What follows belongs to an exercise in optimizing a design on an open flow for small area and a short achievable clock period; a production flow would make more cautious choices. RTL that was checked went through simulation tests only; none was proved equivalent to the original. Not every run is shown, and edits may drop behaviour that the tests do not exercise. Only the layout flow was run in runs 5 and 6; the RTL was not checked for function there. No activity file was given, so power comes from the tool's default toggle rates.

===== flow/design.v =====
module pg_bit(
	input  wire a,
	input  wire b,
	input  wire use_b,
	input  wire sub,
	output wire g,
	output wire p
);
wire nb, x;
nand2_cell u_nb (.a(b), .b(use_b), .y(nb));
xnor2_cell u_x  (.a(nb), .b(sub), .y(x));
xor2_cell  u_p  (.a(a), .b(x), .y(p));
and2_cell  u_g  (.a(a), .b(x), .y(g));
endmodule
module nand2_cell(input wire a, b, output wire y);
assign y = ~(a & b);
endmodule
module xnor2_cell(input wire a, b, output wire y);
assign y = ~(a ^ b);
endmodule
module xor2_cell(input wire a, b, output wire y);
assign y = a ^ b;
endmodule
module and2_cell(input wire a, b, output wire y);
assign y = a & b;
endmodule
module ks_carries(
	input  wire        cin,
	input  wire [30:0] g,    
	input  wire [30:0] p,    
	output wire [31:0] cn    
);
wire g1_0;
cell_inv i1_0 (.a(cin), .y(g1_0));
wire g1_1;
pfx_aoi_g u1_1 (.gh(g[0]), .ph(p[0]), .gl(cin), .go(g1_1));
wire g1_2, p1_2;
pfx_aoi_gp u1_2 (.gh(g[1]), .ph(p[1]), .gl(g[0]), .pl(p[0]), .go(g1_2), .po(p1_2));
wire g1_3, p1_3;
pfx_aoi_gp u1_3 (.gh(g[2]), .ph(p[2]), .gl(g[1]), .pl(p[1]), .go(g1_3), .po(p1_3));
wire g1_4, p1_4;
pfx_aoi_gp u1_4 (.gh(g[3]), .ph(p[3]), .gl(g[2]), .pl(p[2]), .go(g1_4), .po(p1_4));
wire g1_5, p1_5;
pfx_aoi_gp u1_5 (.gh(g[4]), .ph(p[4]), .gl(g[3]), .pl(p[3]), .go(g1_5), .po(p1_5));
wire g1_6, p1_6;
pfx_aoi_gp u1_6 (.gh(g[5]), .ph(p[5]), .gl(g[4]), .pl(p[4]), .go(g1_6), .po(p1_6));
wire g1_7, p1_7;
pfx_aoi_gp u1_7 (.gh(g[6]), .ph(p[6]), .gl(g[5]), .pl(p[5]), .go(g1_7), .po(p1_7));
wire g1_8, p1_8;
pfx_aoi_gp u1_8 (.gh(g[7]), .ph(p[7]), .gl(g[6]), .pl(p[6]), .go(g1_8), .po(p1_8));
wire g1_9, p1_9;
pfx_aoi_gp u1_9 (.gh(g[8]), .ph(p[8]), .gl(g[7]), .pl(p[7]), .go(g1_9), .po(p1_9));
wire g1_10, p1_10;
pfx_aoi_gp u1_10 (.gh(g[9]), .ph(p[9]), .gl(g[8]), .pl(p[8]), .go(g1_10), .po(p1_10));
wire g1_11, p1_11;
pfx_aoi_gp u1_11 (.gh(g[10]), .ph(p[10]), .gl(g[9]), .pl(p[9]), .go(g1_11), .po(p1_11));
wire g1_12, p1_12;
pfx_aoi_gp u1_12 (.gh(g[11]), .ph(p[11]), .gl(g[10]), .pl(p[10]), .go(g1_12), .po(p1_12));
wire g1_13, p1_13;
pfx_aoi_gp u1_13 (.gh(g[12]), .ph(p[12]), .gl(g[11]), .pl(p[11]), .go(g1_13), .po(p1_13));
wire g1_14, p1_14;
pfx_aoi_gp u1_14 (.gh(g[13]), .ph(p[13]), .gl(g[12]), .pl(p[12]), .go(g1_14), .po(p1_14));
wire g1_15, p1_15;
pfx_aoi_gp u1_15 (.gh(g[14]), .ph(p[14]), .gl(g[13]), .pl(p[13]), .go(g1_15), .po(p1_15));
wire g1_16, p1_16;
pfx_aoi_gp u1_16 (.gh(g[15]), .ph(p[15]), .gl(g[14]), .pl(p[14]), .go(g1_16), .po(p1_16));
wire g1_17, p1_17;
pfx_aoi_gp u1_17 (.gh(g[16]), .ph(p[16]), .gl(g[15]), .pl(p[15]), .go(g1_17), .po(p1_17));
wire g1_18, p1_18;
pfx_aoi_gp u1_18 (.gh(g[17]), .ph(p[17]), .gl(g[16]), .pl(p[16]), .go(g1_18), .po(p1_18));
wire g1_19, p1_19;
pfx_aoi_gp u1_19 (.gh(g[18]), .ph(p[18]), .gl(g[17]), .pl(p[17]), .go(g1_19), .po(p1_19));
wire g1_20, p1_20;
pfx_aoi_gp u1_20 (.gh(g[19]), .ph(p[19]), .gl(g[18]), .pl(p[18]), .go(g1_20), .po(p1_20));
wire g1_21, p1_21;
pfx_aoi_gp u1_21 (.gh(g[20]), .ph(p[20]), .gl(g[19]), .pl(p[19]), .go(g1_21), .po(p1_21));
wire g1_22, p1_22;
pfx_aoi_gp u1_22 (.gh(g[21]), .ph(p[21]), .gl(g[20]), .pl(p[20]), .go(g1_22), .po(p1_22));
wire g1_23, p1_23;
pfx_aoi_gp u1_23 (.gh(g[22]), .ph(p[22]), .gl(g[21]), .pl(p[21]), .go(g1_23), .po(p1_23));
wire g1_24, p1_24;
pfx_aoi_gp u1_24 (.gh(g[23]), .ph(p[23]), .gl(g[22]), .pl(p[22]), .go(g1_24), .po(p1_24));
wire g1_25, p1_25;
pfx_aoi_gp u1_25 (.gh(g[24]), .ph(p[24]), .gl(g[23]), .pl(p[23]), .go(g1_25), .po(p1_25));
wire g1_26, p1_26;
pfx_aoi_gp u1_26 (.gh(g[25]), .ph(p[25]), .gl(g[24]), .pl(p[24]), .go(g1_26), .po(p1_26));
wire g1_27, p1_27;
pfx_aoi_gp u1_27 (.gh(g[26]), .ph(p[26]), .gl(g[25]), .pl(p[25]), .go(g1_27), .po(p1_27));
wire g1_28, p1_28;
pfx_aoi_gp u1_28 (.gh(g[27]), .ph(p[27]), .gl(g[26]), .pl(p[26]), .go(g1_28), .po(p1_28));
wire g1_29, p1_29;
pfx_aoi_gp u1_29 (.gh(g[28]), .ph(p[28]), .gl(g[27]), .pl(p[27]), .go(g1_29), .po(p1_29));
wire g1_30, p1_30;
pfx_aoi_gp u1_30 (.gh(g[29]), .ph(p[29]), .gl(g[28]), .pl(p[28]), .go(g1_30), .po(p1_30));
wire g1_31, p1_31;
pfx_aoi_gp u1_31 (.gh(g[30]), .ph(p[30]), .gl(g[29]), .pl(p[29]), .go(g1_31), .po(p1_31));
wire g2_0;
cell_inv i2_0 (.a(g1_0), .y(g2_0));
wire g2_1;
cell_inv i2_1 (.a(g1_1), .y(g2_1));
wire g2_2;
pfx_oai_g u2_2 (.gh(g1_2), .ph(p1_2), .gl(g1_0), .go(g2_2));
wire g2_3;
pfx_oai_g u2_3 (.gh(g1_3), .ph(p1_3), .gl(g1_1), .go(g2_3));
wire g2_4, p2_4;
pfx_oai_gp u2_4 (.gh(g1_4), .ph(p1_4), .gl(g1_2), .pl(p1_2), .go(g2_4), .po(p2_4));
wire g2_5, p2_5;
pfx_oai_gp u2_5 (.gh(g1_5), .ph(p1_5), .gl(g1_3), .pl(p1_3), .go(g2_5), .po(p2_5));
wire g2_6, p2_6;
pfx_oai_gp u2_6 (.gh(g1_6), .ph(p1_6), .gl(g1_4), .pl(p1_4), .go(g2_6), .po(p2_6));
wire g2_7, p2_7;
pfx_oai_gp u2_7 (.gh(g1_7), .ph(p1_7), .gl(g1_5), .pl(p1_5), .go(g2_7), .po(p2_7));
wire g2_8, p2_8;
pfx_oai_gp u2_8 (.gh(g1_8), .ph(p1_8), .gl(g1_6), .pl(p1_6), .go(g2_8), .po(p2_8));
wire g2_9, p2_9;
pfx_oai_gp u2_9 (.gh(g1_9), .ph(p1_9), .gl(g1_7), .pl(p1_7), .go(g2_9), .po(p2_9));
wire g2_10, p2_10;
pfx_oai_gp u2_10 (.gh(g1_10), .ph(p1_10), .gl(g1_8), .pl(p1_8), .go(g2_10), .po(p2_10));
wire g2_11, p2_11;
pfx_oai_gp u2_11 (.gh(g1_11), .ph(p1_11), .gl(g1_9), .pl(p1_9), .go(g2_11), .po(p2_11));
wire g2_12, p2_12;
pfx_oai_gp u2_12 (.gh(g1_12), .ph(p1_12), .gl(g1_10), .pl(p1_10), .go(g2_12), .po(p2_12));
wire g2_13, p2_13;
pfx_oai_gp u2_13 (.gh(g1_13), .ph(p1_13), .gl(g1_11), .pl(p1_11), .go(g2_13), .po(p2_13));
wire g2_14, p2_14;
pfx_oai_gp u2_14 (.gh(g1_14), .ph(p1_14), .gl(g1_12), .pl(p1_12), .go(g2_14), .po(p2_14));
wire g2_15, p2_15;
pfx_oai_gp u2_15 (.gh(g1_15), .ph(p1_15), .gl(g1_13), .pl(p1_13), .go(g2_15), .po(p2_15));
wire g2_16, p2_16;
pfx_oai_gp u2_16 (.gh(g1_16), .ph(p1_16), .gl(g1_14), .pl(p1_14), .go(g2_16), .po(p2_16));
wire g2_17, p2_17;
pfx_oai_gp u2_17 (.gh(g1_17), .ph(p1_17), .gl(g1_15), .pl(p1_15), .go(g2_17), .po(p2_17));
wire g2_18, p2_18;
pfx_oai_gp u2_18 (.gh(g1_18), .ph(p1_18), .gl(g1_16), .pl(p1_16), .go(g2_18), .po(p2_18));
wire g2_19, p2_19;
pfx_oai_gp u2_19 (.gh(g1_19), .ph(p1_19), .gl(g1_17), .pl(p1_17), .go(g2_19), .po(p2_19));
wire g2_20, p2_20;
pfx_oai_gp u2_20 (.gh(g1_20), .ph(p1_20), .gl(g1_18), .pl(p1_18), .go(g2_20), .po(p2_20));
wire g2_21, p2_21;
pfx_oai_gp u2_21 (.gh(g1_21), .ph(p1_21), .gl(g1_19), .pl(p1_19), .go(g2_21), .po(p2_21));
wire g2_22, p2_22;
pfx_oai_gp u2_22 (.gh(g1_22), .ph(p1_22), .gl(g1_20), .pl(p1_20), .go(g2_22), .po(p2_22));
wire g2_23, p2_23;
pfx_oai_gp u2_23 (.gh(g1_23), .ph(p1_23), .gl(g1_21), .pl(p1_21), .go(g2_23), .po(p2_23));
wire g2_24, p2_24;
pfx_oai_gp u2_24 (.gh(g1_24), .ph(p1_24), .gl(g1_22), .pl(p1_22), .go(g2_24), .po(p2_24));
wire g2_25, p2_25;
pfx_oai_gp u2_25 (.gh(g1_25), .ph(p1_25), .gl(g1_23), .pl(p1_23), .go(g2_25), .po(p2_25));
wire g2_26, p2_26;
pfx_oai_gp u2_26 (.gh(g1_26), .ph(p1_26), .gl(g1_24), .pl(p1_24), .go(g2_26), .po(p2_26));
wire g2_27, p2_27;
pfx_oai_gp u2_27 (.gh(g1_27), .ph(p1_27), .gl(g1_25), .pl(p1_25), .go(g2_27), .po(p2_27));
wire g2_28, p2_28;
pfx_oai_gp u2_28 (.gh(g1_28), .ph(p1_28), .gl(g1_26), .pl(p1_26), .go(g2_28), .po(p2_28));
wire g2_29, p2_29;
pfx_oai_gp u2_29 (.gh(g1_29), .ph(p1_29), .gl(g1_27), .pl(p1_27), .go(g2_29), .po(p2_29));
wire g2_30, p2_30;
pfx_oai_gp u2_30 (.gh(g1_30), .ph(p1_30), .gl(g1_28), .pl(p1_28), .go(g2_30), .po(p2_30));
wire g2_31, p2_31;
pfx_oai_gp u2_31 (.gh(g1_31), .ph(p1_31), .gl(g1_29), .pl(p1_29), .go(g2_31), .po(p2_31));
wire g3_0;
cell_inv i3_0 (.a(g2_0), .y(g3_0));
wire g3_1;
cell_inv i3_1 (.a(g2_1), .y(g3_1));
wire g3_2;
cell_inv i3_2 (.a(g2_2), .y(g3_2));
wire g3_3;
cell_inv i3_3 (.a(g2_3), .y(g3_3));
wire g3_4;
pfx_aoi_g u3_4 (.gh(g2_4), .ph(p2_4), .gl(g2_0), .go(g3_4));
wire g3_5;
pfx_aoi_g u3_5 (.gh(g2_5), .ph(p2_5), .gl(g2_1), .go(g3_5));
wire g3_6;
pfx_aoi_g u3_6 (.gh(g2_6), .ph(p2_6), .gl(g2_2), .go(g3_6));
wire g3_7;
pfx_aoi_g u3_7 (.gh(g2_7), .ph(p2_7), .gl(g2_3), .go(g3_7));
wire g3_8, p3_8;
pfx_aoi_gp u3_8 (.gh(g2_8), .ph(p2_8), .gl(g2_4), .pl(p2_4), .go(g3_8), .po(p3_8));
wire g3_9, p3_9;
pfx_aoi_gp u3_9 (.gh(g2_9), .ph(p2_9), .gl(g2_5), .pl(p2_5), .go(g3_9), .po(p3_9));
wire g3_10, p3_10;
pfx_aoi_gp u3_10 (.gh(g2_10), .ph(p2_10), .gl(g2_6), .pl(p2_6), .go(g3_10), .po(p3_10));
wire g3_11, p3_11;
pfx_aoi_gp u3_11 (.gh(g2_11), .ph(p2_11), .gl(g2_7), .pl(p2_7), .go(g3_11), .po(p3_11));
wire g3_12, p3_12;
pfx_aoi_gp u3_12 (.gh(g2_12), .ph(p2_12), .gl(g2_8), .pl(p2_8), .go(g3_12), .po(p3_12));
wire g3_13, p3_13;
pfx_aoi_gp u3_13 (.gh(g2_13), .ph(p2_13), .gl(g2_9), .pl(p2_9), .go(g3_13), .po(p3_13));
wire g3_14, p3_14;
pfx_aoi_gp u3_14 (.gh(g2_14), .ph(p2_14), .gl(g2_10), .pl(p2_10), .go(g3_14), .po(p3_14));
wire g3_15, p3_15;
pfx_aoi_gp u3_15 (.gh(g2_15), .ph(p2_15), .gl(g2_11), .pl(p2_11), .go(g3_15), .po(p3_15));
wire g3_16, p3_16;
pfx_aoi_gp u3_16 (.gh(g2_16), .ph(p2_16), .gl(g2_12), .pl(p2_12), .go(g3_16), .po(p3_16));
wire g3_17, p3_17;
pfx_aoi_gp u3_17 (.gh(g2_17), .ph(p2_17), .gl(g2_13), .pl(p2_13), .go(g3_17), .po(p3_17));
wire g3_18, p3_18;
pfx_aoi_gp u3_18 (.gh(g2_18), .ph(p2_18), .gl(g2_14), .pl(p2_14), .go(g3_18), .po(p3_18));
wire g3_19, p3_19;
pfx_aoi_gp u3_19 (.gh(g2_19), .ph(p2_19), .gl(g2_15), .pl(p2_15), .go(g3_19), .po(p3_19));
wire g3_20, p3_20;
pfx_aoi_gp u3_20 (.gh(g2_20), .ph(p2_20), .gl(g2_16), .pl(p2_16), .go(g3_20), .po(p3_20));
wire g3_21, p3_21;
pfx_aoi_gp u3_21 (.gh(g2_21), .ph(p2_21), .gl(g2_17), .pl(p2_17), .go(g3_21), .po(p3_21));
wire g3_22, p3_22;
pfx_aoi_gp u3_22 (.gh(g2_22), .ph(p2_22), .gl(g2_18), .pl(p2_18), .go(g3_22), .po(p3_22));
wire g3_23, p3_23;
pfx_aoi_gp u3_23 (.gh(g2_23), .ph(p2_23), .gl(g2_19), .pl(p2_19), .go(g3_23), .po(p3_23));
wire g3_24, p3_24;
pfx_aoi_gp u3_24 (.gh(g2_24), .ph(p2_24), .gl(g2_20), .pl(p2_20), .go(g3_24), .po(p3_24));
wire g3_25, p3_25;
pfx_aoi_gp u3_25 (.gh(g2_25), .ph(p2_25), .gl(g2_21), .pl(p2_21), .go(g3_25), .po(p3_25));
wire g3_26, p3_26;
pfx_aoi_gp u3_26 (.gh(g2_26), .ph(p2_26), .gl(g2_22), .pl(p2_22), .go(g3_26), .po(p3_26));
wire g3_27, p3_27;
pfx_aoi_gp u3_27 (.gh(g2_27), .ph(p2_27), .gl(g2_23), .pl(p2_23), .go(g3_27), .po(p3_27));
wire g3_28, p3_28;
pfx_aoi_gp u3_28 (.gh(g2_28), .ph(p2_28), .gl(g2_24), .pl(p2_24), .go(g3_28), .po(p3_28));
wire g3_29, p3_29;
pfx_aoi_gp u3_29 (.gh(g2_29), .ph(p2_29), .gl(g2_25), .pl(p2_25), .go(g3_29), .po(p3_29));
wire g3_30, p3_30;
pfx_aoi_gp u3_30 (.gh(g2_30), .ph(p2_30), .gl(g2_26), .pl(p2_26), .go(g3_30), .po(p3_30));
wire g3_31, p3_31;
pfx_aoi_gp u3_31 (.gh(g2_31), .ph(p2_31), .gl(g2_27), .pl(p2_27), .go(g3_31), .po(p3_31));
wire g4_0;
cell_inv i4_0 (.a(g3_0), .y(g4_0));
wire g4_1;
cell_inv i4_1 (.a(g3_1), .y(g4_1));
wire g4_2;
cell_inv i4_2 (.a(g3_2), .y(g4_2));
wire g4_3;
cell_inv i4_3 (.a(g3_3), .y(g4_3));
wire g4_4;
cell_inv i4_4 (.a(g3_4), .y(g4_4));
wire g4_5;
cell_inv i4_5 (.a(g3_5), .y(g4_5));
wire g4_6;
cell_inv i4_6 (.a(g3_6), .y(g4_6));
wire g4_7;
cell_inv i4_7 (.a(g3_7), .y(g4_7));
wire g4_8;
pfx_oai_g u4_8 (.gh(g3_8), .ph(p3_8), .gl(g3_0), .go(g4_8));
wire g4_9;
pfx_oai_g u4_9 (.gh(g3_9), .ph(p3_9), .gl(g3_1), .go(g4_9));
wire g4_10;
pfx_oai_g u4_10 (.gh(g3_10), .ph(p3_10), .gl(g3_2), .go(g4_10));
wire g4_11;
pfx_oai_g u4_11 (.gh(g3_11), .ph(p3_11), .gl(g3_3), .go(g4_11));
wire g4_12;
pfx_oai_g u4_12 (.gh(g3_12), .ph(p3_12), .gl(g3_4), .go(g4_12));
wire g4_13;
pfx_oai_g u4_13 (.gh(g3_13), .ph(p3_13), .gl(g3_5), .go(g4_13));
wire g4_14;
pfx_oai_g u4_14 (.gh(g3_14), .ph(p3_14), .gl(g3_6), .go(g4_14));
wire g4_15;
pfx_oai_g u4_15 (.gh(g3_15), .ph(p3_15), .gl(g3_7), .go(g4_15));
wire g4_16, p4_16;
pfx_oai_gp u4_16 (.gh(g3_16), .ph(p3_16), .gl(g3_8), .pl(p3_8), .go(g4_16), .po(p4_16));
wire g4_17, p4_17;
pfx_oai_gp u4_17 (.gh(g3_17), .ph(p3_17), .gl(g3_9), .pl(p3_9), .go(g4_17), .po(p4_17));
wire g4_18, p4_18;
pfx_oai_gp u4_18 (.gh(g3_18), .ph(p3_18), .gl(g3_10), .pl(p3_10), .go(g4_18), .po(p4_18));
wire g4_19, p4_19;
pfx_oai_gp u4_19 (.gh(g3_19), .ph(p3_19), .gl(g3_11), .pl(p3_11), .go(g4_19), .po(p4_19));
wire g4_20, p4_20;
pfx_oai_gp u4_20 (.gh(g3_20), .ph(p3_20), .gl(g3_12), .pl(p3_12), .go(g4_20), .po(p4_20));
wire g4_21, p4_21;
pfx_oai_gp u4_21 (.gh(g3_21), .ph(p3_21), .gl(g3_13), .pl(p3_13), .go(g4_21), .po(p4_21));
wire g4_22, p4_22;
pfx_oai_gp u4_22 (.gh(g3_22), .ph(p3_22), .gl(g3_14), .pl(p3_14), .go(g4_22), .po(p4_22));
wire g4_23, p4_23;
pfx_oai_gp u4_23 (.gh(g3_23), .ph(p3_23), .gl(g3_15), .pl(p3_15), .go(g4_23), .po(p4_23));
wire g4_24, p4_24;
pfx_oai_gp u4_24 (.gh(g3_24), .ph(p3_24), .gl(g3_16), .pl(p3_16), .go(g4_24), .po(p4_24));
wire g4_25, p4_25;
pfx_oai_gp u4_25 (.gh(g3_25), .ph(p3_25), .gl(g3_17), .pl(p3_17), .go(g4_25), .po(p4_25));
wire g4_26, p4_26;
pfx_oai_gp u4_26 (.gh(g3_26), .ph(p3_26), .gl(g3_18), .pl(p3_18), .go(g4_26), .po(p4_26));
wire g4_27, p4_27;
pfx_oai_gp u4_27 (.gh(g3_27), .ph(p3_27), .gl(g3_19), .pl(p3_19), .go(g4_27), .po(p4_27));
wire g4_28, p4_28;
pfx_oai_gp u4_28 (.gh(g3_28), .ph(p3_28), .gl(g3_20), .pl(p3_20), .go(g4_28), .po(p4_28));
wire g4_29, p4_29;
pfx_oai_gp u4_29 (.gh(g3_29), .ph(p3_29), .gl(g3_21), .pl(p3_21), .go(g4_29), .po(p4_29));
wire g4_30, p4_30;
pfx_oai_gp u4_30 (.gh(g3_30), .ph(p3_30), .gl(g3_22), .pl(p3_22), .go(g4_30), .po(p4_30));
wire g4_31, p4_31;
pfx_oai_gp u4_31 (.gh(g3_31), .ph(p3_31), .gl(g3_23), .pl(p3_23), .go(g4_31), .po(p4_31));
cell_inv i5_0 (.a(g4_0), .y(cn[0]));
cell_inv i5_1 (.a(g4_1), .y(cn[1]));
cell_inv i5_2 (.a(g4_2), .y(cn[2]));
cell_inv i5_3 (.a(g4_3), .y(cn[3]));
cell_inv i5_4 (.a(g4_4), .y(cn[4]));
cell_inv i5_5 (.a(g4_5), .y(cn[5]));
cell_inv i5_6 (.a(g4_6), .y(cn[6]));
cell_inv i5_7 (.a(g4_7), .y(cn[7]));
cell_inv i5_8 (.a(g4_8), .y(cn[8]));
cell_inv i5_9 (.a(g4_9), .y(cn[9]));
cell_inv i5_10 (.a(g4_10), .y(cn[10]));
cell_inv i5_11 (.a(g4_11), .y(cn[11]));
cell_inv i5_12 (.a(g4_12), .y(cn[12]));
cell_inv i5_13 (.a(g4_13), .y(cn[13]));
cell_inv i5_14 (.a(g4_14), .y(cn[14]));
cell_inv i5_15 (.a(g4_15), .y(cn[15]));
pfx_aoi_g u5_16 (.gh(g4_16), .ph(p4_16), .gl(g4_0), .go(cn[16]));
pfx_aoi_g u5_17 (.gh(g4_17), .ph(p4_17), .gl(g4_1), .go(cn[17]));
pfx_aoi_g u5_18 (.gh(g4_18), .ph(p4_18), .gl(g4_2), .go(cn[18]));
pfx_aoi_g u5_19 (.gh(g4_19), .ph(p4_19), .gl(g4_3), .go(cn[19]));
pfx_aoi_g u5_20 (.gh(g4_20), .ph(p4_20), .gl(g4_4), .go(cn[20]));
pfx_aoi_g u5_21 (.gh(g4_21), .ph(p4_21), .gl(g4_5), .go(cn[21]));
pfx_aoi_g u5_22 (.gh(g4_22), .ph(p4_22), .gl(g4_6), .go(cn[22]));
pfx_aoi_g u5_23 (.gh(g4_23), .ph(p4_23), .gl(g4_7), .go(cn[23]));
pfx_aoi_g u5_24 (.gh(g4_24), .ph(p4_24), .gl(g4_8), .go(cn[24]));
pfx_aoi_g u5_25 (.gh(g4_25), .ph(p4_25), .gl(g4_9), .go(cn[25]));
pfx_aoi_g u5_26 (.gh(g4_26), .ph(p4_26), .gl(g4_10), .go(cn[26]));
pfx_aoi_g u5_27 (.gh(g4_27), .ph(p4_27), .gl(g4_11), .go(cn[27]));
pfx_aoi_g u5_28 (.gh(g4_28), .ph(p4_28), .gl(g4_12), .go(cn[28]));
pfx_aoi_g u5_29 (.gh(g4_29), .ph(p4_29), .gl(g4_13), .go(cn[29]));
pfx_aoi_g u5_30 (.gh(g4_30), .ph(p4_30), .gl(g4_14), .go(cn[30]));
pfx_aoi_g u5_31 (.gh(g4_31), .ph(p4_31), .gl(g4_15), .go(cn[31]));
endmodule
module cell_inv(input wire a, output wire y);
assign y = ~a;
endmodule
module pfx_aoi_gp(input wire gh, ph, gl, pl, output wire go, po);
assign go = ~(gh | (ph & gl));
assign po = ~(ph & pl);
endmodule
module pfx_aoi_g(input wire gh, ph, gl, output wire go);
assign go = ~(gh | (ph & gl));
endmodule
module pfx_oai_gp(input wire gh, ph, gl, pl, output wire go, po);
assign go = ~(gh & (ph | gl));
assign po = ~(ph | pl);
endmodule
module pfx_oai_g(input wire gh, ph, gl, output wire go);
assign go = ~(gh & (ph | gl));
endmodule
module mux_cell(input wire s, d1, d0, output wire y);
assign y = s ? d1 : d0;
endmodule
module sub_ctl(input wire [3:0] op, output wire y);
assign y = ~op[3] & (op[1] ? op[0] : op[2]);
endmodule
module useb_ctl(input wire [3:0] op, output wire y);
assign y = ~((~op[2] & op[1] & ~op[0]) | (op[2] & ~op[1] & op[0]));
endmodule
module cin_ctl(input wire [3:0] op, output wire y);
assign y = ~op[3] & (op[0] ? ~(op[1] | op[2]) : (op[1] ^ op[2]));
endmodule
module zx_cell(input wire p, g, q, output wire e);
assign e = ~(p ^ (g | q));
endmodule
module nand4_cell(input wire a, b, c, d, output wire y);
assign y = ~(a & b & c & d);
endmodule
module nor2_cell(input wire a, b, output wire y);
assign y = ~(a | b);
endmodule
module zfin_cell(input wire zn, en, o, output wire y);
assign y = (en & ~zn) | o;
endmodule
module pbl2_datapath(
	input wire        clk,
	input wire        rst,
	input wire [3:0]  rf_read_a,
	input wire [3:0]  rf_read_b,
	input wire [3:0]  rf_write_addr,
	input wire        rf_read_en,
	input wire        rf_write_en,
	input wire        wb_from_mem,
	input wire [31:0] mem_data,
	input wire [4:0]  opula,
	input wire        alu_src_imm,
	input wire [15:0] imm,
	input wire        alu_en,
	output reg [31:0] alu_result,
	output reg        flag_zero,
	output reg        flag_carry,
	output reg        flag_sign,
	output reg        flag_overflow,
	output reg        alu_ready,
	output reg [31:0] rf_out_a,
	output reg [31:0] rf_out_b
);
genvar i;
integer k;
wire [31:0]  wdata = wb_from_mem ? mem_data : alu_result;
wire [31:0]  wd    = rst ? 32'd0 : wdata;
wire [511:0] regs;
generate
	for (i = 0; i < 16; i = i + 1) begin : g_reg
		reg [31:0] q;
		wire en = rst | (rf_write_en & (rf_write_addr == i));
		always @(posedge clk)
			if (en) q <= (i == 1) ? {wd[31:1], wd[0] | rst} : wd;
		assign regs[32*i +: 32] = q;
	end
endgenerate
reg [31:0] ma, mb;
always @(*) begin
	ma = 32'd0;
	mb = 32'd0;
	for (k = 0; k < 16; k = k + 1) begin
		ma = ma | ({32{~rst & (rf_read_a == k)}} & regs[32*k +: 32]);
		mb = mb | ({32{~rst & (rf_read_b == k)}} & regs[32*k +: 32]);
	end
end
always @(posedge clk)
	if (rst | rf_read_en) begin
		rf_out_a <= ma;
		rf_out_b <= mb;
	end
reg       arith;     
reg       ovf_inc;   
reg       ovf_dec;   
reg       shl, shr;
reg       logic_op;
reg [3:0] lut;       
reg       nop;       
always @(*) begin
	arith = 1'b0;
	ovf_inc = 1'b0; ovf_dec = 1'b0; shl = 1'b0; shr = 1'b0;
	logic_op = 1'b0; lut = 4'b0000; nop = 1'b0;
	case (opula)
		5'd0, 5'd8, 5'd12, 5'd22: arith = 1'b1;                            
		5'd1, 5'd3, 5'd4: arith = 1'b1;                                   
		5'd2:  begin arith = 1'b1; ovf_inc = 1'b1; end                     
		5'd5:  begin arith = 1'b1; ovf_dec = 1'b1; end                     
		5'd6:  shl = 1'b1;
		5'd7:  shr = 1'b1;
		5'd9:  begin logic_op = 1'b1; lut = 4'b1000; end  
		5'd10: begin logic_op = 1'b1; lut = 4'b0010; end  
		5'd11: begin logic_op = 1'b1; lut = 4'b0100; end  
		5'd13, 5'd15: begin logic_op = 1'b1; lut = 4'b1110; end  
		5'd14: begin logic_op = 1'b1; lut = 4'b0110; end  
		5'd16: begin logic_op = 1'b1; lut = 4'b0111; end  
		5'd17: begin logic_op = 1'b1; lut = 4'b1001; end  
		5'd18: begin logic_op = 1'b1; lut = 4'b0011; end  
		5'd19: begin logic_op = 1'b1; lut = 4'b1011; end  
		5'd20: begin logic_op = 1'b1; lut = 4'b1101; end  
		5'd21: begin logic_op = 1'b1; lut = 4'b0001; end  
		default: nop = 1'b1;
	endcase
end
wire sub, use_b, cin;
sub_ctl  u_sub  (.op(opula[3:0]), .y(sub));
useb_ctl u_useb (.op(opula[3:0]), .y(use_b));
cin_ctl  u_cin  (.op(opula[3:0]), .y(cin));
wire [31:0] a = rf_out_a;
wire [31:0] b = alu_src_imm ? {{16{imm[15]}}, imm} : rf_out_b;
wire [31:0] g, p;
generate
	for (i = 0; i < 32; i = i + 1) begin : g_pg
		pg_bit u_pg (.a(a[i]), .b(b[i]), .use_b(use_b), .sub(sub), .g(g[i]), .p(p[i]));
	end
endgenerate
wire [31:0] cn;    
ks_carries u_ks (.cin(cin), .g(g[30:0]), .p(p[30:0]), .cn(cn));
wire [31:0] ze;
zx_cell u_zx0 (.p(p[0]), .g(cin), .q(1'b0), .e(ze[0]));
generate
	for (i = 1; i < 32; i = i + 1) begin : g_zx
		zx_cell u_zx (.p(p[i]), .g(g[i-1]), .q(p[i-1]), .e(ze[i]));
	end
endgenerate
wire [7:0] zn4;
wire [3:0] z8;
wire       sum_zero_n;
generate
	for (i = 0; i < 8; i = i + 1) begin : g_z4
		nand4_cell u_z4 (.a(ze[4*i]), .b(ze[4*i+1]), .c(ze[4*i+2]), .d(ze[4*i+3]), .y(zn4[i]));
	end
	for (i = 0; i < 4; i = i + 1) begin : g_z8
		nor2_cell u_z8 (.a(zn4[2*i]), .b(zn4[2*i+1]), .y(z8[i]));
	end
endgenerate
nand4_cell u_z32 (.a(z8[0]), .b(z8[1]), .c(z8[2]), .d(z8[3]), .y(sum_zero_n));
function [31:0] rev(input [31:0] v);
	integer n;
	for (n = 0; n < 32; n = n + 1) rev[n] = v[31-n];
endfunction
wire        big = |b[31:5];    
wire [31:0] sh_in  = opula[0] ? a : rev(a);
wire [31:0] sh_out = sh_in >> b[4:0];
reg  [31:0] keep;
always @(*)
	for (k = 0; k < 32; k = k + 1)
		keep[k] = (k >= b[4:0]);
wire zsh = ~|(sh_in & keep);
wire [31:0] lg = ({32{lut[3]}} &  a &  b) | ({32{lut[2]}} &  a & ~b) |
                 ({32{lut[1]}} & ~a &  b) | ({32{lut[0]}} & ~a & ~b);
wire        sh_ok   = ~big & ~rst;
wire [31:0] r_other = ({32{shr & sh_ok}} & sh_out) |
                      ({32{shl & sh_ok}} & rev(sh_out)) |
                      ({32{logic_op & ~rst}} & lg);
wire        sel_sum = arith & ~rst;
wire [31:0] r_new;
generate
	for (i = 0; i < 32; i = i + 1) begin : g_res
		mux_cell u_r (.s(cn[i]), .d1(( sel_sum & p[i]) | r_other[i]),
		              .d0((sel_sum & ~p[i]) | r_other[i]), .y(r_new[i]));
	end
endgenerate
wire z_other = ~rst & (nop ? ~|alu_result :
                       logic_op ? ~|lg :
                       (shl | shr) ? (big | zsh) : 1'b0);
wire z_new;
zfin_cell u_zfin (.zn(sum_zero_n), .en(arith & ~rst), .o(z_other), .y(z_new));
function ovf_of(input ar, input sb, input inc, input dec, input a31, input b31, input r31);
	ovf_of = ar & (
		(~sb & ~a31 & ~b31 &  r31) | (~sb & a31 &  b31 & ~r31) |
		( sb & ~a31 &  b31 &  r31) | ( sb & a31 & ~b31 & ~r31) |
		(inc & ~a31 & r31) | (dec & a31 & ~r31));
endfunction
wire ovf, carry, sign;
mux_cell u_ovf (.s(cn[31]),
	.d1(~rst & ovf_of(arith, sub, ovf_inc, ovf_dec, a[31], b[31],  p[31])),
	.d0(~rst & ovf_of(arith, sub, ovf_inc, ovf_dec, a[31], b[31], ~p[31])), .y(ovf));
mux_cell u_carry (.s(cn[31]), .d1(~rst & (g[31] ^ sub)),
	.d0(~rst & ((g[31] | p[31]) ^ sub)), .y(carry));
mux_cell u_sign (.s(cn[31]), .d1(~rst & p[31]), .d0(~rst & ~p[31]), .y(sign));
always @(posedge clk) begin
	if (rst | (alu_en & ~nop))
		alu_result <= r_new;
	if (rst | alu_en) begin
		flag_zero     <= z_new;
		flag_overflow <= ovf;
	end
	if (rst | (alu_en & arith)) begin
		flag_carry <= carry;
		flag_sign  <= sign;
	end
	alu_ready <= ~rst & alu_en;
end
endmodule

===== flow/flow/run.sh =====
#!/bin/bash
# The standard layout (standard.sh) with two changes to how the resizer
# works: the port buffers that buffer_ports inserts are plain buf_2 cells
# instead of its default choice (clkdlybuf4s50_1, a delay cell), and gate
# sizing may pick any cell of the same function (MATCH_CELL_FOOTPRINT=0)
# rather than only cells of the same footprint. Every port still gets its
# own buffer.
set -euo pipefail
bash standard.sh BUFFER_PORTS_ARGS="-buffer_cell sky130_fd_sc_hd__buf_2" MATCH_CELL_FOOTPRINT=0 finish > standard.log 2>&1

===== flow/standard.sh =====
#!/bin/bash
# synth_recipe.tcl (not shown) runs the flow's synth.tcl, then flattens the netlist and writes it again
# the make line also repeats each setting of config.mk as NAME=value (left out here)
make -C /OpenROAD-flow-scripts/flow DESIGN_CONFIG=/design/flow/config.mk WORK_HOME=/design/flow/orfs CLKGATE_MAP_FILE= SYNTH_SCRIPT=/design/flow/synth_recipe.tcl "${@:-finish}"

===== flow/config.mk =====
export PLATFORM = sky130hd
export DESIGN_NAME = pbl2_datapath
export DESIGN_NICKNAME = pbl2_datapath
export VERILOG_FILES = /design/flow/design.v
export SDC_FILE = /design/flow/constraint.sdc
export NUM_CORES = 4
export LEC_CHECK = 0
export CAP_MARGIN = 30
export CORE_MARGIN = 2
export CORE_UTILIZATION = 40
export CTS_CLUSTER_DIAMETER = 100
export CTS_CLUSTER_SIZE = 30
export SETUP_SLACK_MARGIN = 3
export SLEW_MARGIN = 30
export SYNTH_HIERARCHICAL = 1
export SYNTH_MINIMUM_KEEP_SIZE = 0
export TNS_END_PERCENT = 0

===== flow/constraint.sdc =====
create_clock -name core_clock -period 6.0 [get_ports {clk}]
set_input_delay 1.2000 -clock core_clock [delete_from_list [all_inputs] [get_ports {clk}]]
set_output_delay 1.2000 -clock core_clock [all_outputs]
set_load 0.01 [all_outputs]

run_1/clock_wires.png
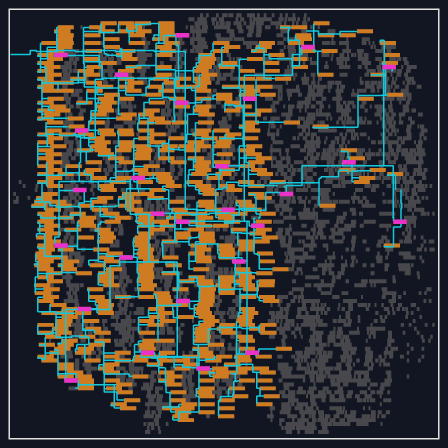
legend:
  cyan:
    item: clock wires
    length: 6650 um
  magenta:
    item: clock-net drivers
    count: 27
  orange:
    item: flip-flops
    count: 613
routed clock nets: 28
worst skew pair latency: 0.67 ns
clock share of power: 20.8%
Clk power: 2290 uW
worst-case clock skew: 0.06738 ns

run_1/congestion_map.png
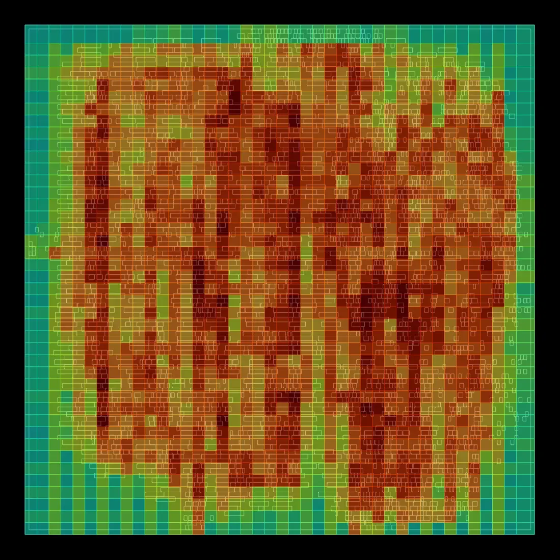
met2 Track Usage GR: 57.06%
met3 usage: 8.540%
GR peak layer: met2
grt met1 use: 44.66%

run_1/ff_map.png
Scale bar: 100 um. Other sequential cells in the stronger gray, the rest of the logic in the fainter gray.
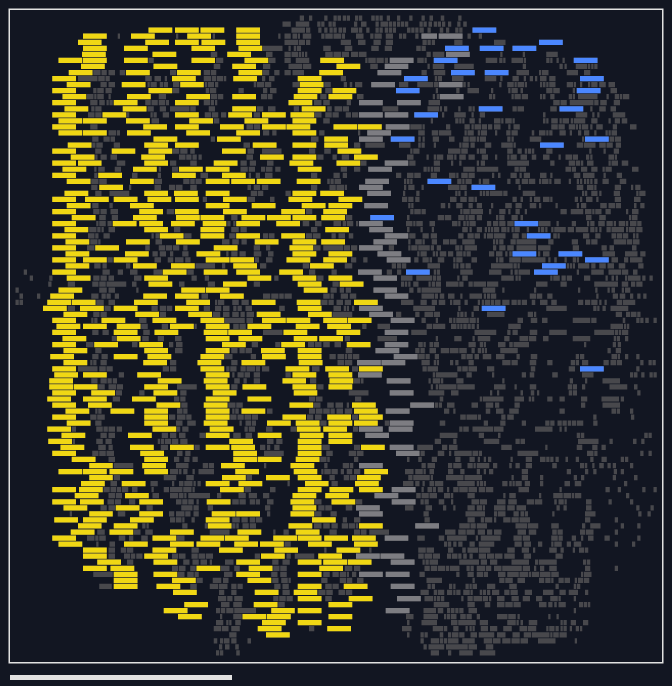
legend:
  blue:
    name_in_the_netlist: `alu_result`
    sequential_cells: 32
    where: top right
  yellow:
    name_in_the_netlist: `g_reg.q`
    sequential_cells: 512
not colored: 69

==> run_results.csv, run 1 <==
group,metric,value,unit
floorplanning,coreArea,83290,um^2
worst_setup_path,critPathKind,"in -> reg",
sta,setup_tns,0,ns
placed_design,routabilityCongestion,1.118,
clocking,htree_levels,1,
clocking,cts_sinks,613,
worst_setup_path,r2r-end,"alu_result[16]",
logic_synthesis,synthDistinctLibCells,84,
route,wirelength,160900,um
finish,fin_cells,4090,
sta,fin_crit,3.765,ns
route,drtAntennaViolNets,0,
logic_synthesis,synthTopCellsByArea,"edfxtp_1, a221oi_1, mux2i_1",
logic_synthesis,synthesis.area,33480,um^2
logic_synthesis,synthArstFlopShare,0,%
global_route,grt_pass1_wl,220400,um
sta,finalWorstSetupSlack,2.235,ns
logic_synthesis,yosysTopAreaCellShare,54.89,%
min_path,worstHoldEndpoint,"rf_out_a[18]",
global_route,track_usage,36.39,%
finish,multi_input_area,15180,um^2
logic_synthesis,ys_seq_area_share,54.95,%
logic_synthesis,synth_area_per_cell,12.08,um^2
worst_setup_path,path_max_fanout,5,
sta,rsz0062_at_grt,"yes",
floorplanning,initial_core_util,40.20,%
sta,finalHoldViolCount,0,
logic_synthesis,post-synth-top-area-cell,"edfxtp_1",
min_path,holdCritStartpoint,"g_reg[14].q[18]",
route,firstDrtPassIters,8,
placed_design,place_hpwl,107200,um
global_route,grt_pass1_vias,28180,
logic_synthesis,synthFlopType,"edfxtp_1",
finish,nets,3075,
floorplanning,io_pins,173,
worst_setup_path,arrival,4.17,ns
min_path,whs_path_depth,1,
outcome,outcome,"finished clean",
sta,slew_headroom,25.33,%
floorplanning,die_w,293.3,um
route,viasPerCell,7.159,
global_route,grt-ovfl-total,0,
flow_run,maxCapViolCount,0,
sta,fmax,0.2656,GHz
route,first_iter_violations,4984,
finish,fillers,7535,
min_path,hold_class,"reg -> reg",
worst_setup_path,worstSetupEndpointType,"flip-flop",
floorplanning,rows,106,
logic_synthesis,synth_edf_count,612,
route,vias,29280,
run 1: through the flow:
stage	total power [uW]	util (%)
floorplan	7128	-
global placement	8364	43.47
detailed placement	8376	43.57
CTS	10890	46.36
global route	11310	46.61
finish	11030	46.62
run 1: synthesized netlist by cell type (25+ instances only):
| cell type | number |
|---|---|
| edfxtp_1 | 612 |
| nand2_1 | 273 |
| a221oi_1 | 192 |
| nor2_1 | 188 |
| mux2i_1 | 167 |
| a22o_1 | 158 |
| clkbuf_1 | 131 |
| o21ai_0 | 76 |
| a21oi_2 | 75 |
| a21oi_1 | 69 |
| xor2_1 | 65 |
| nand4_1 | 63 |
| a22oi_1 | 51 |
| inv_1 | 51 |
| a222oi_1 | 46 |
| o21ai_2 | 44 |
| and2_1 | 37 |
| nand3_1 | 37 |
| mux2_4 | 35 |
| xnor2_1 | 35 |
| mux2_2 | 31 |
| a21o_1 | 30 |
| o22ai_1 | 25 |
run 1: power breakdown:
group	internal, uW	switching (uW)
clock network	865	1420
logic	1080	2000
registers	5200	466
total	7140	3890
run 1: Yosys stat by module (local to each module, per instance), excerpt:
module	cells inside	flops+latches
and2_cell	1	0
cell_inv	1	0
nand4_cell	1	0
nor2_cell	1	0
pbl2_datapath	2261	613
pfx_aoi_gp	2	0
pfx_oai_g	1	0
xnor2_cell	1	0
xor2_cell	1	0
zx_cell	2	0
run 1: worst max-delay path: stages:
cell and delay (ns):
buf_16 0.12, mux2i_4 0.28, buf_6 0.17, clkinv_8 0.07, mux2_4 0.32, mux2_4 0.28, mux2i_4 0.20, mux2i_2 0.13
a222oi_1 0.80, buf_4 0.27, o21ai_2 0.05, mux2_4 0.27
run 1: layer usage:
layer	up-vias	share of wire, %	global-route usage [%]
met4	14	8.3	24.81
met2	2535	45	57.06
met3	719	12	8.540
met1	14470	35	44.66
met5	-	0.062	0
li1	11540	-	-
run 1: cell usage in the layout (no fill, tap or decap), types with 46 or more instances in the layout:
cell and n:
a21oi_1 56, inv_1 49, a22o_1 158, a221oi_1 189, buf_2 166, nor2_1 135, mux2i_1 149, buf_4 174
a22oi_1 51, a222oi_1 46, nand2_1 269, o21ai_2 52, a21oi_2 84, edfxtp_1 612, o21ai_0 72, nand4_1 63
run 1: flip-flops by register name (all words and copies together), names as in the netlist:
| register | count |
|---|---|
| g.q | 512 |
| alu_result | 32 |
| rf_out_a | 32 |
| rf_out_b | 32 |
| alu_ready | 1 |
| flag_carry | 1 |
| flag_overflow | 1 |
| flag_sign | 1 |
| flag_zero | 1 |
run 1: what timing repair did:
item                                    in CTS  in global routing
endpoints found under the setup margin     259                289
pin swaps                                   31                  1
gates resized for setup                    151                 10
buffers inserted                            73                  4
cloned                                      11                  0
run 1: cell families after synthesis:
logic type	share of synthesized area [%]
AND/OR/NAND/NOR	9.383
buffers and inverters	2.907
AO/OA/AOI/OAI	20.72
other	0.01120
adder cells (fa/ha/maj)	0.07099
flip-flops	54.95
multiplexers	9.349
XOR/XNOR	2.616
run 1: cell type report:
| cell class | count | area share (%) |
|---|---|---|
| diodes | 2 | 0.01289 |
| clock inverters | 7 | 0.3963 |
| well taps | 1080 | 3.480 |
| multi-input cells | 1927 | 39.10 |
| inverters | 54 | 0.5993 |
| flip-flops and latches | 613 | 47.38 |
| clock buffers | 28 | 1.750 |
| repair inverters | 2 | 0.04511 |
| repair buffers | 377 | 7.234 |
run 1: worst max-delay path by stage:
stage / endpoint / slack [ns] / cells after the start
final: alu_result[16] / 2.24 / 12
after global routing: alu_result[16] / 2.29 / 12
after global placement: alu_result[31] / 0.89 / 12
after floorplan: alu_result[31] / 1.91 / 10
after detailed placement: alu_result[28] / 0.94 / 12
after CTS: alu_result[16] / 2.51 / 12
run_1/critical_path.png
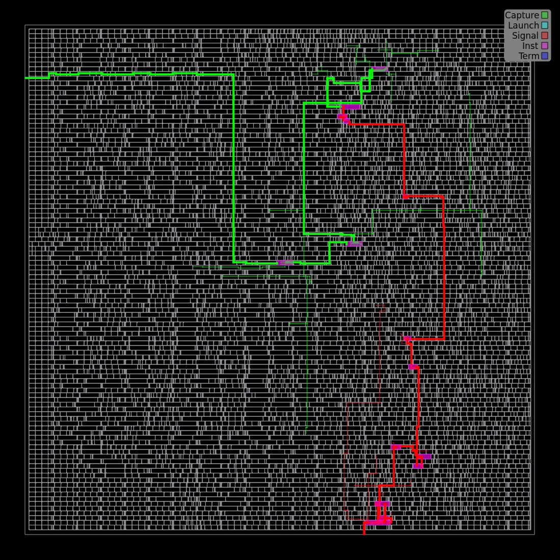

--- run 2 (diff from run 1) ---
--- a/flow/design.v
+++ b/flow/design.v
@@ -490,11 +490,16 @@
 wire zsh = ~|(sh_in & keep);
 wire [31:0] lg = ({32{lut[3]}} &  a &  b) | ({32{lut[2]}} &  a & ~b) |
                  ({32{lut[1]}} & ~a &  b) | ({32{lut[0]}} & ~a & ~b);
-wire        sh_ok   = ~big & ~rst;
+wire        go      = alu_en & ~rst;
+wire        hold_r  = ~rst & ~(alu_en & ~nop);     
+wire        hold_f  = ~rst & ~alu_en;              
+wire        hold_cs = ~rst & ~(alu_en & arith);    
+wire        sh_ok   = ~big & go;
 wire [31:0] r_other = ({32{shr & sh_ok}} & sh_out) |
                       ({32{shl & sh_ok}} & rev(sh_out)) |
-                      ({32{logic_op & ~rst}} & lg);
-wire        sel_sum = arith & ~rst;
+                      ({32{logic_op & go}} & lg) |
+                      ({32{hold_r}} & alu_result);
+wire        sel_sum = arith & go;
 wire [31:0] r_new;
 generate
 	for (i = 0; i < 32; i = i + 1) begin : g_res
@@ -502,35 +507,36 @@
 		              .d0((sel_sum & ~p[i]) | r_other[i]), .y(r_new[i]));
 	end
 endgenerate
-wire z_other = ~rst & (nop ? ~|alu_result :
-                       logic_op ? ~|lg :
-                       (shl | shr) ? (big | zsh) : 1'b0);
+wire z_other = (go & (nop ? ~|alu_result :
+                      logic_op ? ~|lg :
+                      (shl | shr) ? (big | zsh) : 1'b0)) |
+               (hold_f & flag_zero);
 wire z_new;
-zfin_cell u_zfin (.zn(sum_zero_n), .en(arith & ~rst), .o(z_other), .y(z_new));
+zfin_cell u_zfin (.zn(sum_zero_n), .en(arith & go), .o(z_other), .y(z_new));
 function ovf_of(input ar, input sb, input inc, input dec, input a31, input b31, input r31);
 	ovf_of = ar & (
 		(~sb & ~a31 & ~b31 &  r31) | (~sb & a31 &  b31 & ~r31) |
 		( sb & ~a31 &  b31 &  r31) | ( sb & a31 & ~b31 & ~r31) |
 		(inc & ~a31 & r31) | (dec & a31 & ~r31));
 endfunction
+wire ovf_keep   = hold_f & flag_overflow;
+wire carry_keep = hold_cs & flag_carry;
+wire sign_keep  = hold_cs & flag_sign;
+wire upd_cs     = arith & go;
 wire ovf, carry, sign;
 mux_cell u_ovf (.s(cn[31]),
-	.d1(~rst & ovf_of(arith, sub, ovf_inc, ovf_dec, a[31], b[31],  p[31])),
-	.d0(~rst & ovf_of(arith, sub, ovf_inc, ovf_dec, a[31], b[31], ~p[31])), .y(ovf));
-mux_cell u_carry (.s(cn[31]), .d1(~rst & (g[31] ^ sub)),
-	.d0(~rst & ((g[31] | p[31]) ^ sub)), .y(carry));
-mux_cell u_sign (.s(cn[31]), .d1(~rst & p[31]), .d0(~rst & ~p[31]), .y(sign));
+	.d1((go & ovf_of(arith, sub, ovf_inc, ovf_dec, a[31], b[31],  p[31])) | ovf_keep),
+	.d0((go & ovf_of(arith, sub, ovf_inc, ovf_dec, a[31], b[31], ~p[31])) | ovf_keep), .y(ovf));
+mux_cell u_carry (.s(cn[31]), .d1((upd_cs & (g[31] ^ sub)) | carry_keep),
+	.d0((upd_cs & ((g[31] | p[31]) ^ sub)) | carry_keep), .y(carry));
+mux_cell u_sign (.s(cn[31]), .d1((upd_cs & p[31]) | sign_keep),
+	.d0((upd_cs & ~p[31]) | sign_keep), .y(sign));
 always @(posedge clk) begin
-	if (rst | (alu_en & ~nop))
-		alu_result <= r_new;
-	if (rst | alu_en) begin
-		flag_zero     <= z_new;
-		flag_overflow <= ovf;
-	end
-	if (rst | (alu_en & arith)) begin
-		flag_carry <= carry;
-		flag_sign  <= sign;
-	end
-	alu_ready <= ~rst & alu_en;
+	alu_result    <= r_new;
+	flag_zero     <= z_new;
+	flag_overflow <= ovf;
+	flag_carry    <= carry;
+	flag_sign     <= sign;
+	alu_ready     <= ~rst & alu_en;
 end
 endmodule
==> flow/flow/run.sh (replaced) <==
#!/bin/bash
# The standard layout (standard.sh), with the port buffers that
# buffer_ports inserts made plain buf_2 cells instead of its default choice
# (clkdlybuf4s50_1, a delay cell). Every port still gets its own buffer.
set -euo pipefail
bash standard.sh BUFFER_PORTS_ARGS="-buffer_cell sky130_fd_sc_hd__buf_2" finish > standard.log 2>&1
run_2/critical_path.png
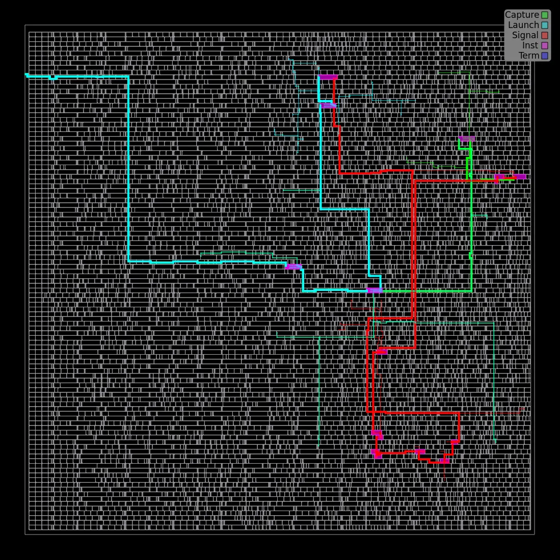
worst setup margin: 2.661 ns
post-layout min period: 3.339 ns
Util after Layout: 48.63%
Final TNS setup: 0 ns
Final Non-Filler Cells: 4164

run_2/pinout.png
Scale bar: 100 um. Pins as bars across the die edge, other pins in gray.
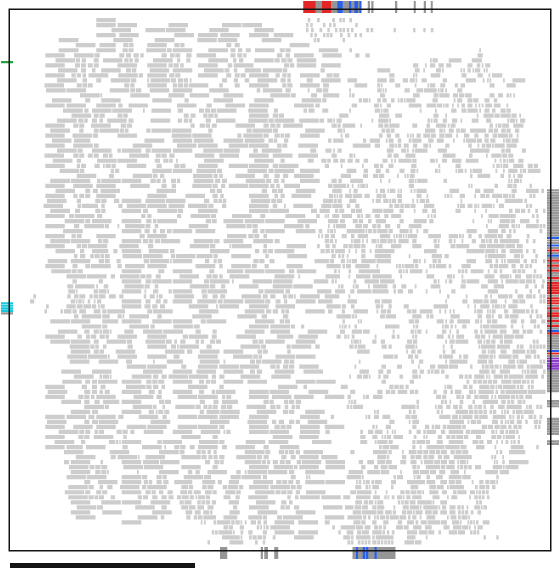
legend:
  blue:
    port: `imm`
    pins: 16
    direction: input
    edge: 7 top, 5 right, 4 bottom
  green:
    port: `clk`
    pins: 1
    direction: input
    edge: left
  purple:
    port: `opula`
    pins: 5
    direction: input
    edge: right
  red:
    port: `mem_data`
    pins: 32
    direction: input
    edge: 20 right, 12 top
  cyan:
    port: `rf_read_a`
    pins: 4
    direction: input
    edge: left
all pins by edge: 93 right, 40 top, 34 bottom, 6 left

==> run 2 against run 1 <==
Still clean; total power increased by 2.5%; critical path depth decreased by 2; largest power group unchanged; clock skew increased by 0.013 ns; critical endpoint is now alu_result[4]; synthesized cell count increased by 0.83%.
==> run_results.csv, run 2 <==
group,metric,value,unit
outcome,outcome,"finished clean",
logic_synthesis,synth.most_common_cell,"edfxtp_1",
worst_setup_path,worst_ep_required_time,6.54,ns
route,drtAntennaViolNets,0,
global_route,grt-ovfl-total,0,
clocking,cts_tree,"built",
clocking,path_clk_slew,0.11,ns
logic_synthesis,post-synth-top-area-cell,"edfxtp_1",
logic_synthesis,synthFlopType,"edfxtp_1",
power,power_density,282.6,nW/um^2
sta,setup_viol,0,
sta,finalHoldViolCount,0,
logic_synthesis,synthDistinctLibCells,81,
finish,largest_register_ff_count,512,
logic_synthesis,synthSimpleGateAreaFrac,10.17,%
logic_synthesis,synthTopCellsByArea,"edfxtp_1, a221oi_1, a22o_1",
global_route,grt_pass1_vias,28290,
logic_synthesis,synth_compound_area_share,21.13,%
power,power,11300,uW
placed_design,place_worst_setup_slack,0.8000,ns
sta,fmax,0.2995,GHz
finish,syn_to_final_growth,20.18,%
floorplanning,coreArea,82240,um^2
min_path,whs_path_depth,2,
min_path,worstHoldEndpoint,"rf_out_a[7]",
finish,layout_common_cells,"edfxtp_1, nand2_1, buf_4",
logic_synthesis,synthesis.area,33280,um^2
sta,worst_pin_slew,1.097,ns
logic_synthesis,synth_fp_nets,2867,
power,p_leak,0.01449,uW
route,drc,0,
worst_setup_path,critPathKind,"reg -> reg",
sta,clock_skew,0.08050,ns
worst_setup_path,reg2reg_depth,10,
logic_synthesis,synth_xor_area_share,2.632,%
worst_setup_path,arrival,3.88,ns
sta,slew_headroom,24.77,%
logic_synthesis,synth_edf_count,576,
sta,slew_violations,0,
logic_synthesis,synth_area_per_cell,11.91,um^2
logic_synthesis,ys_seq_elements,613,
power,ir_drop,256.3,uV
placed_design,place_hpwl,103700,um
logic_synthesis,ys_top_cells_by_count,"edfxtp_1, nand2_1, nor2_1, a221oi_1, a22o_1",
logic_synthesis,synth_fa_ha_area_share,0.1015,%
route,viasPerCell,7.119,
route,wirelength,162300,um
route,first_iter_violations,5122,
logic_synthesis,synth_top_family_by_area,"compound AO/OA/AOI/OAI gates",
worst_setup_path,path_max_fanout,7,
finish,top_register,"g.q",
floorplanning,die_area,85520,um^2
global_route,track_usage,36.73,%
placed_design,routabilityCongestion,1.085,
min_path,hold_class,"reg -> reg",
clocking,cts_made_buffers,28,
worst_setup_path,r2r_start,"rf_out_a[5]",
clocking,htree_levels,1,
worst_setup_path,worstSetupEndpointType,"flip-flop",
floorplanning,die_w,292.4,um
logic_synthesis,yosysTopAreaCellShare,51.98,%
global_route,grt_max_degree,37,
global_route,grt_pass1_wl,220700,um
clocking,cts-root-buf,"clkbuf_16",
logic_synthesis,yosys_warnings,7,
route,wire_per_inst,38.99,um
sta,fin_crit_sh,55.65,%
logic_synthesis,ys_seq_area_share,54.20,%
logic_synthesis,muxShareOfSynthArea,8.704,%
finish,final_common_cell,"edfxtp_1",
finish,nets,3153,
worst_setup_path,cp-start-kind,"flip-flop",
worst_setup_path,r2r-end,"alu_result[4]",
flow_run,maxCapViolCount,0,
clocking,clock_path_buffers,3,
min_path,holdCritStartpoint,"g_reg[2].q[7]",
logic_synthesis,synthArstFlopShare,0,%
sta,rsz0062_at_grt,"yes",
floorplanning,die_y,292.4,um
floorplanning,rows,105,
floorplanning,initial_core_util,40.46,%
route,firstDrtPassIters,8,
logic_synthesis,synth_cells,2794,
global_route,antenna_found_initial,13,
finish,drive_gt1_share,31.89,%
clocking,cts_sinks,613,
route,vias,29640,
clocking,clkLatencyLatePin,0.70,ns
worst_setup_path,rrSetupSlack,2.66,ns
run_2/ff_map.png
Scale bar: 100 um. Other sequential cells in the stronger gray, the rest of the logic in the fainter gray.
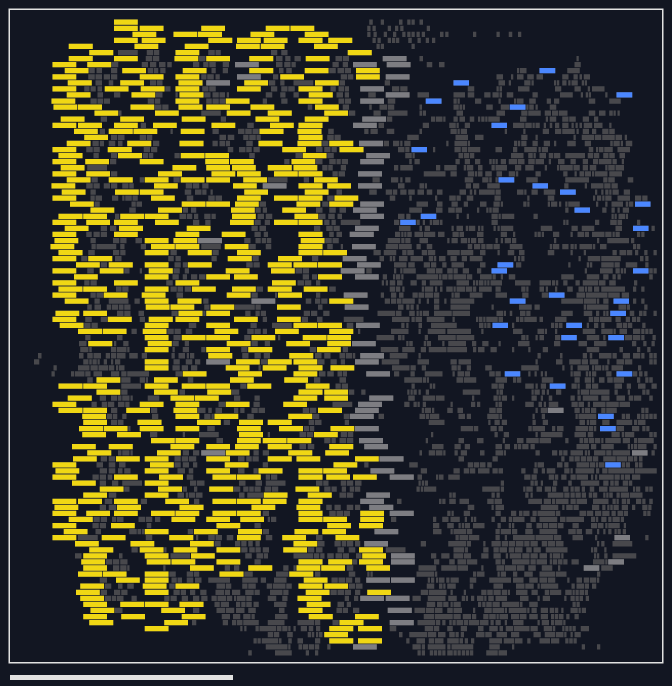
legend:
  blue:
    name_in_the_netlist: `alu_result`
    sequential_cells: 32
  yellow:
    name_in_the_netlist: `g_reg.q`
    sequential_cells: 512
not colored: 69
Register Area: 18040 um^2
P_seq: 5580 uW
sequential cell area share: 45.10%

run_2/port_trees.png
Scale bar: 100 um.
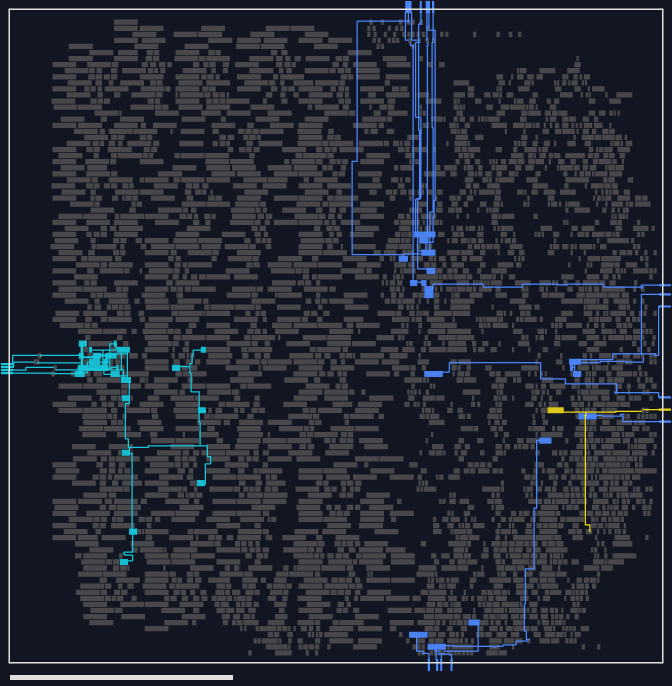
legend:
  cyan:
    port: `rf_read_a`
    bits: 4
    direction: input
    edge: left
    end_cells: 28
    buffers: 4
    wire: 544 um
  yellow:
    port: `flag_zero`
    bits: 1
    direction: output
    edge: right
    end_cells: 1
    buffers: 1
    wire: 99.9 um
  blue:
    port: `imm`
    bits: 16
    direction: input
    edge: 7 top, 5 right, 4 bottom
    end_cells: 20
    buffers: 16
    wire: 1510 um
io pins: 173
I/O Buffers: 172

[run 2: changes by cell type after synthesis, sizes merged, moves of 19 or more]
| cell | change |
|---|---|
| dfxtp | +36 |
| a22oi | +73 |
| nand4 | +29 |
| edfxtp | -36 |
| nand2 | -28 |
| mux2i | -47 |
| a222oi | -33 |
| and3 | +19 |
[run 2: metal layers]
metal | up-vias | global-route usage, % | part of all wire [%]
met3 | 707 | 9.682 | 12
li1 | 11750 | - | -
met4 | 2 | 24.23 | 8.3
met1 | 14590 | 45.33 | 35
met5 | - | 0 | 0.011
met2 | 2592 | 56.91 | 44
[run 2: layout make-up]
type	instances	area, um^2
inverter	56	234.0
multi-input combinational	1946	16160
timing repair inverter	1	8.758
fill	7242	42250
clock inverter	9	191.4
tap	1070	1339
sequential	613	18040
clock buffer	30	708.2
antenna	5	12.51
timing repair buffer	434	3301
[run 2: critical path, cell delays in order, from the launching register on]
cell and delay (ns):
edfxtp_1 0.78, mux2i_1 0.50, mux2i_2 0.16, mux2_4 0.31, mux2_2 0.29, a22oi_2 0.20
buf_6 0.16, a21oi_4 0.09, a21oi_4 0.32, o21ai_1 0.11, mux2_4 0.27
[run 2: per-stage QoR]
step                cells  utilization (%)  instance area (um^2)  hold slack [ns]
CTS                  4129            47.67                 39200           0.6133
detailed placement   3977            43.94                 36140           0.5827
global placement     3975            43.86                 36070           0.5794
floorplan            2794                -                 33430           0.5201
global route         4159            48.62                 39980           0.6604
finish               4164            48.63                 39990           0.6125
[run 2: power by group]
part	leakage (uW)	switching [uW]	internal, uW
Combinational	0.00779	2130	1220
Clock	0.000425	1470	908
Sequential	0.00627	447	5130
[run 2: cell families (layout without fill, tap and decap cells)]
| logic type | after synthesis | count (layout) |
|---|---|---|
| other | 1 | 6 |
| xor gates and xnor gates | 100 | 100 |
| and+or+nand+nor | 715 | 716 |
| muxes | 229 | 229 |
| buffers and inverters | 237 | 530 |
| adders and majority gates | 3 | 3 |
| DFF | 613 | 613 |
| AOI/OAI and AO/OA | 896 | 897 |
[run 2: worst max path at each step]
stage | from | endpoint | slack [ns] | cells past startpoint
5_1_grt | rf_out_a[5] | alu_result[11] | 2.63 | 11
3_5_place_dp | alu_src_imm | alu_result[15] | 0.80 | 11
3_3_place_gp | alu_src_imm | alu_result[15] | 0.73 | 11
6_report | rf_out_a[5] | alu_result[4] | 2.66 | 10
4_1_cts | opula[0] | alu_result[16] | 2.75 | 16
2_1_floorplan | alu_src_imm | alu_result[31] | 2.07 | 15
[run 2: repair_timing]
item,CTS,global route
gates cloned,8,0
buffers inserted,105,29
pin swaps,75,43
setup endpoints to repair,159,97
hold buffers,0,0
gates resized for setup,233,112
[run 2: modules after synthesis, one instance, submodules excluded, excerpt]
module | cells inside | copies in the design
pfx_oai_g | 1 | 10
cin_ctl | 5 | 1
pfx_aoi_g | 1 | 21
xor2_cell | 1 | 32
nand2_cell | 1 | 32
useb_ctl | 3 | 1
run_2/clock_wires.png
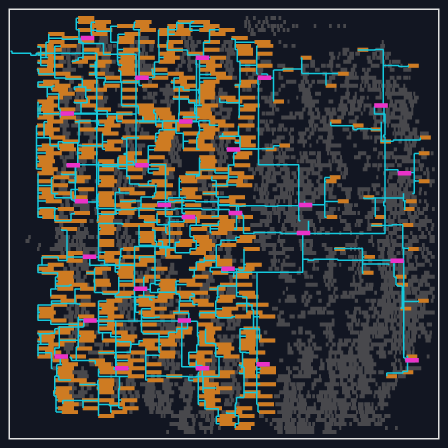

--- run 3 (diff from run 2) ---
--- a/flow/config.mk
+++ b/flow/config.mk
@@ -8,8 +8,8 @@
 export CAP_MARGIN = 30
 export CORE_MARGIN = 2
 export CORE_UTILIZATION = 40
-export CTS_CLUSTER_DIAMETER = 100
-export CTS_CLUSTER_SIZE = 30
+export CTS_CLUSTER_DIAMETER = 90
+export CTS_CLUSTER_SIZE = 26
 export SETUP_SLACK_MARGIN = 3
 export SLEW_MARGIN = 30
 export SYNTH_HIERARCHICAL = 1
run_3/clock_wires.png
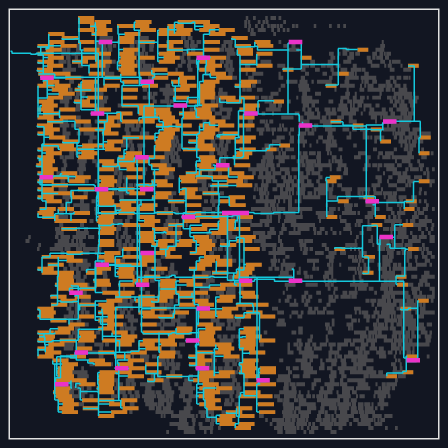
legend:
  magenta:
    item: clock-net drivers
    count: 34
  orange:
    item: flip-flops
    count: 613
  cyan:
    item: clock wires
    length: 6930 um
routed clock nets: 35

run_3/ff_map.png
Scale bar: 100 um. Other sequential cells in the stronger gray, the rest of the logic in the fainter gray.
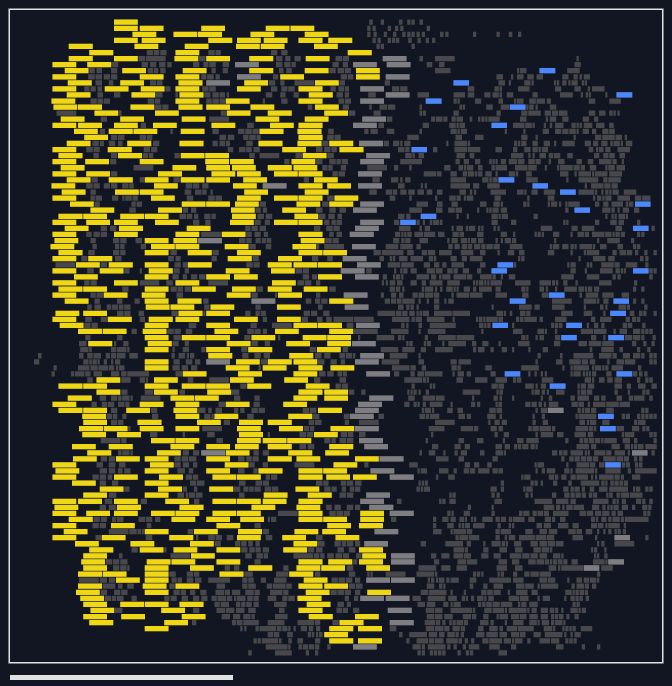
legend:
  blue:
    name_in_the_netlist: `alu_result`
    sequential_cells: 32
  yellow:
    name_in_the_netlist: `g_reg.q`
    sequential_cells: 512
not colored: 69

run_3/port_trees.png
Scale bar: 100 um.
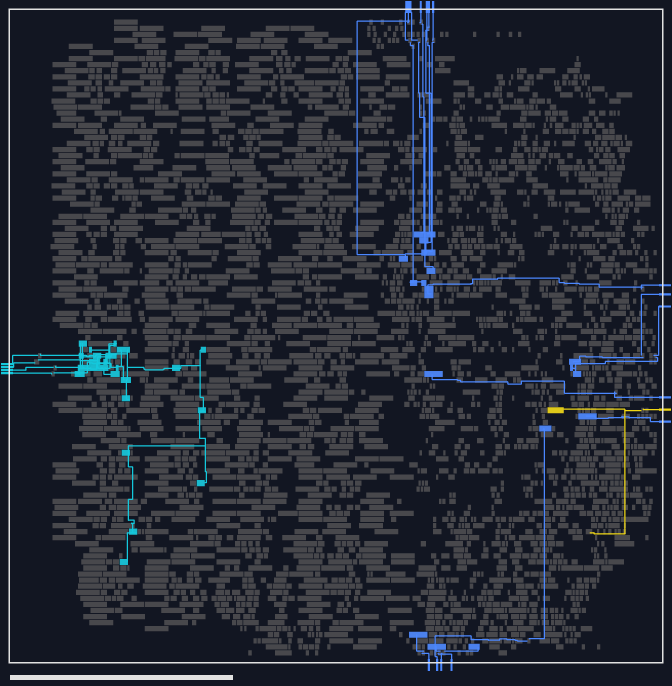
legend:
  cyan:
    port: `rf_read_a`
    bits: 4
    direction: input
    edge: left
    end_cells: 28
    buffers: 4
    wire: 540 um
  yellow:
    port: `flag_zero`
    bits: 1
    direction: output
    edge: right
    end_cells: 1
    buffers: 1
    wire: 115 um
  blue:
    port: `imm`
    bits: 16
    direction: input
    edge: 7 top, 5 right, 4 bottom
    end_cells: 20
    buffers: 16
    wire: 1480 um

run_3/pinout.png
Scale bar: 100 um. Pins as bars across the die edge, other pins in gray.
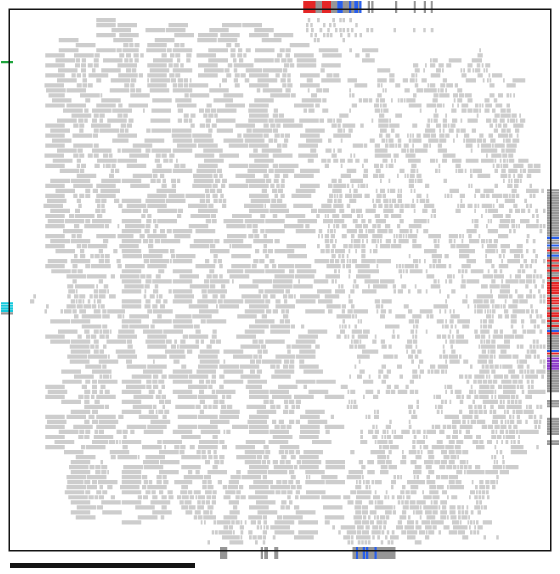
legend:
  green:
    port: `clk`
    pins: 1
    direction: input
    edge: left
  blue:
    port: `imm`
    pins: 16
    direction: input
    edge: 7 top, 5 right, 4 bottom
  red:
    port: `mem_data`
    pins: 32
    direction: input
    edge: 20 right, 12 top
  cyan:
    port: `rf_read_a`
    pins: 4
    direction: input
    edge: left
  purple:
    port: `opula`
    pins: 5
    direction: input
    edge: right
all pins by edge: 93 right, 40 top, 34 bottom, 6 left
Die W: 292.4 um
die height: 292.4 um

==> run 3 against run 2 <==
Sequential share of layout area is 0.53 points higher; die area stayed put; hold slack hardly changed; total power is 1.2% higher; non-clock buffer count is 29 lower; largest cell class unchanged; sequential power hardly changed; global-route usage hardly changed; still clean; critical path depth is 2 lower; setup slack worse by 0.11 ns; routed wire length is 0.40% lower.
==> run_results.csv, run 3 <==
group,metric,value,unit
power,switching_share,35.51,%
logic_synthesis,ys_seq_area_share,54.20,%
worst_setup_path,worstSetupEndpointType,"flip-flop",
logic_synthesis,synth_top_family_by_area,"compound AO/OA/AOI/OAI gates",
sta,fin_crit,3.453,ns
power,power_density,289.3,nW/um^2
worst_setup_path,critPathTopFamily,"buffers and inverters",
global_route,grt-ovfl-total,0,
power,ir_drop,212.6,uV
worst_setup_path,path_cells,"buf_2, buf_4, buf_6, nor4_2, buf_4, a22o_1, a221oi_1, nand4b_1",
global_route,grt_pass1_vias,27960,
route,drtAntennaViolNets,0,
logic_synthesis,synth.most_common_cell,"edfxtp_1",
sta,setup_tns,0,ns
sta,worst_pin_slew,1.097,ns
finish,syn_to_final_growth,18.78,%
placed_design,post_dp_cell_area,36140,um^2
logic_synthesis,synth_xor_area_share,2.632,%
sta,setup_viol,0,
worst_setup_path,cp.buffers_inverters,4,
placed_design,place_hpwl,103700,um
logic_synthesis,synthSimpleGateAreaFrac,10.17,%
route,vias,29390,
global_route,track_usage,36.75,%
finish,drive_gt1_share,30.42,%
clocking,path_clk_slew,0.10,ns
finish,layout_common_cells,"edfxtp_1, nand2_1, buf_4",
clocking,clock_path_buffers,3,
placed_design,portBuffers,172,
worst_setup_path,arrival,3.69,ns
sta,finalHoldViolCount,0,
logic_synthesis,post-synth-top-area-cell,"edfxtp_1",
logic_synthesis,synth_cells,2794,
clocking,cts_sinks,613,
worst_setup_path,worst_ep_required_time,6.24,ns
outcome,outcome,"finished clean",
route,viasPerCell,7.095,
floorplanning,coreArea,82240,um^2
floorplanning,rows,105,
route,wirelength,161700,um
finish,nets,3130,
worst_setup_path,max_stage_delay,0.45,ns
power,p_seq_share,48.8,%
clocking,clkLatencyLatePin,0.62,ns
logic_synthesis,synthFlopType,"edfxtp_1",
logic_synthesis,yosys_warnings,7,
worst_setup_path,crit_path_top_delay_cell,"buf_6",
sta,clock_skew,0.03614,ns
logic_synthesis,synthesis.area,33280,um^2
route,first_iter_violations,5011,
clocking,cts-root-buf,"clkbuf_16",
finish,largest_register_ff_count,512,
clocking,htree_levels,2,
route,firstDrtPassIters,6,
finish,fillers,7314,
worst_setup_path,path_common_cell,"buf_4",
worst_setup_path,path_max_fanout,32,
power,p_leak,0.01437,uW
logic_synthesis,synth_fp_nets,2867,
sta,fmax,0.2896,GHz
finish,final_common_cell,"edfxtp_1",
finish,stdcell_area,39530,um^2
global_route,grt_max_degree,37,
[run 3: cell counts after synthesis]
Identical to the previous run, type by type.
[run 3: repair_timing]
item,4_1_cts,5_1_grt
endpoints found under the setup margin,201,119
hold endpoints to repair,0,0
setup buffers,93,13
pin swaps,50,40
gates cloned,6,0
resized for setup,181,96
[run 3: cell type report]
cell class / count / share of cell area [%]
multi-input cells: 1946 / 40.18
repair buffers: 405 / 7.480
clock buffers: 35 / 2.162
inverters: 56 / 0.5856
diodes: 5 / 0.03165
repair inverters: 1 / 0.01583
flip-flops and latches: 613 / 45.63
clock inverters: 11 / 0.5223
well taps: 1070 / 3.387
[run 3: path summary, 6_finish.rpt]
path	from	slack (ns)	endpoint	cells after the start
worst max-delay path	rst	2.55	rf_out_a[5]	8
worst min-delay path	g_reg[2].q[7]	0.61	rf_out_a[7]	2
worst max register to register	rf_out_a[5]	2.72	alu_result[9]	9
worst min register to register	g_reg[2].q[7]	0.61	rf_out_a[7]	2
[run 3: routing by layer]
metal	global-route usage [%]	wire length [um]	vias to the layer above
met1	45.50	57400	14410
li1	-	-	11700
met3	9.242	19760	653
met2	57.49	71530	2614
met4	23.38	12940	8
met5	0	48	-
[run 3: modules after synthesis, one instance, submodules excluded, excerpt]
module / flip-flops and latches / times used / cell area [um^2] / cells inside
nand4_cell: 0 / 9 / 6.256 / 1
cell_inv: 0 / 31 / 3.754 / 1
sub_ctl: 0 / 1 / 13.76 / 2
pfx_oai_gp: 0 / 44 / 12.51 / 2
xnor2_cell: 0 / 32 / 8.758 / 1
cin_ctl: 0 / 1 / 33.78 / 5
nor2_cell: 0 / 4 / 3.754 / 1
mux_cell: 0 / 35 / 15.01 / 1
nand2_cell: 0 / 32 / 3.754 / 1
zx_cell: 0 / 32 / 12.51 / 2
pfx_aoi_gp: 0 / 54 / 12.51 / 2
[run 3: cell families (layout without fill, tap and decap cells)]
kind of cell / Yosys count / in the layout
AND/OR/NAND/NOR: 715 / 716
other: 1 / 6
XOR/XNOR: 100 / 100
buffers and inverters: 237 / 508
multiplexers: 229 / 229
AO/OA/AOI/OAI: 896 / 897
adder cells (fa/ha/maj): 3 / 3
flip-flops: 613 / 613
[run 3: per-stage QoR]
stage | utilization, % | hold slack, ns | power, uW | setup WS [ns] | std cells
after CTS | 47.33 | 0.5998 | 11180 | 2.693 | 4122
final | 48.06 | 0.6126 | 11430 | 2.547 | 4142
after global routing | 48.05 | 0.6590 | 11720 | 2.534 | 4137
after detailed placement | 43.94 | 0.5827 | 8292 | 0.8000 | 3977
after global placement | 43.86 | 0.5794 | 8287 | 0.7269 | 3975
after floorplan | - | 0.5201 | 7035 | 2.071 | 2794
[run 3: power groups by stage]
stage / Combinational (uW) / Sequential, uW / Clock [uW]
2_1_floorplan: 1580 / 5460 / 0
3_3_place_gp: 2660 / 5630 / 0
3_5_place_dp: 2650 / 5640 / 0
4_1_cts: 2980 / 5550 / 2660
5_1_grt: 3320 / 5590 / 2800
6_report: 3220 / 5580 / 2640
[run 3: tightest hold or removal path: stages, from the launching register on]
cell and delay (ns):
edfxtp_1 0.37, a22oi_1 0.07, nand4_1 0.07
run_3/congestion_map.png
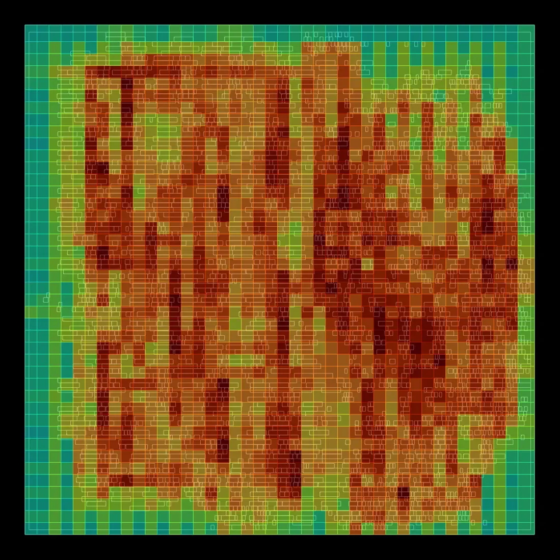

--- run 4 (diff from run 3) ---
--- a/flow/design.v
+++ b/flow/design.v
@@ -397,20 +397,20 @@
 		assign regs[32*i +: 32] = q;
 	end
 endgenerate
+wire rd_hold = ~rst & ~rf_read_en;
 reg [31:0] ma, mb;
 always @(*) begin
-	ma = 32'd0;
-	mb = 32'd0;
+	ma = {32{rd_hold}} & rf_out_a;
+	mb = {32{rd_hold}} & rf_out_b;
 	for (k = 0; k < 16; k = k + 1) begin
-		ma = ma | ({32{~rst & (rf_read_a == k)}} & regs[32*k +: 32]);
-		mb = mb | ({32{~rst & (rf_read_b == k)}} & regs[32*k +: 32]);
+		ma = ma | ({32{~rst & rf_read_en & (rf_read_a == k)}} & regs[32*k +: 32]);
+		mb = mb | ({32{~rst & rf_read_en & (rf_read_b == k)}} & regs[32*k +: 32]);
 	end
 end
-always @(posedge clk)
-	if (rst | rf_read_en) begin
-		rf_out_a <= ma;
-		rf_out_b <= mb;
-	end
+always @(posedge clk) begin
+	rf_out_a <= ma;
+	rf_out_b <= mb;
+end
 reg       arith;     
 reg       ovf_inc;   
 reg       ovf_dec;   
--- a/flow/config.mk
+++ b/flow/config.mk
@@ -8,8 +8,8 @@
 export CAP_MARGIN = 30
 export CORE_MARGIN = 2
 export CORE_UTILIZATION = 40
-export CTS_CLUSTER_DIAMETER = 90
-export CTS_CLUSTER_SIZE = 26
+export CTS_CLUSTER_DIAMETER = 100
+export CTS_CLUSTER_SIZE = 30
 export SETUP_SLACK_MARGIN = 3
 export SLEW_MARGIN = 30
 export SYNTH_HIERARCHICAL = 1
run_4/congestion_map.png
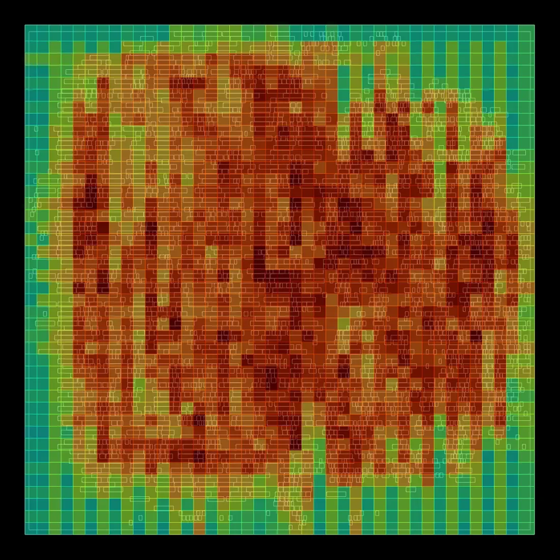
DR WL/cell: 38.63 um
met2 Track Usage GR: 57.86%
grt met1 use: 46.46%
Util after Layout: 49.56%
met3 usage: 11.81%

run_4/pinout.png
Scale bar: 100 um. Pins as bars across the die edge, other pins in gray.
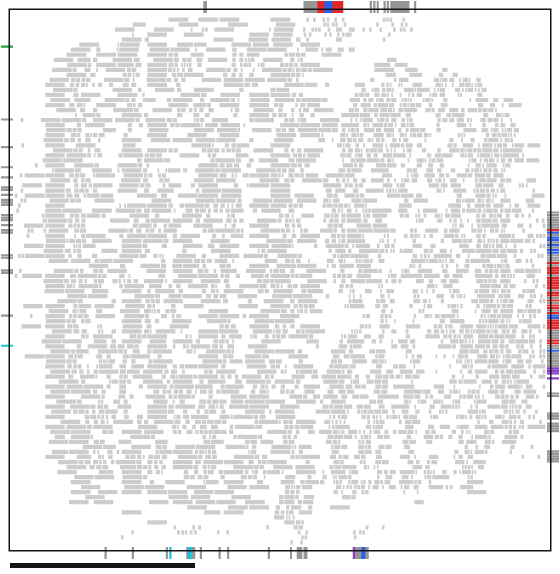
legend:
  purple:
    port: `opula`
    pins: 5
    direction: input
    edge: 4 right, 1 bottom
  cyan:
    port: `rf_read_a`
    pins: 4
    direction: input
    edge: 3 bottom, 1 left
  blue:
    port: `imm`
    pins: 16
    direction: input
    edge: 9 right, 5 top, 2 bottom
  red:
    port: `mem_data`
    pins: 32
    direction: input
    edge: 22 right, 10 top
  green:
    port: `clk`
    pins: 1
    direction: input
    edge: left
all pins by edge: 80 right, 42 top, 28 bottom, 23 left

==> run 4 against run 3 <==
Still clean; routed wire length is 3.6% higher; die area is 0.20% lower; fmax is 0.45% lower; via count is 5.6% higher; clock skew is 0.052 ns higher; total power is 6.5% lower; non-clock buffer count is 62 higher; utilization is 1.5 points higher; setup slack worse by 0.016 ns; register-to-register slack worse by 0.08 ns; critical path depth is 1 higher; sequential cell count stayed put.
==> run_results.csv, run 4 <==
group,metric,value,unit
sta,fin_crit,3.468,ns
min_path,whs_path_depth,2,
floorplanning,coreArea,82110,um^2
worst_setup_path,arrival,4.12,ns
logic_synthesis,ys_top_cells_by_count,"edfxtp_1, nand2_1, a22oi_1, nor2_1, clkbuf_1",
route,firstDrtPassIters,10,
finish,syn_to_final_growth,22.54,%
global_route,grt_pass1_wl,229300,um
sta,rsz0062_at_grt,"yes",
worst_setup_path,cp-start-kind,"primary input",
sta,finalWorstSetupSlack,2.532,ns
global_route,antenna_found_initial,9,
logic_synthesis,synth_edf_count,512,
global_route,grt_max_degree,44,
logic_synthesis,synth.most_common_cell,"edfxtp_1",
logic_synthesis,synthArstFlopShare,0,%
floorplanning,die_area,85340,um^2
power,ir_drop,327.7,uV
worst_setup_path,r2r_start,"rf_out_a[20]",
floorplanning,die_w,292.1,um
sta,setup_viol,0,
finish,drive_gt1_share,32.52,%
worst_setup_path,path_max_fanout,19,
sta,worst_pin_slew,1.186,ns
floorplanning,io_pins,173,
logic_synthesis,synth_fp_nets,3003,
logic_synthesis,yosysTopAreaCellShare,46.30,%
worst_setup_path,worst_ep_required_time,6.65,ns
sta,whs,0.4995,ns
route,viasPerCell,7.152,
power,p_leak,0.01493,uW
placed_design,portBuffers,172,
logic_synthesis,synthesis.area,33210,um^2
global_route,track_usage,37.99,%
worst_setup_path,worstSetupEndpointType,"flip-flop",
logic_synthesis,post-synth-top-area-cell,"edfxtp_1",
route,wirelength,167600,um
sta,fin_crit_sh,57.80,%
finish,nets,3319,
min_path,worstHoldEndpoint,"rf_out_a[22]",
logic_synthesis,synthTopCellsByArea,"edfxtp_1, a22oi_1, dfxtp_1",
flow_run,maxCapViolCount,0,
sta,fmax,0.2883,GHz
global_route,grt_pass1_vias,29420,
clocking,cts-root-buf,"clkbuf_16",
min_path,holdCritStartpoint,"g_reg[6].q[22]",
logic_synthesis,yosys_warnings,7,
finish,layout_common_cells,"edfxtp_1, a22oi_1, buf_4",
logic_synthesis,ys_seq_elements,613,
worst_setup_path,critPathKind,"in -> reg",
sta,finalHoldViolCount,0,
route,drc,0,
logic_synthesis,synth_area_per_cell,11.33,um^2
logic_synthesis,ys_seq_area_share,52.38,%
global_route,grt-ovfl-total,0,
worst_setup_path,startpoint,"rst",
clocking,htree_levels,1,
finish,final_common_cell,"edfxtp_1",
clocking,cts_made_buffers,30,
outcome,outcome,"finished clean",
clocking,cts_tree,"built",
finish,top_register,"g.q",
floorplanning,rows,105,
sta,setup_tns,0,ns
logic_synthesis,synth_cells,2930,
floorplanning,initial_core_util,40.44,%
route,drtAntennaViolNets,0,
placed_design,place_hpwl,106700,um
logic_synthesis,synthDistinctLibCells,82,
placed_design,place_worst_setup_slack,0.8404,ns
clocking,cts_sinks,613,
clocking,clock_path_buffers,3,
route,vias,31030,
sta,slew_violations,0,
finish,largest_register_ff_count,512,
min_path,hold_class,"reg -> reg",
route,first_iter_violations,5876,
floorplanning,die_y,292.1,um
logic_synthesis,synthFlopType,"edfxtp_1",
placed_design,routabilityCongestion,1.042,
clocking,path_clk_slew,0.12,ns
worst_setup_path,reg2reg_depth,9,
sta,slew_headroom,20.84,%
worst_setup_path,r2r-end,"alu_result[0]",
run_4/clock_wires.png
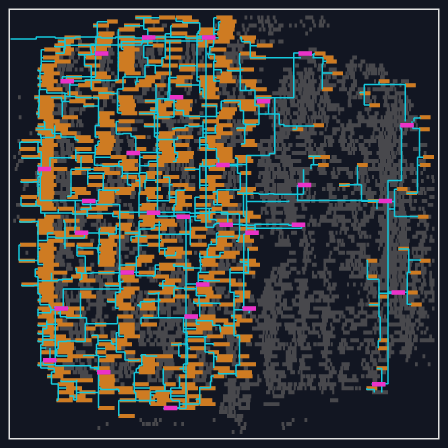
legend:
  orange:
    item: flip-flops
    count: 613
  magenta:
    item: clock-net drivers
    count: 30
  cyan:
    item: clock wires
    length: 6870 um
routed clock nets: 31
Clk power: 2590 uW
worst-case clock skew: 0.08824 ns
worst skew pair latency: 0.71 ns
clock share of power: 24.2%

run_4/ff_map.png
Scale bar: 100 um. Other sequential cells in the stronger gray, the rest of the logic in the fainter gray.
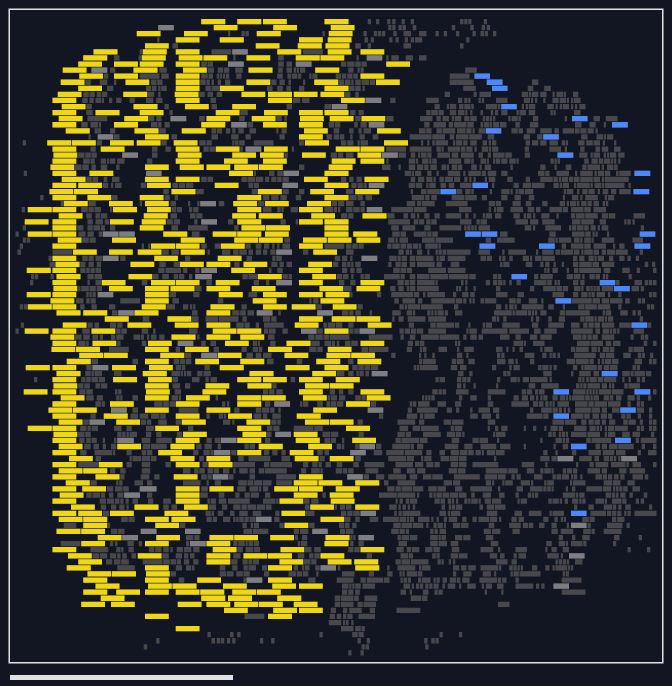
legend:
  yellow:
    name_in_the_netlist: `g_reg.q`
    sequential_cells: 512
  blue:
    name_in_the_netlist: `alu_result`
    sequential_cells: 32
not colored: 69

run 4: final cells by class:
type,instances,area (um^2)
clock inverter,11,274.0
antenna,2,5.005
multi-input combinational,2068,16940
fill,7184,41420
inverter,64,274.0
timing repair buffer,467,3651
clock buffer,41,792.0
tap,1070,1339
timing repair inverter,2,20.02
sequential,613,17400
run 4: worst max-delay path by stage:
stage	endpoint	slack, ns	cells after the start
after CTS	alu_result[16]	2.72	14
final	rf_out_a[10]	2.53	9
after global placement	alu_result[25]	0.83	11
after global routing	alu_result[24]	2.55	16
after floorplan	alu_result[31]	2.10	10
after detailed placement	alu_result[25]	0.84	11
run 4: stage by stage:
| stage | utilization [%] | power, uW | area (um^2) | instances |
|---|---|---|---|---|
| CTS | 48.39 | 10430 | 39730 | 4298 |
| global placement | 43.98 | 7516 | 36110 | 4103 |
| detailed placement | 44.12 | 7536 | 36230 | 4107 |
| floorplan | - | 6551 | 33400 | 2930 |
| global route | 49.55 | 10930 | 40690 | 4336 |
| finish | 49.56 | 10690 | 40690 | 4338 |
run 4: worst max-delay path, cell delays in order:
cell and delay (ns):
buf_2 0.24, nand2b_1 0.26, nor2_1 0.10, nand2_1 0.40
nor2_4 1.04, buf_4 0.42, a222oi_1 0.13, and3_1 0.20
nand4_1 0.10
run 4: per-layer routing:
metal,global-route usage (%),up-vias,wire (um)
li1,-,12190,-
met1,46.46,15070,57120
met2,57.86,2956,72210
met3,11.81,809,23700
met4,25.21,8,14510
met5,0,-,42
run 4: kinds of logic (layout without fill, tap and decap cells):
logic type,count (synthesis),count (layout),share of synthesized area [%]
compound gates,901,902,21.17
simple gates,816,822,11.16
flops,613,613,52.38
buf+inv,256,585,3.195
mux,241,241,9.378
xor+xnor,100,100,2.637
fa+ha+maj,2,2,0.06781
other cells,1,3,0.01129
run 4: per-module statistics from Yosys, one instance, submodules excluded, excerpt:
| module | times used | cell area [um^2] | flops+latches |
|---|---|---|---|
| cin_ctl | 1 | 33.78 | 0 |
| mux_cell | 35 | 15.01 | 0 |
| pfx_oai_gp | 44 | 12.51 | 0 |
| zx_cell | 32 | 12.51 | 0 |
| zfin_cell | 1 | 11.26 | 0 |
| pfx_aoi_g | 21 | 8.758 | 0 |
| cell_inv | 31 | 3.754 | 0 |
run 4: what timing repair did:
action / in CTS / in global routing
endpoints found under the hold margin: 0 / 0
gates cloned: 16 / 1
pin swaps: 92 / 50
buffers inserted: 123 / 34
hold buffers: 0 / 0
gates resized for setup: 249 / 98
endpoints found under the setup margin: 653 / 470
run 4: where the power goes:
group | total, uW | switching (uW) | internal, uW
Sequential | 5370 | 378 | 5000
Combinational | 2720 | 1730 | 992
Clock | 2590 | 1570 | 1020
run_4/port_trees.png
Scale bar: 100 um.
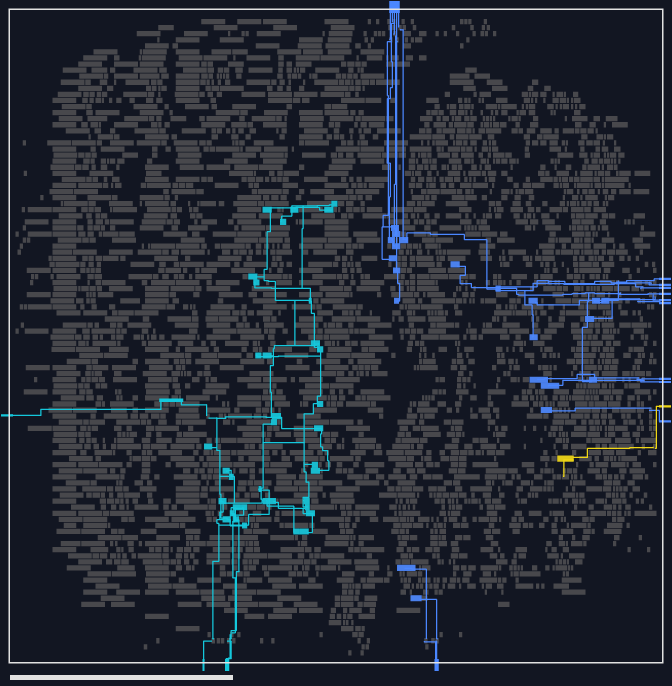

## Run 5: files that changed since run 4, shown whole
removed: flow/flow/run.sh
removed: flow/standard.sh
==> flow/design.v <==
module unidade_de_controle_ULA(
	input  wire [4:0] opula,
	output reg        arith,     
	output reg        sub,       
	output reg  [1:0] xsel,      
	output reg        cin,
	output reg        ovf_inc,   
	output reg        ovf_dec,   
	output reg        shl,
	output reg        shr,
	output reg        logic_op,
	output reg  [3:0] lut,       
	output reg        nop        
);
always @(*) begin
	arith = 1'b0; sub = 1'b0; xsel = 2'd0; cin = 1'b0;
	ovf_inc = 1'b0; ovf_dec = 1'b0; shl = 1'b0; shr = 1'b0;
	logic_op = 1'b0; lut = 4'b0000; nop = 1'b0;
	case (opula)
		5'd0, 5'd8, 5'd12, 5'd22: begin arith = 1'b1; end
		5'd1:  begin arith = 1'b1; cin = 1'b1; end
		5'd2:  begin arith = 1'b1; xsel = 2'd2; cin = 1'b1; ovf_inc = 1'b1; end
		5'd3:  begin arith = 1'b1; sub = 1'b1; xsel = 2'd1; end
		5'd4:  begin arith = 1'b1; sub = 1'b1; xsel = 2'd1; cin = 1'b1; end
		5'd5:  begin arith = 1'b1; sub = 1'b1; xsel = 2'd3; ovf_dec = 1'b1; end
		5'd6:  shl = 1'b1;
		5'd7:  shr = 1'b1;
		5'd9:  begin logic_op = 1'b1; lut = 4'b1000; end  
		5'd10: begin logic_op = 1'b1; lut = 4'b0010; end  
		5'd11: begin logic_op = 1'b1; lut = 4'b0100; end  
		5'd13, 5'd15: begin logic_op = 1'b1; lut = 4'b1110; end  
		5'd14: begin logic_op = 1'b1; lut = 4'b0110; end  
		5'd16: begin logic_op = 1'b1; lut = 4'b0111; end  
		5'd17: begin logic_op = 1'b1; lut = 4'b1001; end  
		5'd18: begin logic_op = 1'b1; lut = 4'b0011; end  
		5'd19: begin logic_op = 1'b1; lut = 4'b1011; end  
		5'd20: begin logic_op = 1'b1; lut = 4'b1101; end  
		5'd21: begin logic_op = 1'b1; lut = 4'b0001; end  
		default: nop = 1'b1;
	endcase
end
endmodule
module extensor_de_sinal(In, Out);
input wire [15:0] In;
output wire [31:0] Out;
assign Out = {{16{In[15]}}, In};
endmodule
module detector_de_flags(
	input  wire arith,
	input  wire sub,
	input  wire ovf_inc,
	input  wire ovf_dec,
	input  wire a,
	input  wire b,
	input  wire r,
	output wire overflow
);
assign overflow = arith & (
	(~sub & ~a & ~b &  r) | (~sub & a &  b & ~r) |
	( sub & ~a &  b &  r) | ( sub & a & ~b & ~r) |
	(ovf_inc & ~a & r) | (ovf_dec & a & ~r));
endmodule
module banco_de_registradores(
	input  wire        clk,
	input  wire        rst,
	input  wire [3:0]  read_a,
	input  wire [3:0]  read_b,
	input  wire [3:0]  write_addr,
	input  wire        read_en,
	input  wire        write_en,
	input  wire [31:0] write_data,
	output reg  [31:0] out_a,
	output reg  [31:0] out_b
);
wire [31:0] wd = rst ? 32'd0 : write_data;
wire [511:0] regs;
genvar i;
generate
	for (i = 0; i < 16; i = i + 1) begin : g_reg
		reg [31:0] q;
		wire en = rst | (write_en & (write_addr == i));
		always @(posedge clk)
			if (en) q <= (i == 1) ? {wd[31:1], wd[0] | rst} : wd;
		assign regs[32*i +: 32] = q;
	end
endgenerate
reg [31:0] ma, mb;
integer k;
always @(*) begin
	ma = 32'd0;
	mb = 32'd0;
	for (k = 0; k < 16; k = k + 1) begin
		ma = ma | ({32{~rst & (read_a == k)}} & regs[32*k +: 32]);
		mb = mb | ({32{~rst & (read_b == k)}} & regs[32*k +: 32]);
	end
end
always @(posedge clk)
	if (rst | read_en) begin
		out_a <= ma;
		out_b <= mb;
	end
endmodule
module ula_32_bits(
	input  wire        clk,
	input  wire        rst,
	input  wire        en,
	input  wire        arith,
	input  wire        sub,
	input  wire [1:0]  xsel,
	input  wire        cin,
	input  wire        ovf_inc,
	input  wire        ovf_dec,
	input  wire        shl,
	input  wire        shr,
	input  wire        logic_op,
	input  wire [3:0]  lut,
	input  wire        nop,
	input  wire [31:0] a,
	input  wire [31:0] b,
	output reg  [31:0] result,
	output reg         flag_zero,
	output reg         flag_carry,
	output reg         flag_sign,
	output reg         flag_overflow,
	output reg         ready
);
reg [31:0] x;
always @(*) begin
	case (xsel)
		2'd0: x = b;
		2'd1: x = ~b;
		2'd2: x = 32'd0;
		default: x = 32'hFFFFFFFF;
	endcase
end
wire [33:0] s_full = {1'b0, a, cin} + {1'b0, x, cin};
wire [31:0] sum  = s_full[32:1];
wire        cout = s_full[33];
wire [31:0] p = a ^ x;
wire [31:0] t = {a[30:0] | x[30:0], cin};
wire        sum_zero = ~|(p ^ t);
wire        big = |b[31:5];
function [31:0] rev(input [31:0] v);
	integer n;
	for (n = 0; n < 32; n = n + 1) rev[n] = v[31-n];
endfunction
wire [31:0] sh_in  = shl ? rev(a) : a;
wire [31:0] sh_out = sh_in >> b[4:0];
wire [31:0] lg = ({32{lut[3]}} &  a &  b) | ({32{lut[2]}} &  a & ~b) |
                 ({32{lut[1]}} & ~a &  b) | ({32{lut[0]}} & ~a & ~b);
wire        sh_ok = ~big & ~rst;
wire [31:0] r_new = ({32{arith & ~rst}} & sum) |
                    ({32{shr & sh_ok}} & sh_out) |
                    ({32{shl & sh_ok}} & rev(sh_out)) |
                    ({32{logic_op & ~rst}} & lg);
wire z_new = nop ? ~|result :
             arith ? sum_zero :
             logic_op ? ~|lg :
             (big | ~|sh_out);
wire ovf;
detector_de_flags U1 (.arith(arith), .sub(sub), .ovf_inc(ovf_inc), .ovf_dec(ovf_dec),
	.a(a[31]), .b(b[31]), .r(sum[31]), .overflow(ovf));
always @(posedge clk) begin
	if (rst | (en & ~nop))
		result <= r_new;
	if (rst | en) begin
		flag_zero     <= ~rst & z_new;
		flag_overflow <= ~rst & ovf;
	end
	if (rst | (en & arith)) begin
		flag_carry <= ~rst & (cout ^ sub);
		flag_sign  <= ~rst & sum[31];
	end
	ready <= ~rst & en;
end
endmodule
module pbl2_datapath(
	input wire        clk,
	input wire        rst,
	input wire [3:0]  rf_read_a,
	input wire [3:0]  rf_read_b,
	input wire [3:0]  rf_write_addr,
	input wire        rf_read_en,
	input wire        rf_write_en,
	input wire        wb_from_mem,
	input wire [31:0] mem_data,
	input wire [4:0]  opula,
	input wire        alu_src_imm,
	input wire [15:0] imm,
	input wire        alu_en,
	output wire [31:0] alu_result,
	output wire       flag_zero,
	output wire       flag_carry,
	output wire       flag_sign,
	output wire       flag_overflow,
	output wire       alu_ready,
	output wire [31:0] rf_out_a,
	output wire [31:0] rf_out_b
);
wire        arith, sub, cin, ovf_inc, ovf_dec, shl, shr, logic_op, nop;
wire [1:0]  xsel;
wire [3:0]  lut;
wire [31:0] imm_ext;
unidade_de_controle_ULA UNIDADE_CONTR_ULA (.opula(opula), .arith(arith), .sub(sub),
	.xsel(xsel), .cin(cin), .ovf_inc(ovf_inc), .ovf_dec(ovf_dec), .shl(shl), .shr(shr),
	.logic_op(logic_op), .lut(lut), .nop(nop));
extensor_de_sinal EXTENSOR_DE_SINAL (imm, imm_ext);
wire [31:0] alu_b = alu_src_imm ? imm_ext : rf_out_b;
wire [31:0] wdata = wb_from_mem ? mem_data : alu_result;
banco_de_registradores BANCO_DE_REGISTRADORES (.clk(clk), .rst(rst),
	.read_a(rf_read_a), .read_b(rf_read_b), .write_addr(rf_write_addr),
	.read_en(rf_read_en), .write_en(rf_write_en), .write_data(wdata),
	.out_a(rf_out_a), .out_b(rf_out_b));
ula_32_bits ULA (.clk(clk), .rst(rst), .en(alu_en), .arith(arith), .sub(sub),
	.xsel(xsel), .cin(cin), .ovf_inc(ovf_inc), .ovf_dec(ovf_dec), .shl(shl), .shr(shr),
	.logic_op(logic_op), .lut(lut), .nop(nop), .a(rf_out_a), .b(alu_b),
	.result(alu_result), .flag_zero(flag_zero), .flag_carry(flag_carry),
	.flag_sign(flag_sign), .flag_overflow(flag_overflow), .ready(alu_ready));
endmodule
==> flow/run.sh <==
#!/bin/bash
# synth_recipe.tcl (not shown) runs the flow's synth.tcl, then flattens the netlist and writes it again
# the make line also repeats each setting of config.mk as NAME=value (left out here)
make -C /OpenROAD-flow-scripts/flow DESIGN_CONFIG=/design/flow/config.mk WORK_HOME=/design/flow/orfs CLKGATE_MAP_FILE= SYNTH_SCRIPT=/design/flow/synth_recipe.tcl finish
==> flow/config.mk <==
export PLATFORM = sky130hd
export DESIGN_NAME = pbl2_datapath
export DESIGN_NICKNAME = pbl2_datapath
export VERILOG_FILES = /design/flow/design.v
export SDC_FILE = /design/flow/constraint.sdc
export NUM_CORES = 4
export LEC_CHECK = 0
export CAP_MARGIN = 20
export CORE_MARGIN = 2
export CORE_UTILIZATION = 40
export SLEW_MARGIN = 20
run_5/port_trees.png
Scale bar: 100 um.
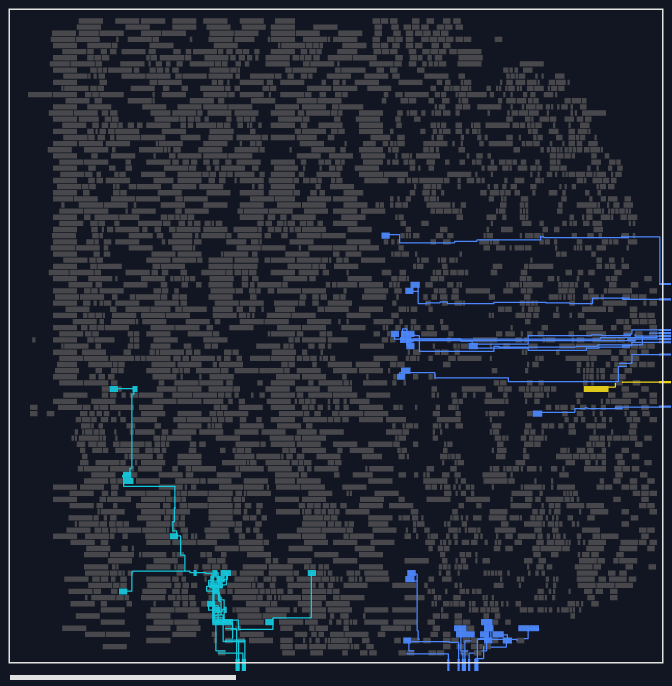
legend:
  blue:
    port: `imm`
    bits: 16
    direction: input
    edge: 9 right, 7 bottom
    end_cells: 26
    buffers: 16
    wire: 1310 um
  yellow:
    port: `flag_zero`
    bits: 1
    direction: output
    edge: right
    end_cells: 1
    buffers: 1
    wire: 22.1 um
  cyan:
    port: `rf_read_a`
    bits: 4
    direction: input
    edge: bottom
    end_cells: 25
    buffers: 5
    wire: 511 um

run_5/clock_wires.png
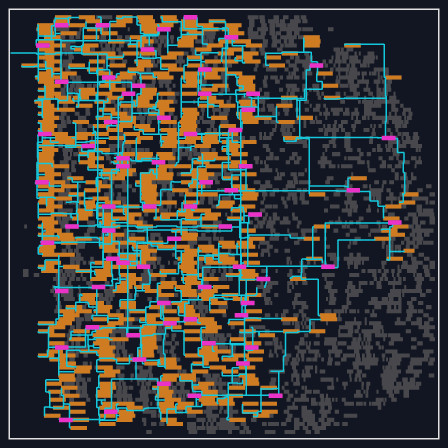
legend:
  cyan:
    item: clock wires
    length: 7950 um
  magenta:
    item: clock-net drivers
    count: 67
  orange:
    item: flip-flops
    count: 613
routed clock nets: 68

run_5/ff_map.png
Scale bar: 100 um. Other sequential cells in the stronger gray, the rest of the logic in the fainter gray.
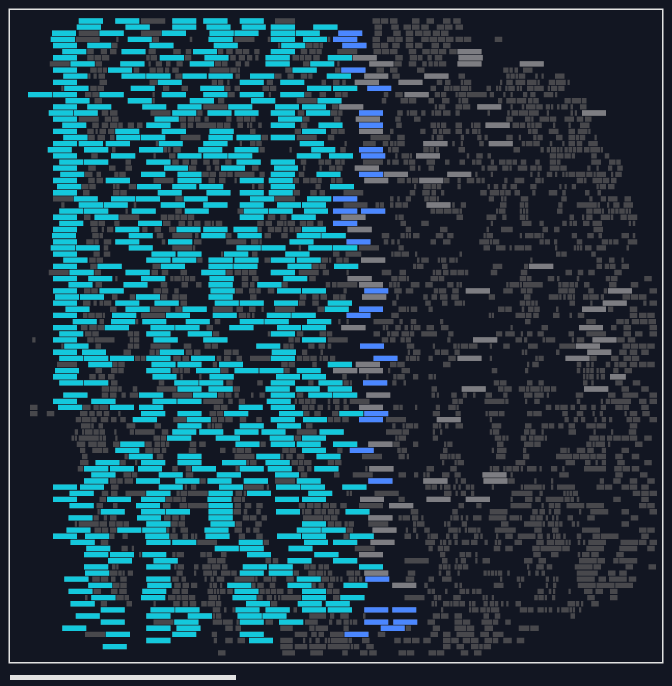
legend:
  blue:
    name_in_the_netlist: `BANCO_DE_REGISTRADORES.out_b`
    sequential_cells: 32
    where: a column down the middle
  cyan:
    name_in_the_netlist: `BANCO_DE_REGISTRADORES.g_reg.q`
    sequential_cells: 512
not colored: 69
sequential cell area share: 47.55%
P_seq: 5600 uW

run_5/congestion_map.png
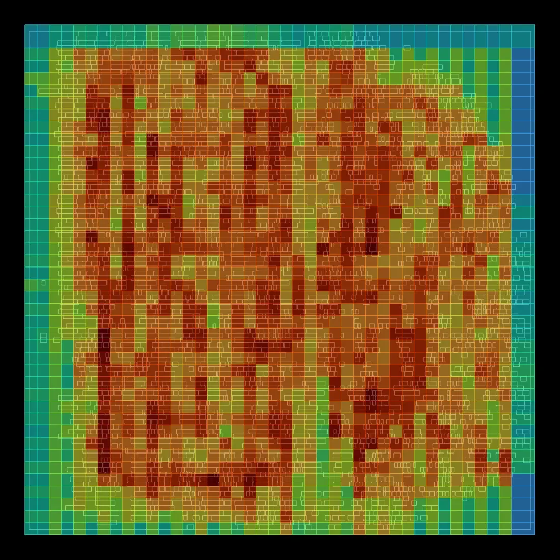
Util after Layout: 48.04%
aggregate global-route resource usage: 35.49%
DR WL/cell: 38.39 um

==> run 5 against run 4 <==
Non-clock buffer count down 130; clock power grew 65%; clock skew is 0.052 ns lower; total power grew 17%; sequential power up 4.3%; utilization fell by 1.5 points; cell count is 9.4% lower.
==> run_results.csv, run 5 <==
group,metric,value,unit
placed_design,place_hpwl,99980,um
worst_setup_path,cp-start-kind,"primary input",
sta,worst_pin_slew,1.256,ns
route,wl_met3,18640,um
route,highest_layer,"met5",
floorplanning,die_w,289.1,um
route,drtAntennaViolNets,0,
floorplanning,coreArea,80550,um^2
logic_synthesis,ys_seq_elements,613,
global_route,antenna_found_initial,6,
global_route,grt-ovfl-total,0,
clocking,htree_levels,3,
sta,fin_crit_sh,90.97,%
sta,rsz0062_at_grt,"no",
clocking,cts_sinks,613,
logic_synthesis,synth_cells,2604,
logic_synthesis,ys_top_cells_by_count,"edfxtp_1, nand2_1, a221oi_1, clkbuf_1, a22o_1",
clocking,path_clk_slew,0.07,ns
clocking,cts-root-buf,"clkbuf_16",
finish,fin_cells,3930,
logic_synthesis,synthTopCellsByArea,"edfxtp_1, a221oi_1, mux2i_1",
floorplanning,initial_core_util,40.37,%
sta,fin_crit,5.458,ns
route,vias,27510,
finish,drive_gt1_share,13.47,%
placed_design,dp.cells,3805,
placed_design,routabilityCongestion,1.038,
floorplanning,die_y,289.1,um
worst_setup_path,path_max_fanout,17,
placed_design,portBuffers,172,
worst_setup_path,critPathKind,"in -> reg",
finish,layout_common_cells,"edfxtp_1, nand2_1, a221oi_1",
power,power_density,323.8,nW/um^2
route,dr_wl_met2,67230,um
logic_synthesis,synth_edf_count,612,
sta,slew_violations,0,
finish,final_common_cell,"edfxtp_1",
global_route,grt_max_degree,65,
route,wirelength,150900,um
logic_synthesis,synthArstFlopShare,0,%
sta,slew_headroom,15.78,%
sta,setup_tns,0,ns
sta,finalHoldViolCount,0,
min_path,hold_class,"reg -> reg",
power,power,12530,uW
global_route,grt_pass1_vias,26680,
finish,syn_to_final_growth,19.01,%
clocking,cts_made_buffers,67,
flow_run,maxCapViolCount,0,
route,viasPerCell,6.999,
power,p_leak,0.01428,uW
logic_synthesis,ys_seq_area_share,56.58,%
global_route,grt_pass1_wl,207000,um
outcome,outcome,"finished clean",
logic_synthesis,synthFlopType,"edfxtp_1",
power,ir_drop,203.5,uV
sta,fmax,0.1832,GHz
logic_synthesis,yosys_warnings,3,
floorplanning,rows,104,
worst_setup_path,reg2reg_depth,9,
route,drc,0,
clocking,cts_tree,"built",
clocking,ctsHoldBuffers,0,
logic_synthesis,synth_area_per_cell,12.49,um^2
clocking,clock_path_buffers,3,
logic_synthesis,yosysTopAreaCellShare,56.52,%
finish,top_register,"BANCO_DE_REGISTRADORES.g.q",
floorplanning,io_pins,173,
clocking,ctsResizeCount,0,
logic_synthesis,synthesis.area,32510,um^2
route,first_iter_violations,4429,
route,route.layer.met1.wl,55320,um
sta,clock_skew,0.03626,ns
worst_setup_path,worstSetupEndpointType,"flip-flop",
min_path,whs_path_depth,1,
logic_synthesis,synth.most_common_cell,"edfxtp_1",
logic_synthesis,post-synth-top-area-cell,"edfxtp_1",
worst_setup_path,arrival,5.83,ns
clocking,post_cts_buffers,0,
logic_synthesis,synth_fp_nets,2746,
worst_setup_path,worst_ep_required_time,6.37,ns
finish,largest_register_ff_count,512,
logic_synthesis,synthDistinctLibCells,84,
clocking,clkLatencyLatePin,0.63,ns
floorplanning,die_area,83580,um^2
finish,nets,2956,
route,firstDrtPassIters,10,
sta,setup_viol,0,
==> run 5: cell count changes in the layout (fill, tap and decap cells not counted), moves of 56 or more <==
cell,previous run,this run
buf_4,248,161
buf_2,168,4
clkdlybuf4s50_1,0,168
dfxtp_1,97,1
edfxtp_1,512,612
a221oi_1,86,175
a22oi_1,273,76
a21oi_2,57,1
ha_1,1,69
a22o_1,57,148
==> run 5: worst max-delay path, stage by stage <==
cell and delay, ns:
clkdlybuf4s50_1 0.49, buf_4 0.19, ha_1 0.21, and2_1 0.19
o21ai_2 0.27, buf_4 0.20, buf_4 0.24, nand2_1 0.10
xor2_1 0.22, inv_1 0.07, ha_1 0.29, a21o_1 0.16
a21o_1 0.17, a21oi_1 0.20, o31a_1 0.17, a21boi_0 0.28
o31ai_1 0.14, a21o_1 0.22, a31o_1 0.23, a221oi_2 0.24
mux2_1 0.36
==> run 5: logic make-up after synthesis <==
logic type,after synthesis,synth area share (%)
AND/OR/NAND/NOR,580,8.543
multiplexers,189,7.081
XOR/XNOR,89,2.397
AO/OA/AOI/OAI,782,19.23
flip-flops,613,56.58
buffers and inverters,281,3.448
adder cells (fa/ha/maj),70,2.717
==> run 5: layout make-up <==
type / count / area (um^2)
Antenna cell: 4 / 10.01
Clock buffer: 82 / 1754
Clock inverter: 39 / 465.4
Fill cell: 7086 / 41850
Inverter: 85 / 319.1
Multi-Input combinational cell: 1710 / 13420
Sequential cell: 613 / 18400
Tap cell: 1060 / 1326
Timing Repair Buffer: 337 / 2998
==> run 5: report_power, final <==
group	total [uW]	switching [uW]	leakage (uW)	internal, uW
clock	4270	1840	0.00107	2420
combinational	2660	1710	0.00686	952
sequential	5600	408	0.00635	5190
total	12500	3960	0.0143	8570
==> run 5: path summary, 6_finish.rpt <==
check                                              from                               end  slack (ns)
setup / recovery                               opula[0]                    ULA.flag_carry        0.54
hold / removal    BANCO_DE_REGISTRADORES.g_reg[8].q[11]  BANCO_DE_REGISTRADORES.out_b[11]        0.57
setup reg to reg        BANCO_DE_REGISTRADORES.out_b[1]                    ULA.result[26]        1.71
hold reg to reg   BANCO_DE_REGISTRADORES.g_reg[8].q[11]  BANCO_DE_REGISTRADORES.out_b[11]        0.57
==> run 5: stage by stage <==
step	setup WS (ns)	hold slack, ns	area, um^2	utilization, %
after detailed placement	0.02229	0.5448	36450	45.26
after floorplan	0.5913	0.5201	32510	-
after global routing	0.3299	0.5988	38680	48.03
final	0.5416	0.5721	38690	48.04
after CTS	0.6460	0.5686	38670	48.01
after global placement	0.06450	0.5512	36420	45.22
==> run 5: layer usage <==
metal	GRT usage (%)	vias to the layer above
met3	9.370	516
li1	-	11040
met4	19.94	2
met2	54.78	2348
met5	0.3977	-
met1	45.38	13600
run_5/pinout.png
Scale bar: 100 um. Pins as bars across the die edge, other pins in gray.
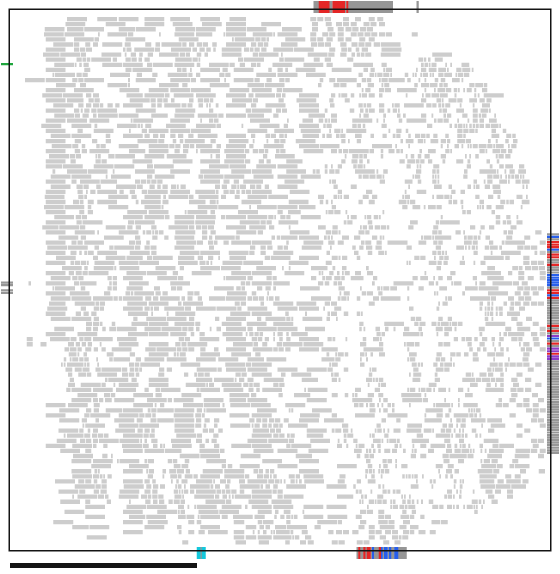

--- run 6 (diff from run 5) ---
--- a/flow/config.mk
+++ b/flow/config.mk
@@ -8,4 +8,5 @@
 export CAP_MARGIN = 20
 export CORE_MARGIN = 2
 export CORE_UTILIZATION = 40
+export SETUP_SLACK_MARGIN = 2
 export SLEW_MARGIN = 20
run_6/pinout.png
Scale bar: 100 um. Pins as bars across the die edge, other pins in gray.
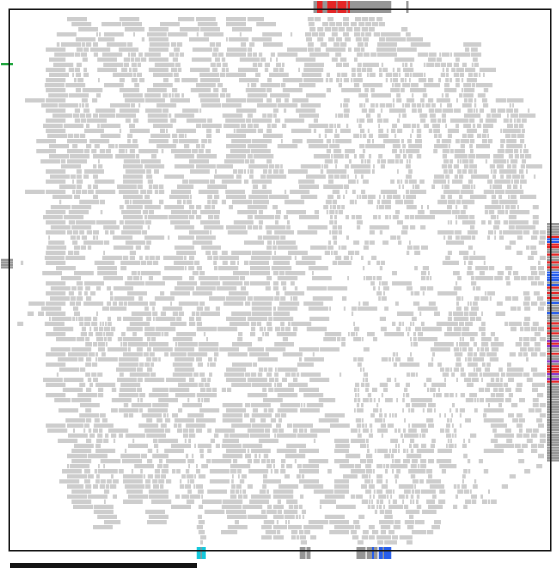
legend:
  cyan:
    port: `rf_read_a`
    pins: 4
    direction: input
    edge: bottom
  blue:
    port: `imm`
    pins: 16
    direction: input
    edge: 9 right, 7 bottom
  green:
    port: `clk`
    pins: 1
    direction: input
    edge: left
  purple:
    port: `opula`
    pins: 5
    direction: input
    edge: right
  red:
    port: `mem_data`
    pins: 32
    direction: input
    edge: 18 right, 14 top
all pins by edge: 94 right, 46 top, 28 bottom, 5 left
Die W: 289.1 um
die height: 289.1 um

run_6/critical_path.png
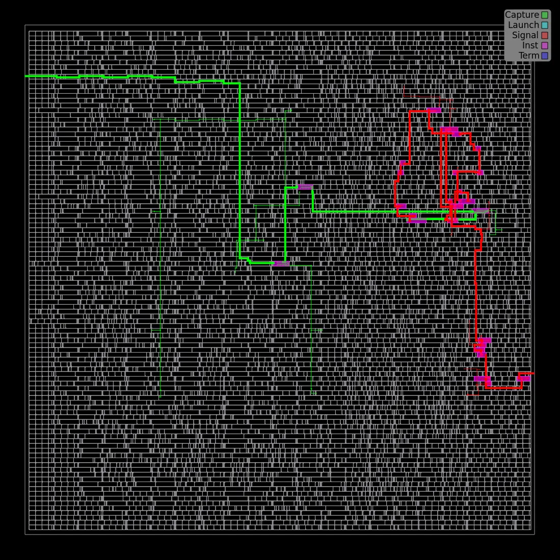
post-layout min period: 4.460 ns
worst setup margin: 1.540 ns

run_6/port_trees.png
Scale bar: 100 um.
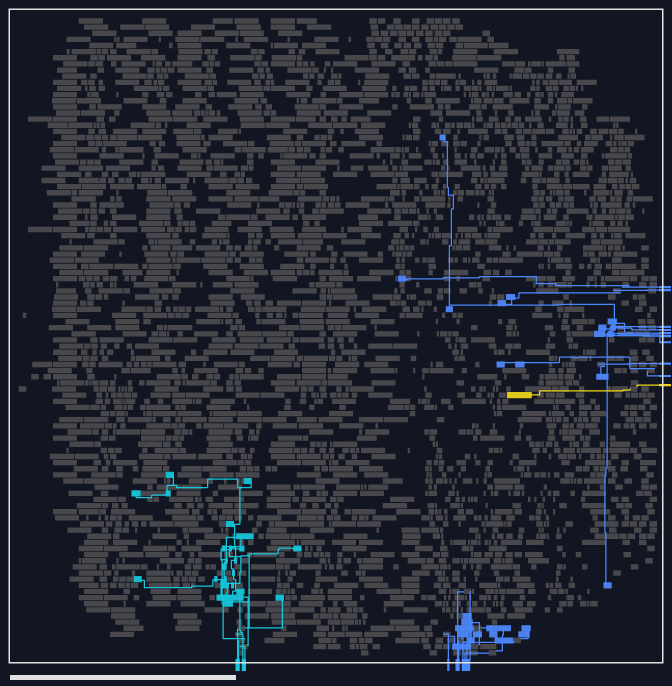
legend:
  yellow:
    port: `flag_zero`
    bits: 1
    direction: output
    edge: right
    end_cells: 1
    buffers: 1
    wire: 57.8 um
  blue:
    port: `imm`
    bits: 16
    direction: input
    edge: 9 right, 7 bottom
    end_cells: 27
    buffers: 16
    wire: 959 um
  cyan:
    port: `rf_read_a`
    bits: 4
    direction: input
    edge: bottom
    end_cells: 25
    buffers: 5
    wire: 546 um

run_6/ff_map.png
Scale bar: 100 um. Other sequential cells in the stronger gray, the rest of the logic in the fainter gray.
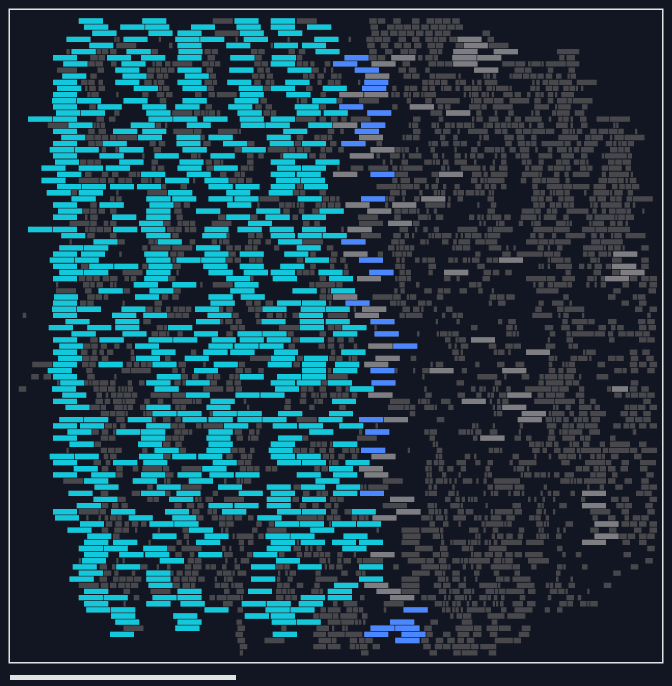
legend:
  blue:
    name_in_the_netlist: `BANCO_DE_REGISTRADORES.out_b`
    sequential_cells: 32
    where: a column down the middle
  cyan:
    name_in_the_netlist: `BANCO_DE_REGISTRADORES.g_reg.q`
    sequential_cells: 512
not colored: 69
sequential cell area share: 45.25%
P_seq: 5580 uW
Register Area: 18400 um^2

==> run 6 against run 5 <==
Register-to-register slack improved by 0.28 ns; utilization rose by 2.4 points; via count rose by 2.3%; largest power group unchanged; still clean on timing, DRC and antenna; global-route usage rose by 0.20 points; largest cell class unchanged; setup slack improved by 1.0 ns; design area rose by 5.1%; sequential cell count did not move; critical path type unchanged; clock power fell by 6.8%; total power rose by 1.1%.
==> run_results.csv, run 6 <==
group,metric,value,unit
route,wire_per_inst,38.26,um
logic_synthesis,post-synth-top-area-cell,"edfxtp_1",
logic_synthesis,yosys_warnings,3,
sta,finalHoldViolCount,0,
route,viasPerCell,7.039,
clocking,clock_path_buffers,3,
logic_synthesis,synthTopCellsByArea,"edfxtp_1, a221oi_1, mux2i_1",
outcome,outcome,"finished clean",
floorplanning,rows,104,
logic_synthesis,ys_seq_area_share,56.58,%
sta,fmax,0.2242,GHz
logic_synthesis,ys_top_cells_by_count,"edfxtp_1, nand2_1, a221oi_1, clkbuf_1, a22o_1",
sta,slew_headroom,22.33,%
sta,setup_tns,0,ns
floorplanning,initial_core_util,40.37,%
global_route,track_usage,35.69,%
clocking,cts-root-buf,"clkbuf_16",
logic_synthesis,synthFlopType,"edfxtp_1",
clocking,ctsHoldBuffers,0,
logic_synthesis,synth_compound_area_share,19.23,%
logic_synthesis,synth_area_per_cell,12.49,um^2
worst_setup_path,worst_ep_required_time,6.36,ns
flow_run,maxCapViolCount,0,
sta,clock_skew,0.03093,ns
route,drc,0,
finish,syn_to_final_growth,25.06,%
route,wirelength,152900,um
power,ir_drop,199.6,uV
worst_setup_path,path_max_fanout,6,
clocking,htree_levels,3,
logic_synthesis,synth_fa_ha_area_share,2.717,%
clocking,path_clk_slew,0.07,ns
route,vias,28130,
logic_synthesis,synthesis.area,32510,um^2
min_path,hold_class,"reg -> reg",
global_route,grtUsageMet3,8.843,%
logic_synthesis,yosysTopAreaCellShare,56.52,%
placed_design,portBuffers,172,
global_route,grt_max_degree,65,
global_route,grt_pass1_vias,26850,
floorplanning,coreArea,80550,um^2
logic_synthesis,synth_edf_count,612,
power,power_density,311.5,nW/um^2
global_route,grt_util_met2,55.28,%
worst_setup_path,critPathKind,"in -> reg",
worst_setup_path,r2r_start,"BANCO_DE_REGISTRADORES.out_a[5]",
global_route,antenna_found_initial,9,
sta,rsz0062_at_grt,"yes",
global_route,grt_pass1_wl,208100,um
min_path,holdCritStartpoint,"BANCO_DE_REGISTRADORES.g_reg[2].q[12]",
floorplanning,io_pins,173,
finish,final_common_cell,"edfxtp_1",
logic_synthesis,synth_xor_area_share,2.397,%
global_route,top_usage_layer,"met2",
logic_synthesis,synth_cells,2604,
clocking,cts_made_buffers,66,
sta,worst_pin_slew,1.133,ns
worst_setup_path,arrival,4.82,ns
logic_synthesis,synth_fp_nets,2746,
worst_setup_path,startpoint,"opula[0]",
placed_design,routabilityCongestion,0.9880,
logic_synthesis,synthSimpleGateAreaFrac,8.543,%
clocking,clkLatencyLatePin,0.64,ns
finish,drive_gt1_share,21.51,%
logic_synthesis,ys_seq_elements,613,
finish,fillers,6887,
worst_setup_path,cp-start-kind,"primary input",
global_route,grt_use_met1,44.37,%
finish,nets,3025,
sta,slew_violations,0,
logic_synthesis,synth_top_family_by_area,"compound AO/OA/AOI/OAI gates",
logic_synthesis,muxShareOfSynthArea,7.081,%
logic_synthesis,synth.most_common_cell,"edfxtp_1",
power,p_leak,0.01489,uW
sta,fin_crit_sh,74.33,%
logic_synthesis,synthDistinctLibCells,84,
route,drtAntennaViolNets,0,
-- run 6: cell counts after synthesis --
No cell type changed its count.
-- run 6: kinds of logic after synthesis --
logic type	count (synthesis)
AOI/OAI and AO/OA	782
DFF	613
and+or+nand+nor	580
buffers and inverters	281
muxes	189
xor gates and xnor gates	89
adders and majority gates	70
-- run 6: layout make-up --
class	count	area (um^2)	area share, %
inverter	85	329.1	0.8093
timing repair buffer	406	3827	9.413
sequential	613	18400	45.25
clock inverter	35	331.6	0.8155
tap	1060	1326	3.262
multi-input combinational	1711	14700	36.16
clock buffer	83	1737	4.271
antenna	4	10.01	0.02462
-- run 6: critical path, stage by stage --
cell,delay [ns]
buf_12,0.10
inv_6,0.03
ha_4,0.14
nor2b_4,0.13
o21ai_4,0.20
buf_6,0.13
buf_12,0.13
buf_12,0.11
buf_16,0.11
nand2_2,0.06
xor2_2,0.19
inv_1,0.10
ha_4,0.25
a21o_1,0.19
a21oi_2,0.14
o21a_1,0.17
o2111a_2,0.27
o31ai_4,0.10
a21o_1,0.19
a31o_1,0.24
a221oi_2,0.26
mux2_1,0.34
-- run 6: final timing paths --
check	endpoint	slack [ns]	cells past startpoint
setup / recovery	ULA.flag_carry	1.54	22
hold / removal	BANCO_DE_REGISTRADORES.out_b[12]	0.60	2
setup reg to reg	ULA.flag_carry	1.99	12
hold reg to reg	BANCO_DE_REGISTRADORES.out_b[12]	0.60	2
-- run 6: stage by stage --
stage	hold slack, ns	total power (uW)	cells	utilization (%)	instance area, um^2
2_1_floorplan	0.5201	6878	2604	-	32800
3_3_place_gp	0.5766	8227	3786	45.21	36420
3_5_place_dp	0.5670	8224	3787	45.26	36460
4_1_cts	0.5863	12360	3958	49.33	39730
5_1_grt	0.5996	12970	3993	50.47	40650
6_report	0.5970	12670	3997	50.48	40660
-- run 6: layer usage --
| metal | routed length [um] | part of all wire (%) |
|---|---|---|
| met5 | 40 | 0.026 |
| met4 | 12160 | 8.0 |
| met3 | 18420 | 12 |
| met2 | 67530 | 44 |
| met1 | 54790 | 36 |
-- run 6: repair_timing --
action | CTS | global route
setup buffers | 47 | 34
setup endpoints to repair | 36 | 30
pin swaps | 52 | 73
endpoints found under the hold margin | 0 | 0
cloned | 6 | 1
resized for setup | 158 | 123
-- run 6: power by group --
group	internal [uW]	leakage, uW	switching (uW)
logic	1200	0.00754	1900
registers	5190	0.00635	388
clock network	2180	0.00100	1800

[afterwards: timing with drivers on the ports]
How much do the figures lean on ideal ports? The routed layouts below were timed once more, with nothing changed but the port constraints. Step 1 sets driving cells, clkbuf_16 on the clock port and buf_2 on the other inputs (assumed; they add their load-dependent delay and slew). Step 2 times the ports against the registers' clock, not the clock port: input delays grow and output delays shrink by t, the midpoint of the rising clock arrivals with the driver on. Slacks: ideal / step 1 / step 2; pairs: ideal / step 1.
| run | t (ns) | slack for setup (ns) | worst register clock-pin slew, ns | pins driven straight from the clock port |
|---|---|---|---|---|
| run 1 | 0.712 | 2.235 / 2.151 / 1.439 | 0.12 / 0.12 | 1 |
| run 2 | 0.733 | 2.661 / 2.518 / 1.785 | 0.11 / 0.11 | 1 |
| run 3 | 0.674 | 2.547 / 2.436 / 1.761 | 0.11 / 0.11 | 1 |
| run 4 | 0.742 | 2.532 / 2.565 / 1.823 | 0.12 / 0.12 | 1 |
| run 5 | 0.684 | 0.542 / 0.581 / -0.103 | 0.07 / 0.07 | 1 |
| run 6 | 0.688 | 1.540 / 1.541 / 0.853 | 0.07 / 0.07 | 1 |
Met with ideal ports but missed after step 2: setup timing in run 5. The setup slack of run 2, which loses most, moves by -0.143 ns with the drivers and by -0.876 ns with both steps.
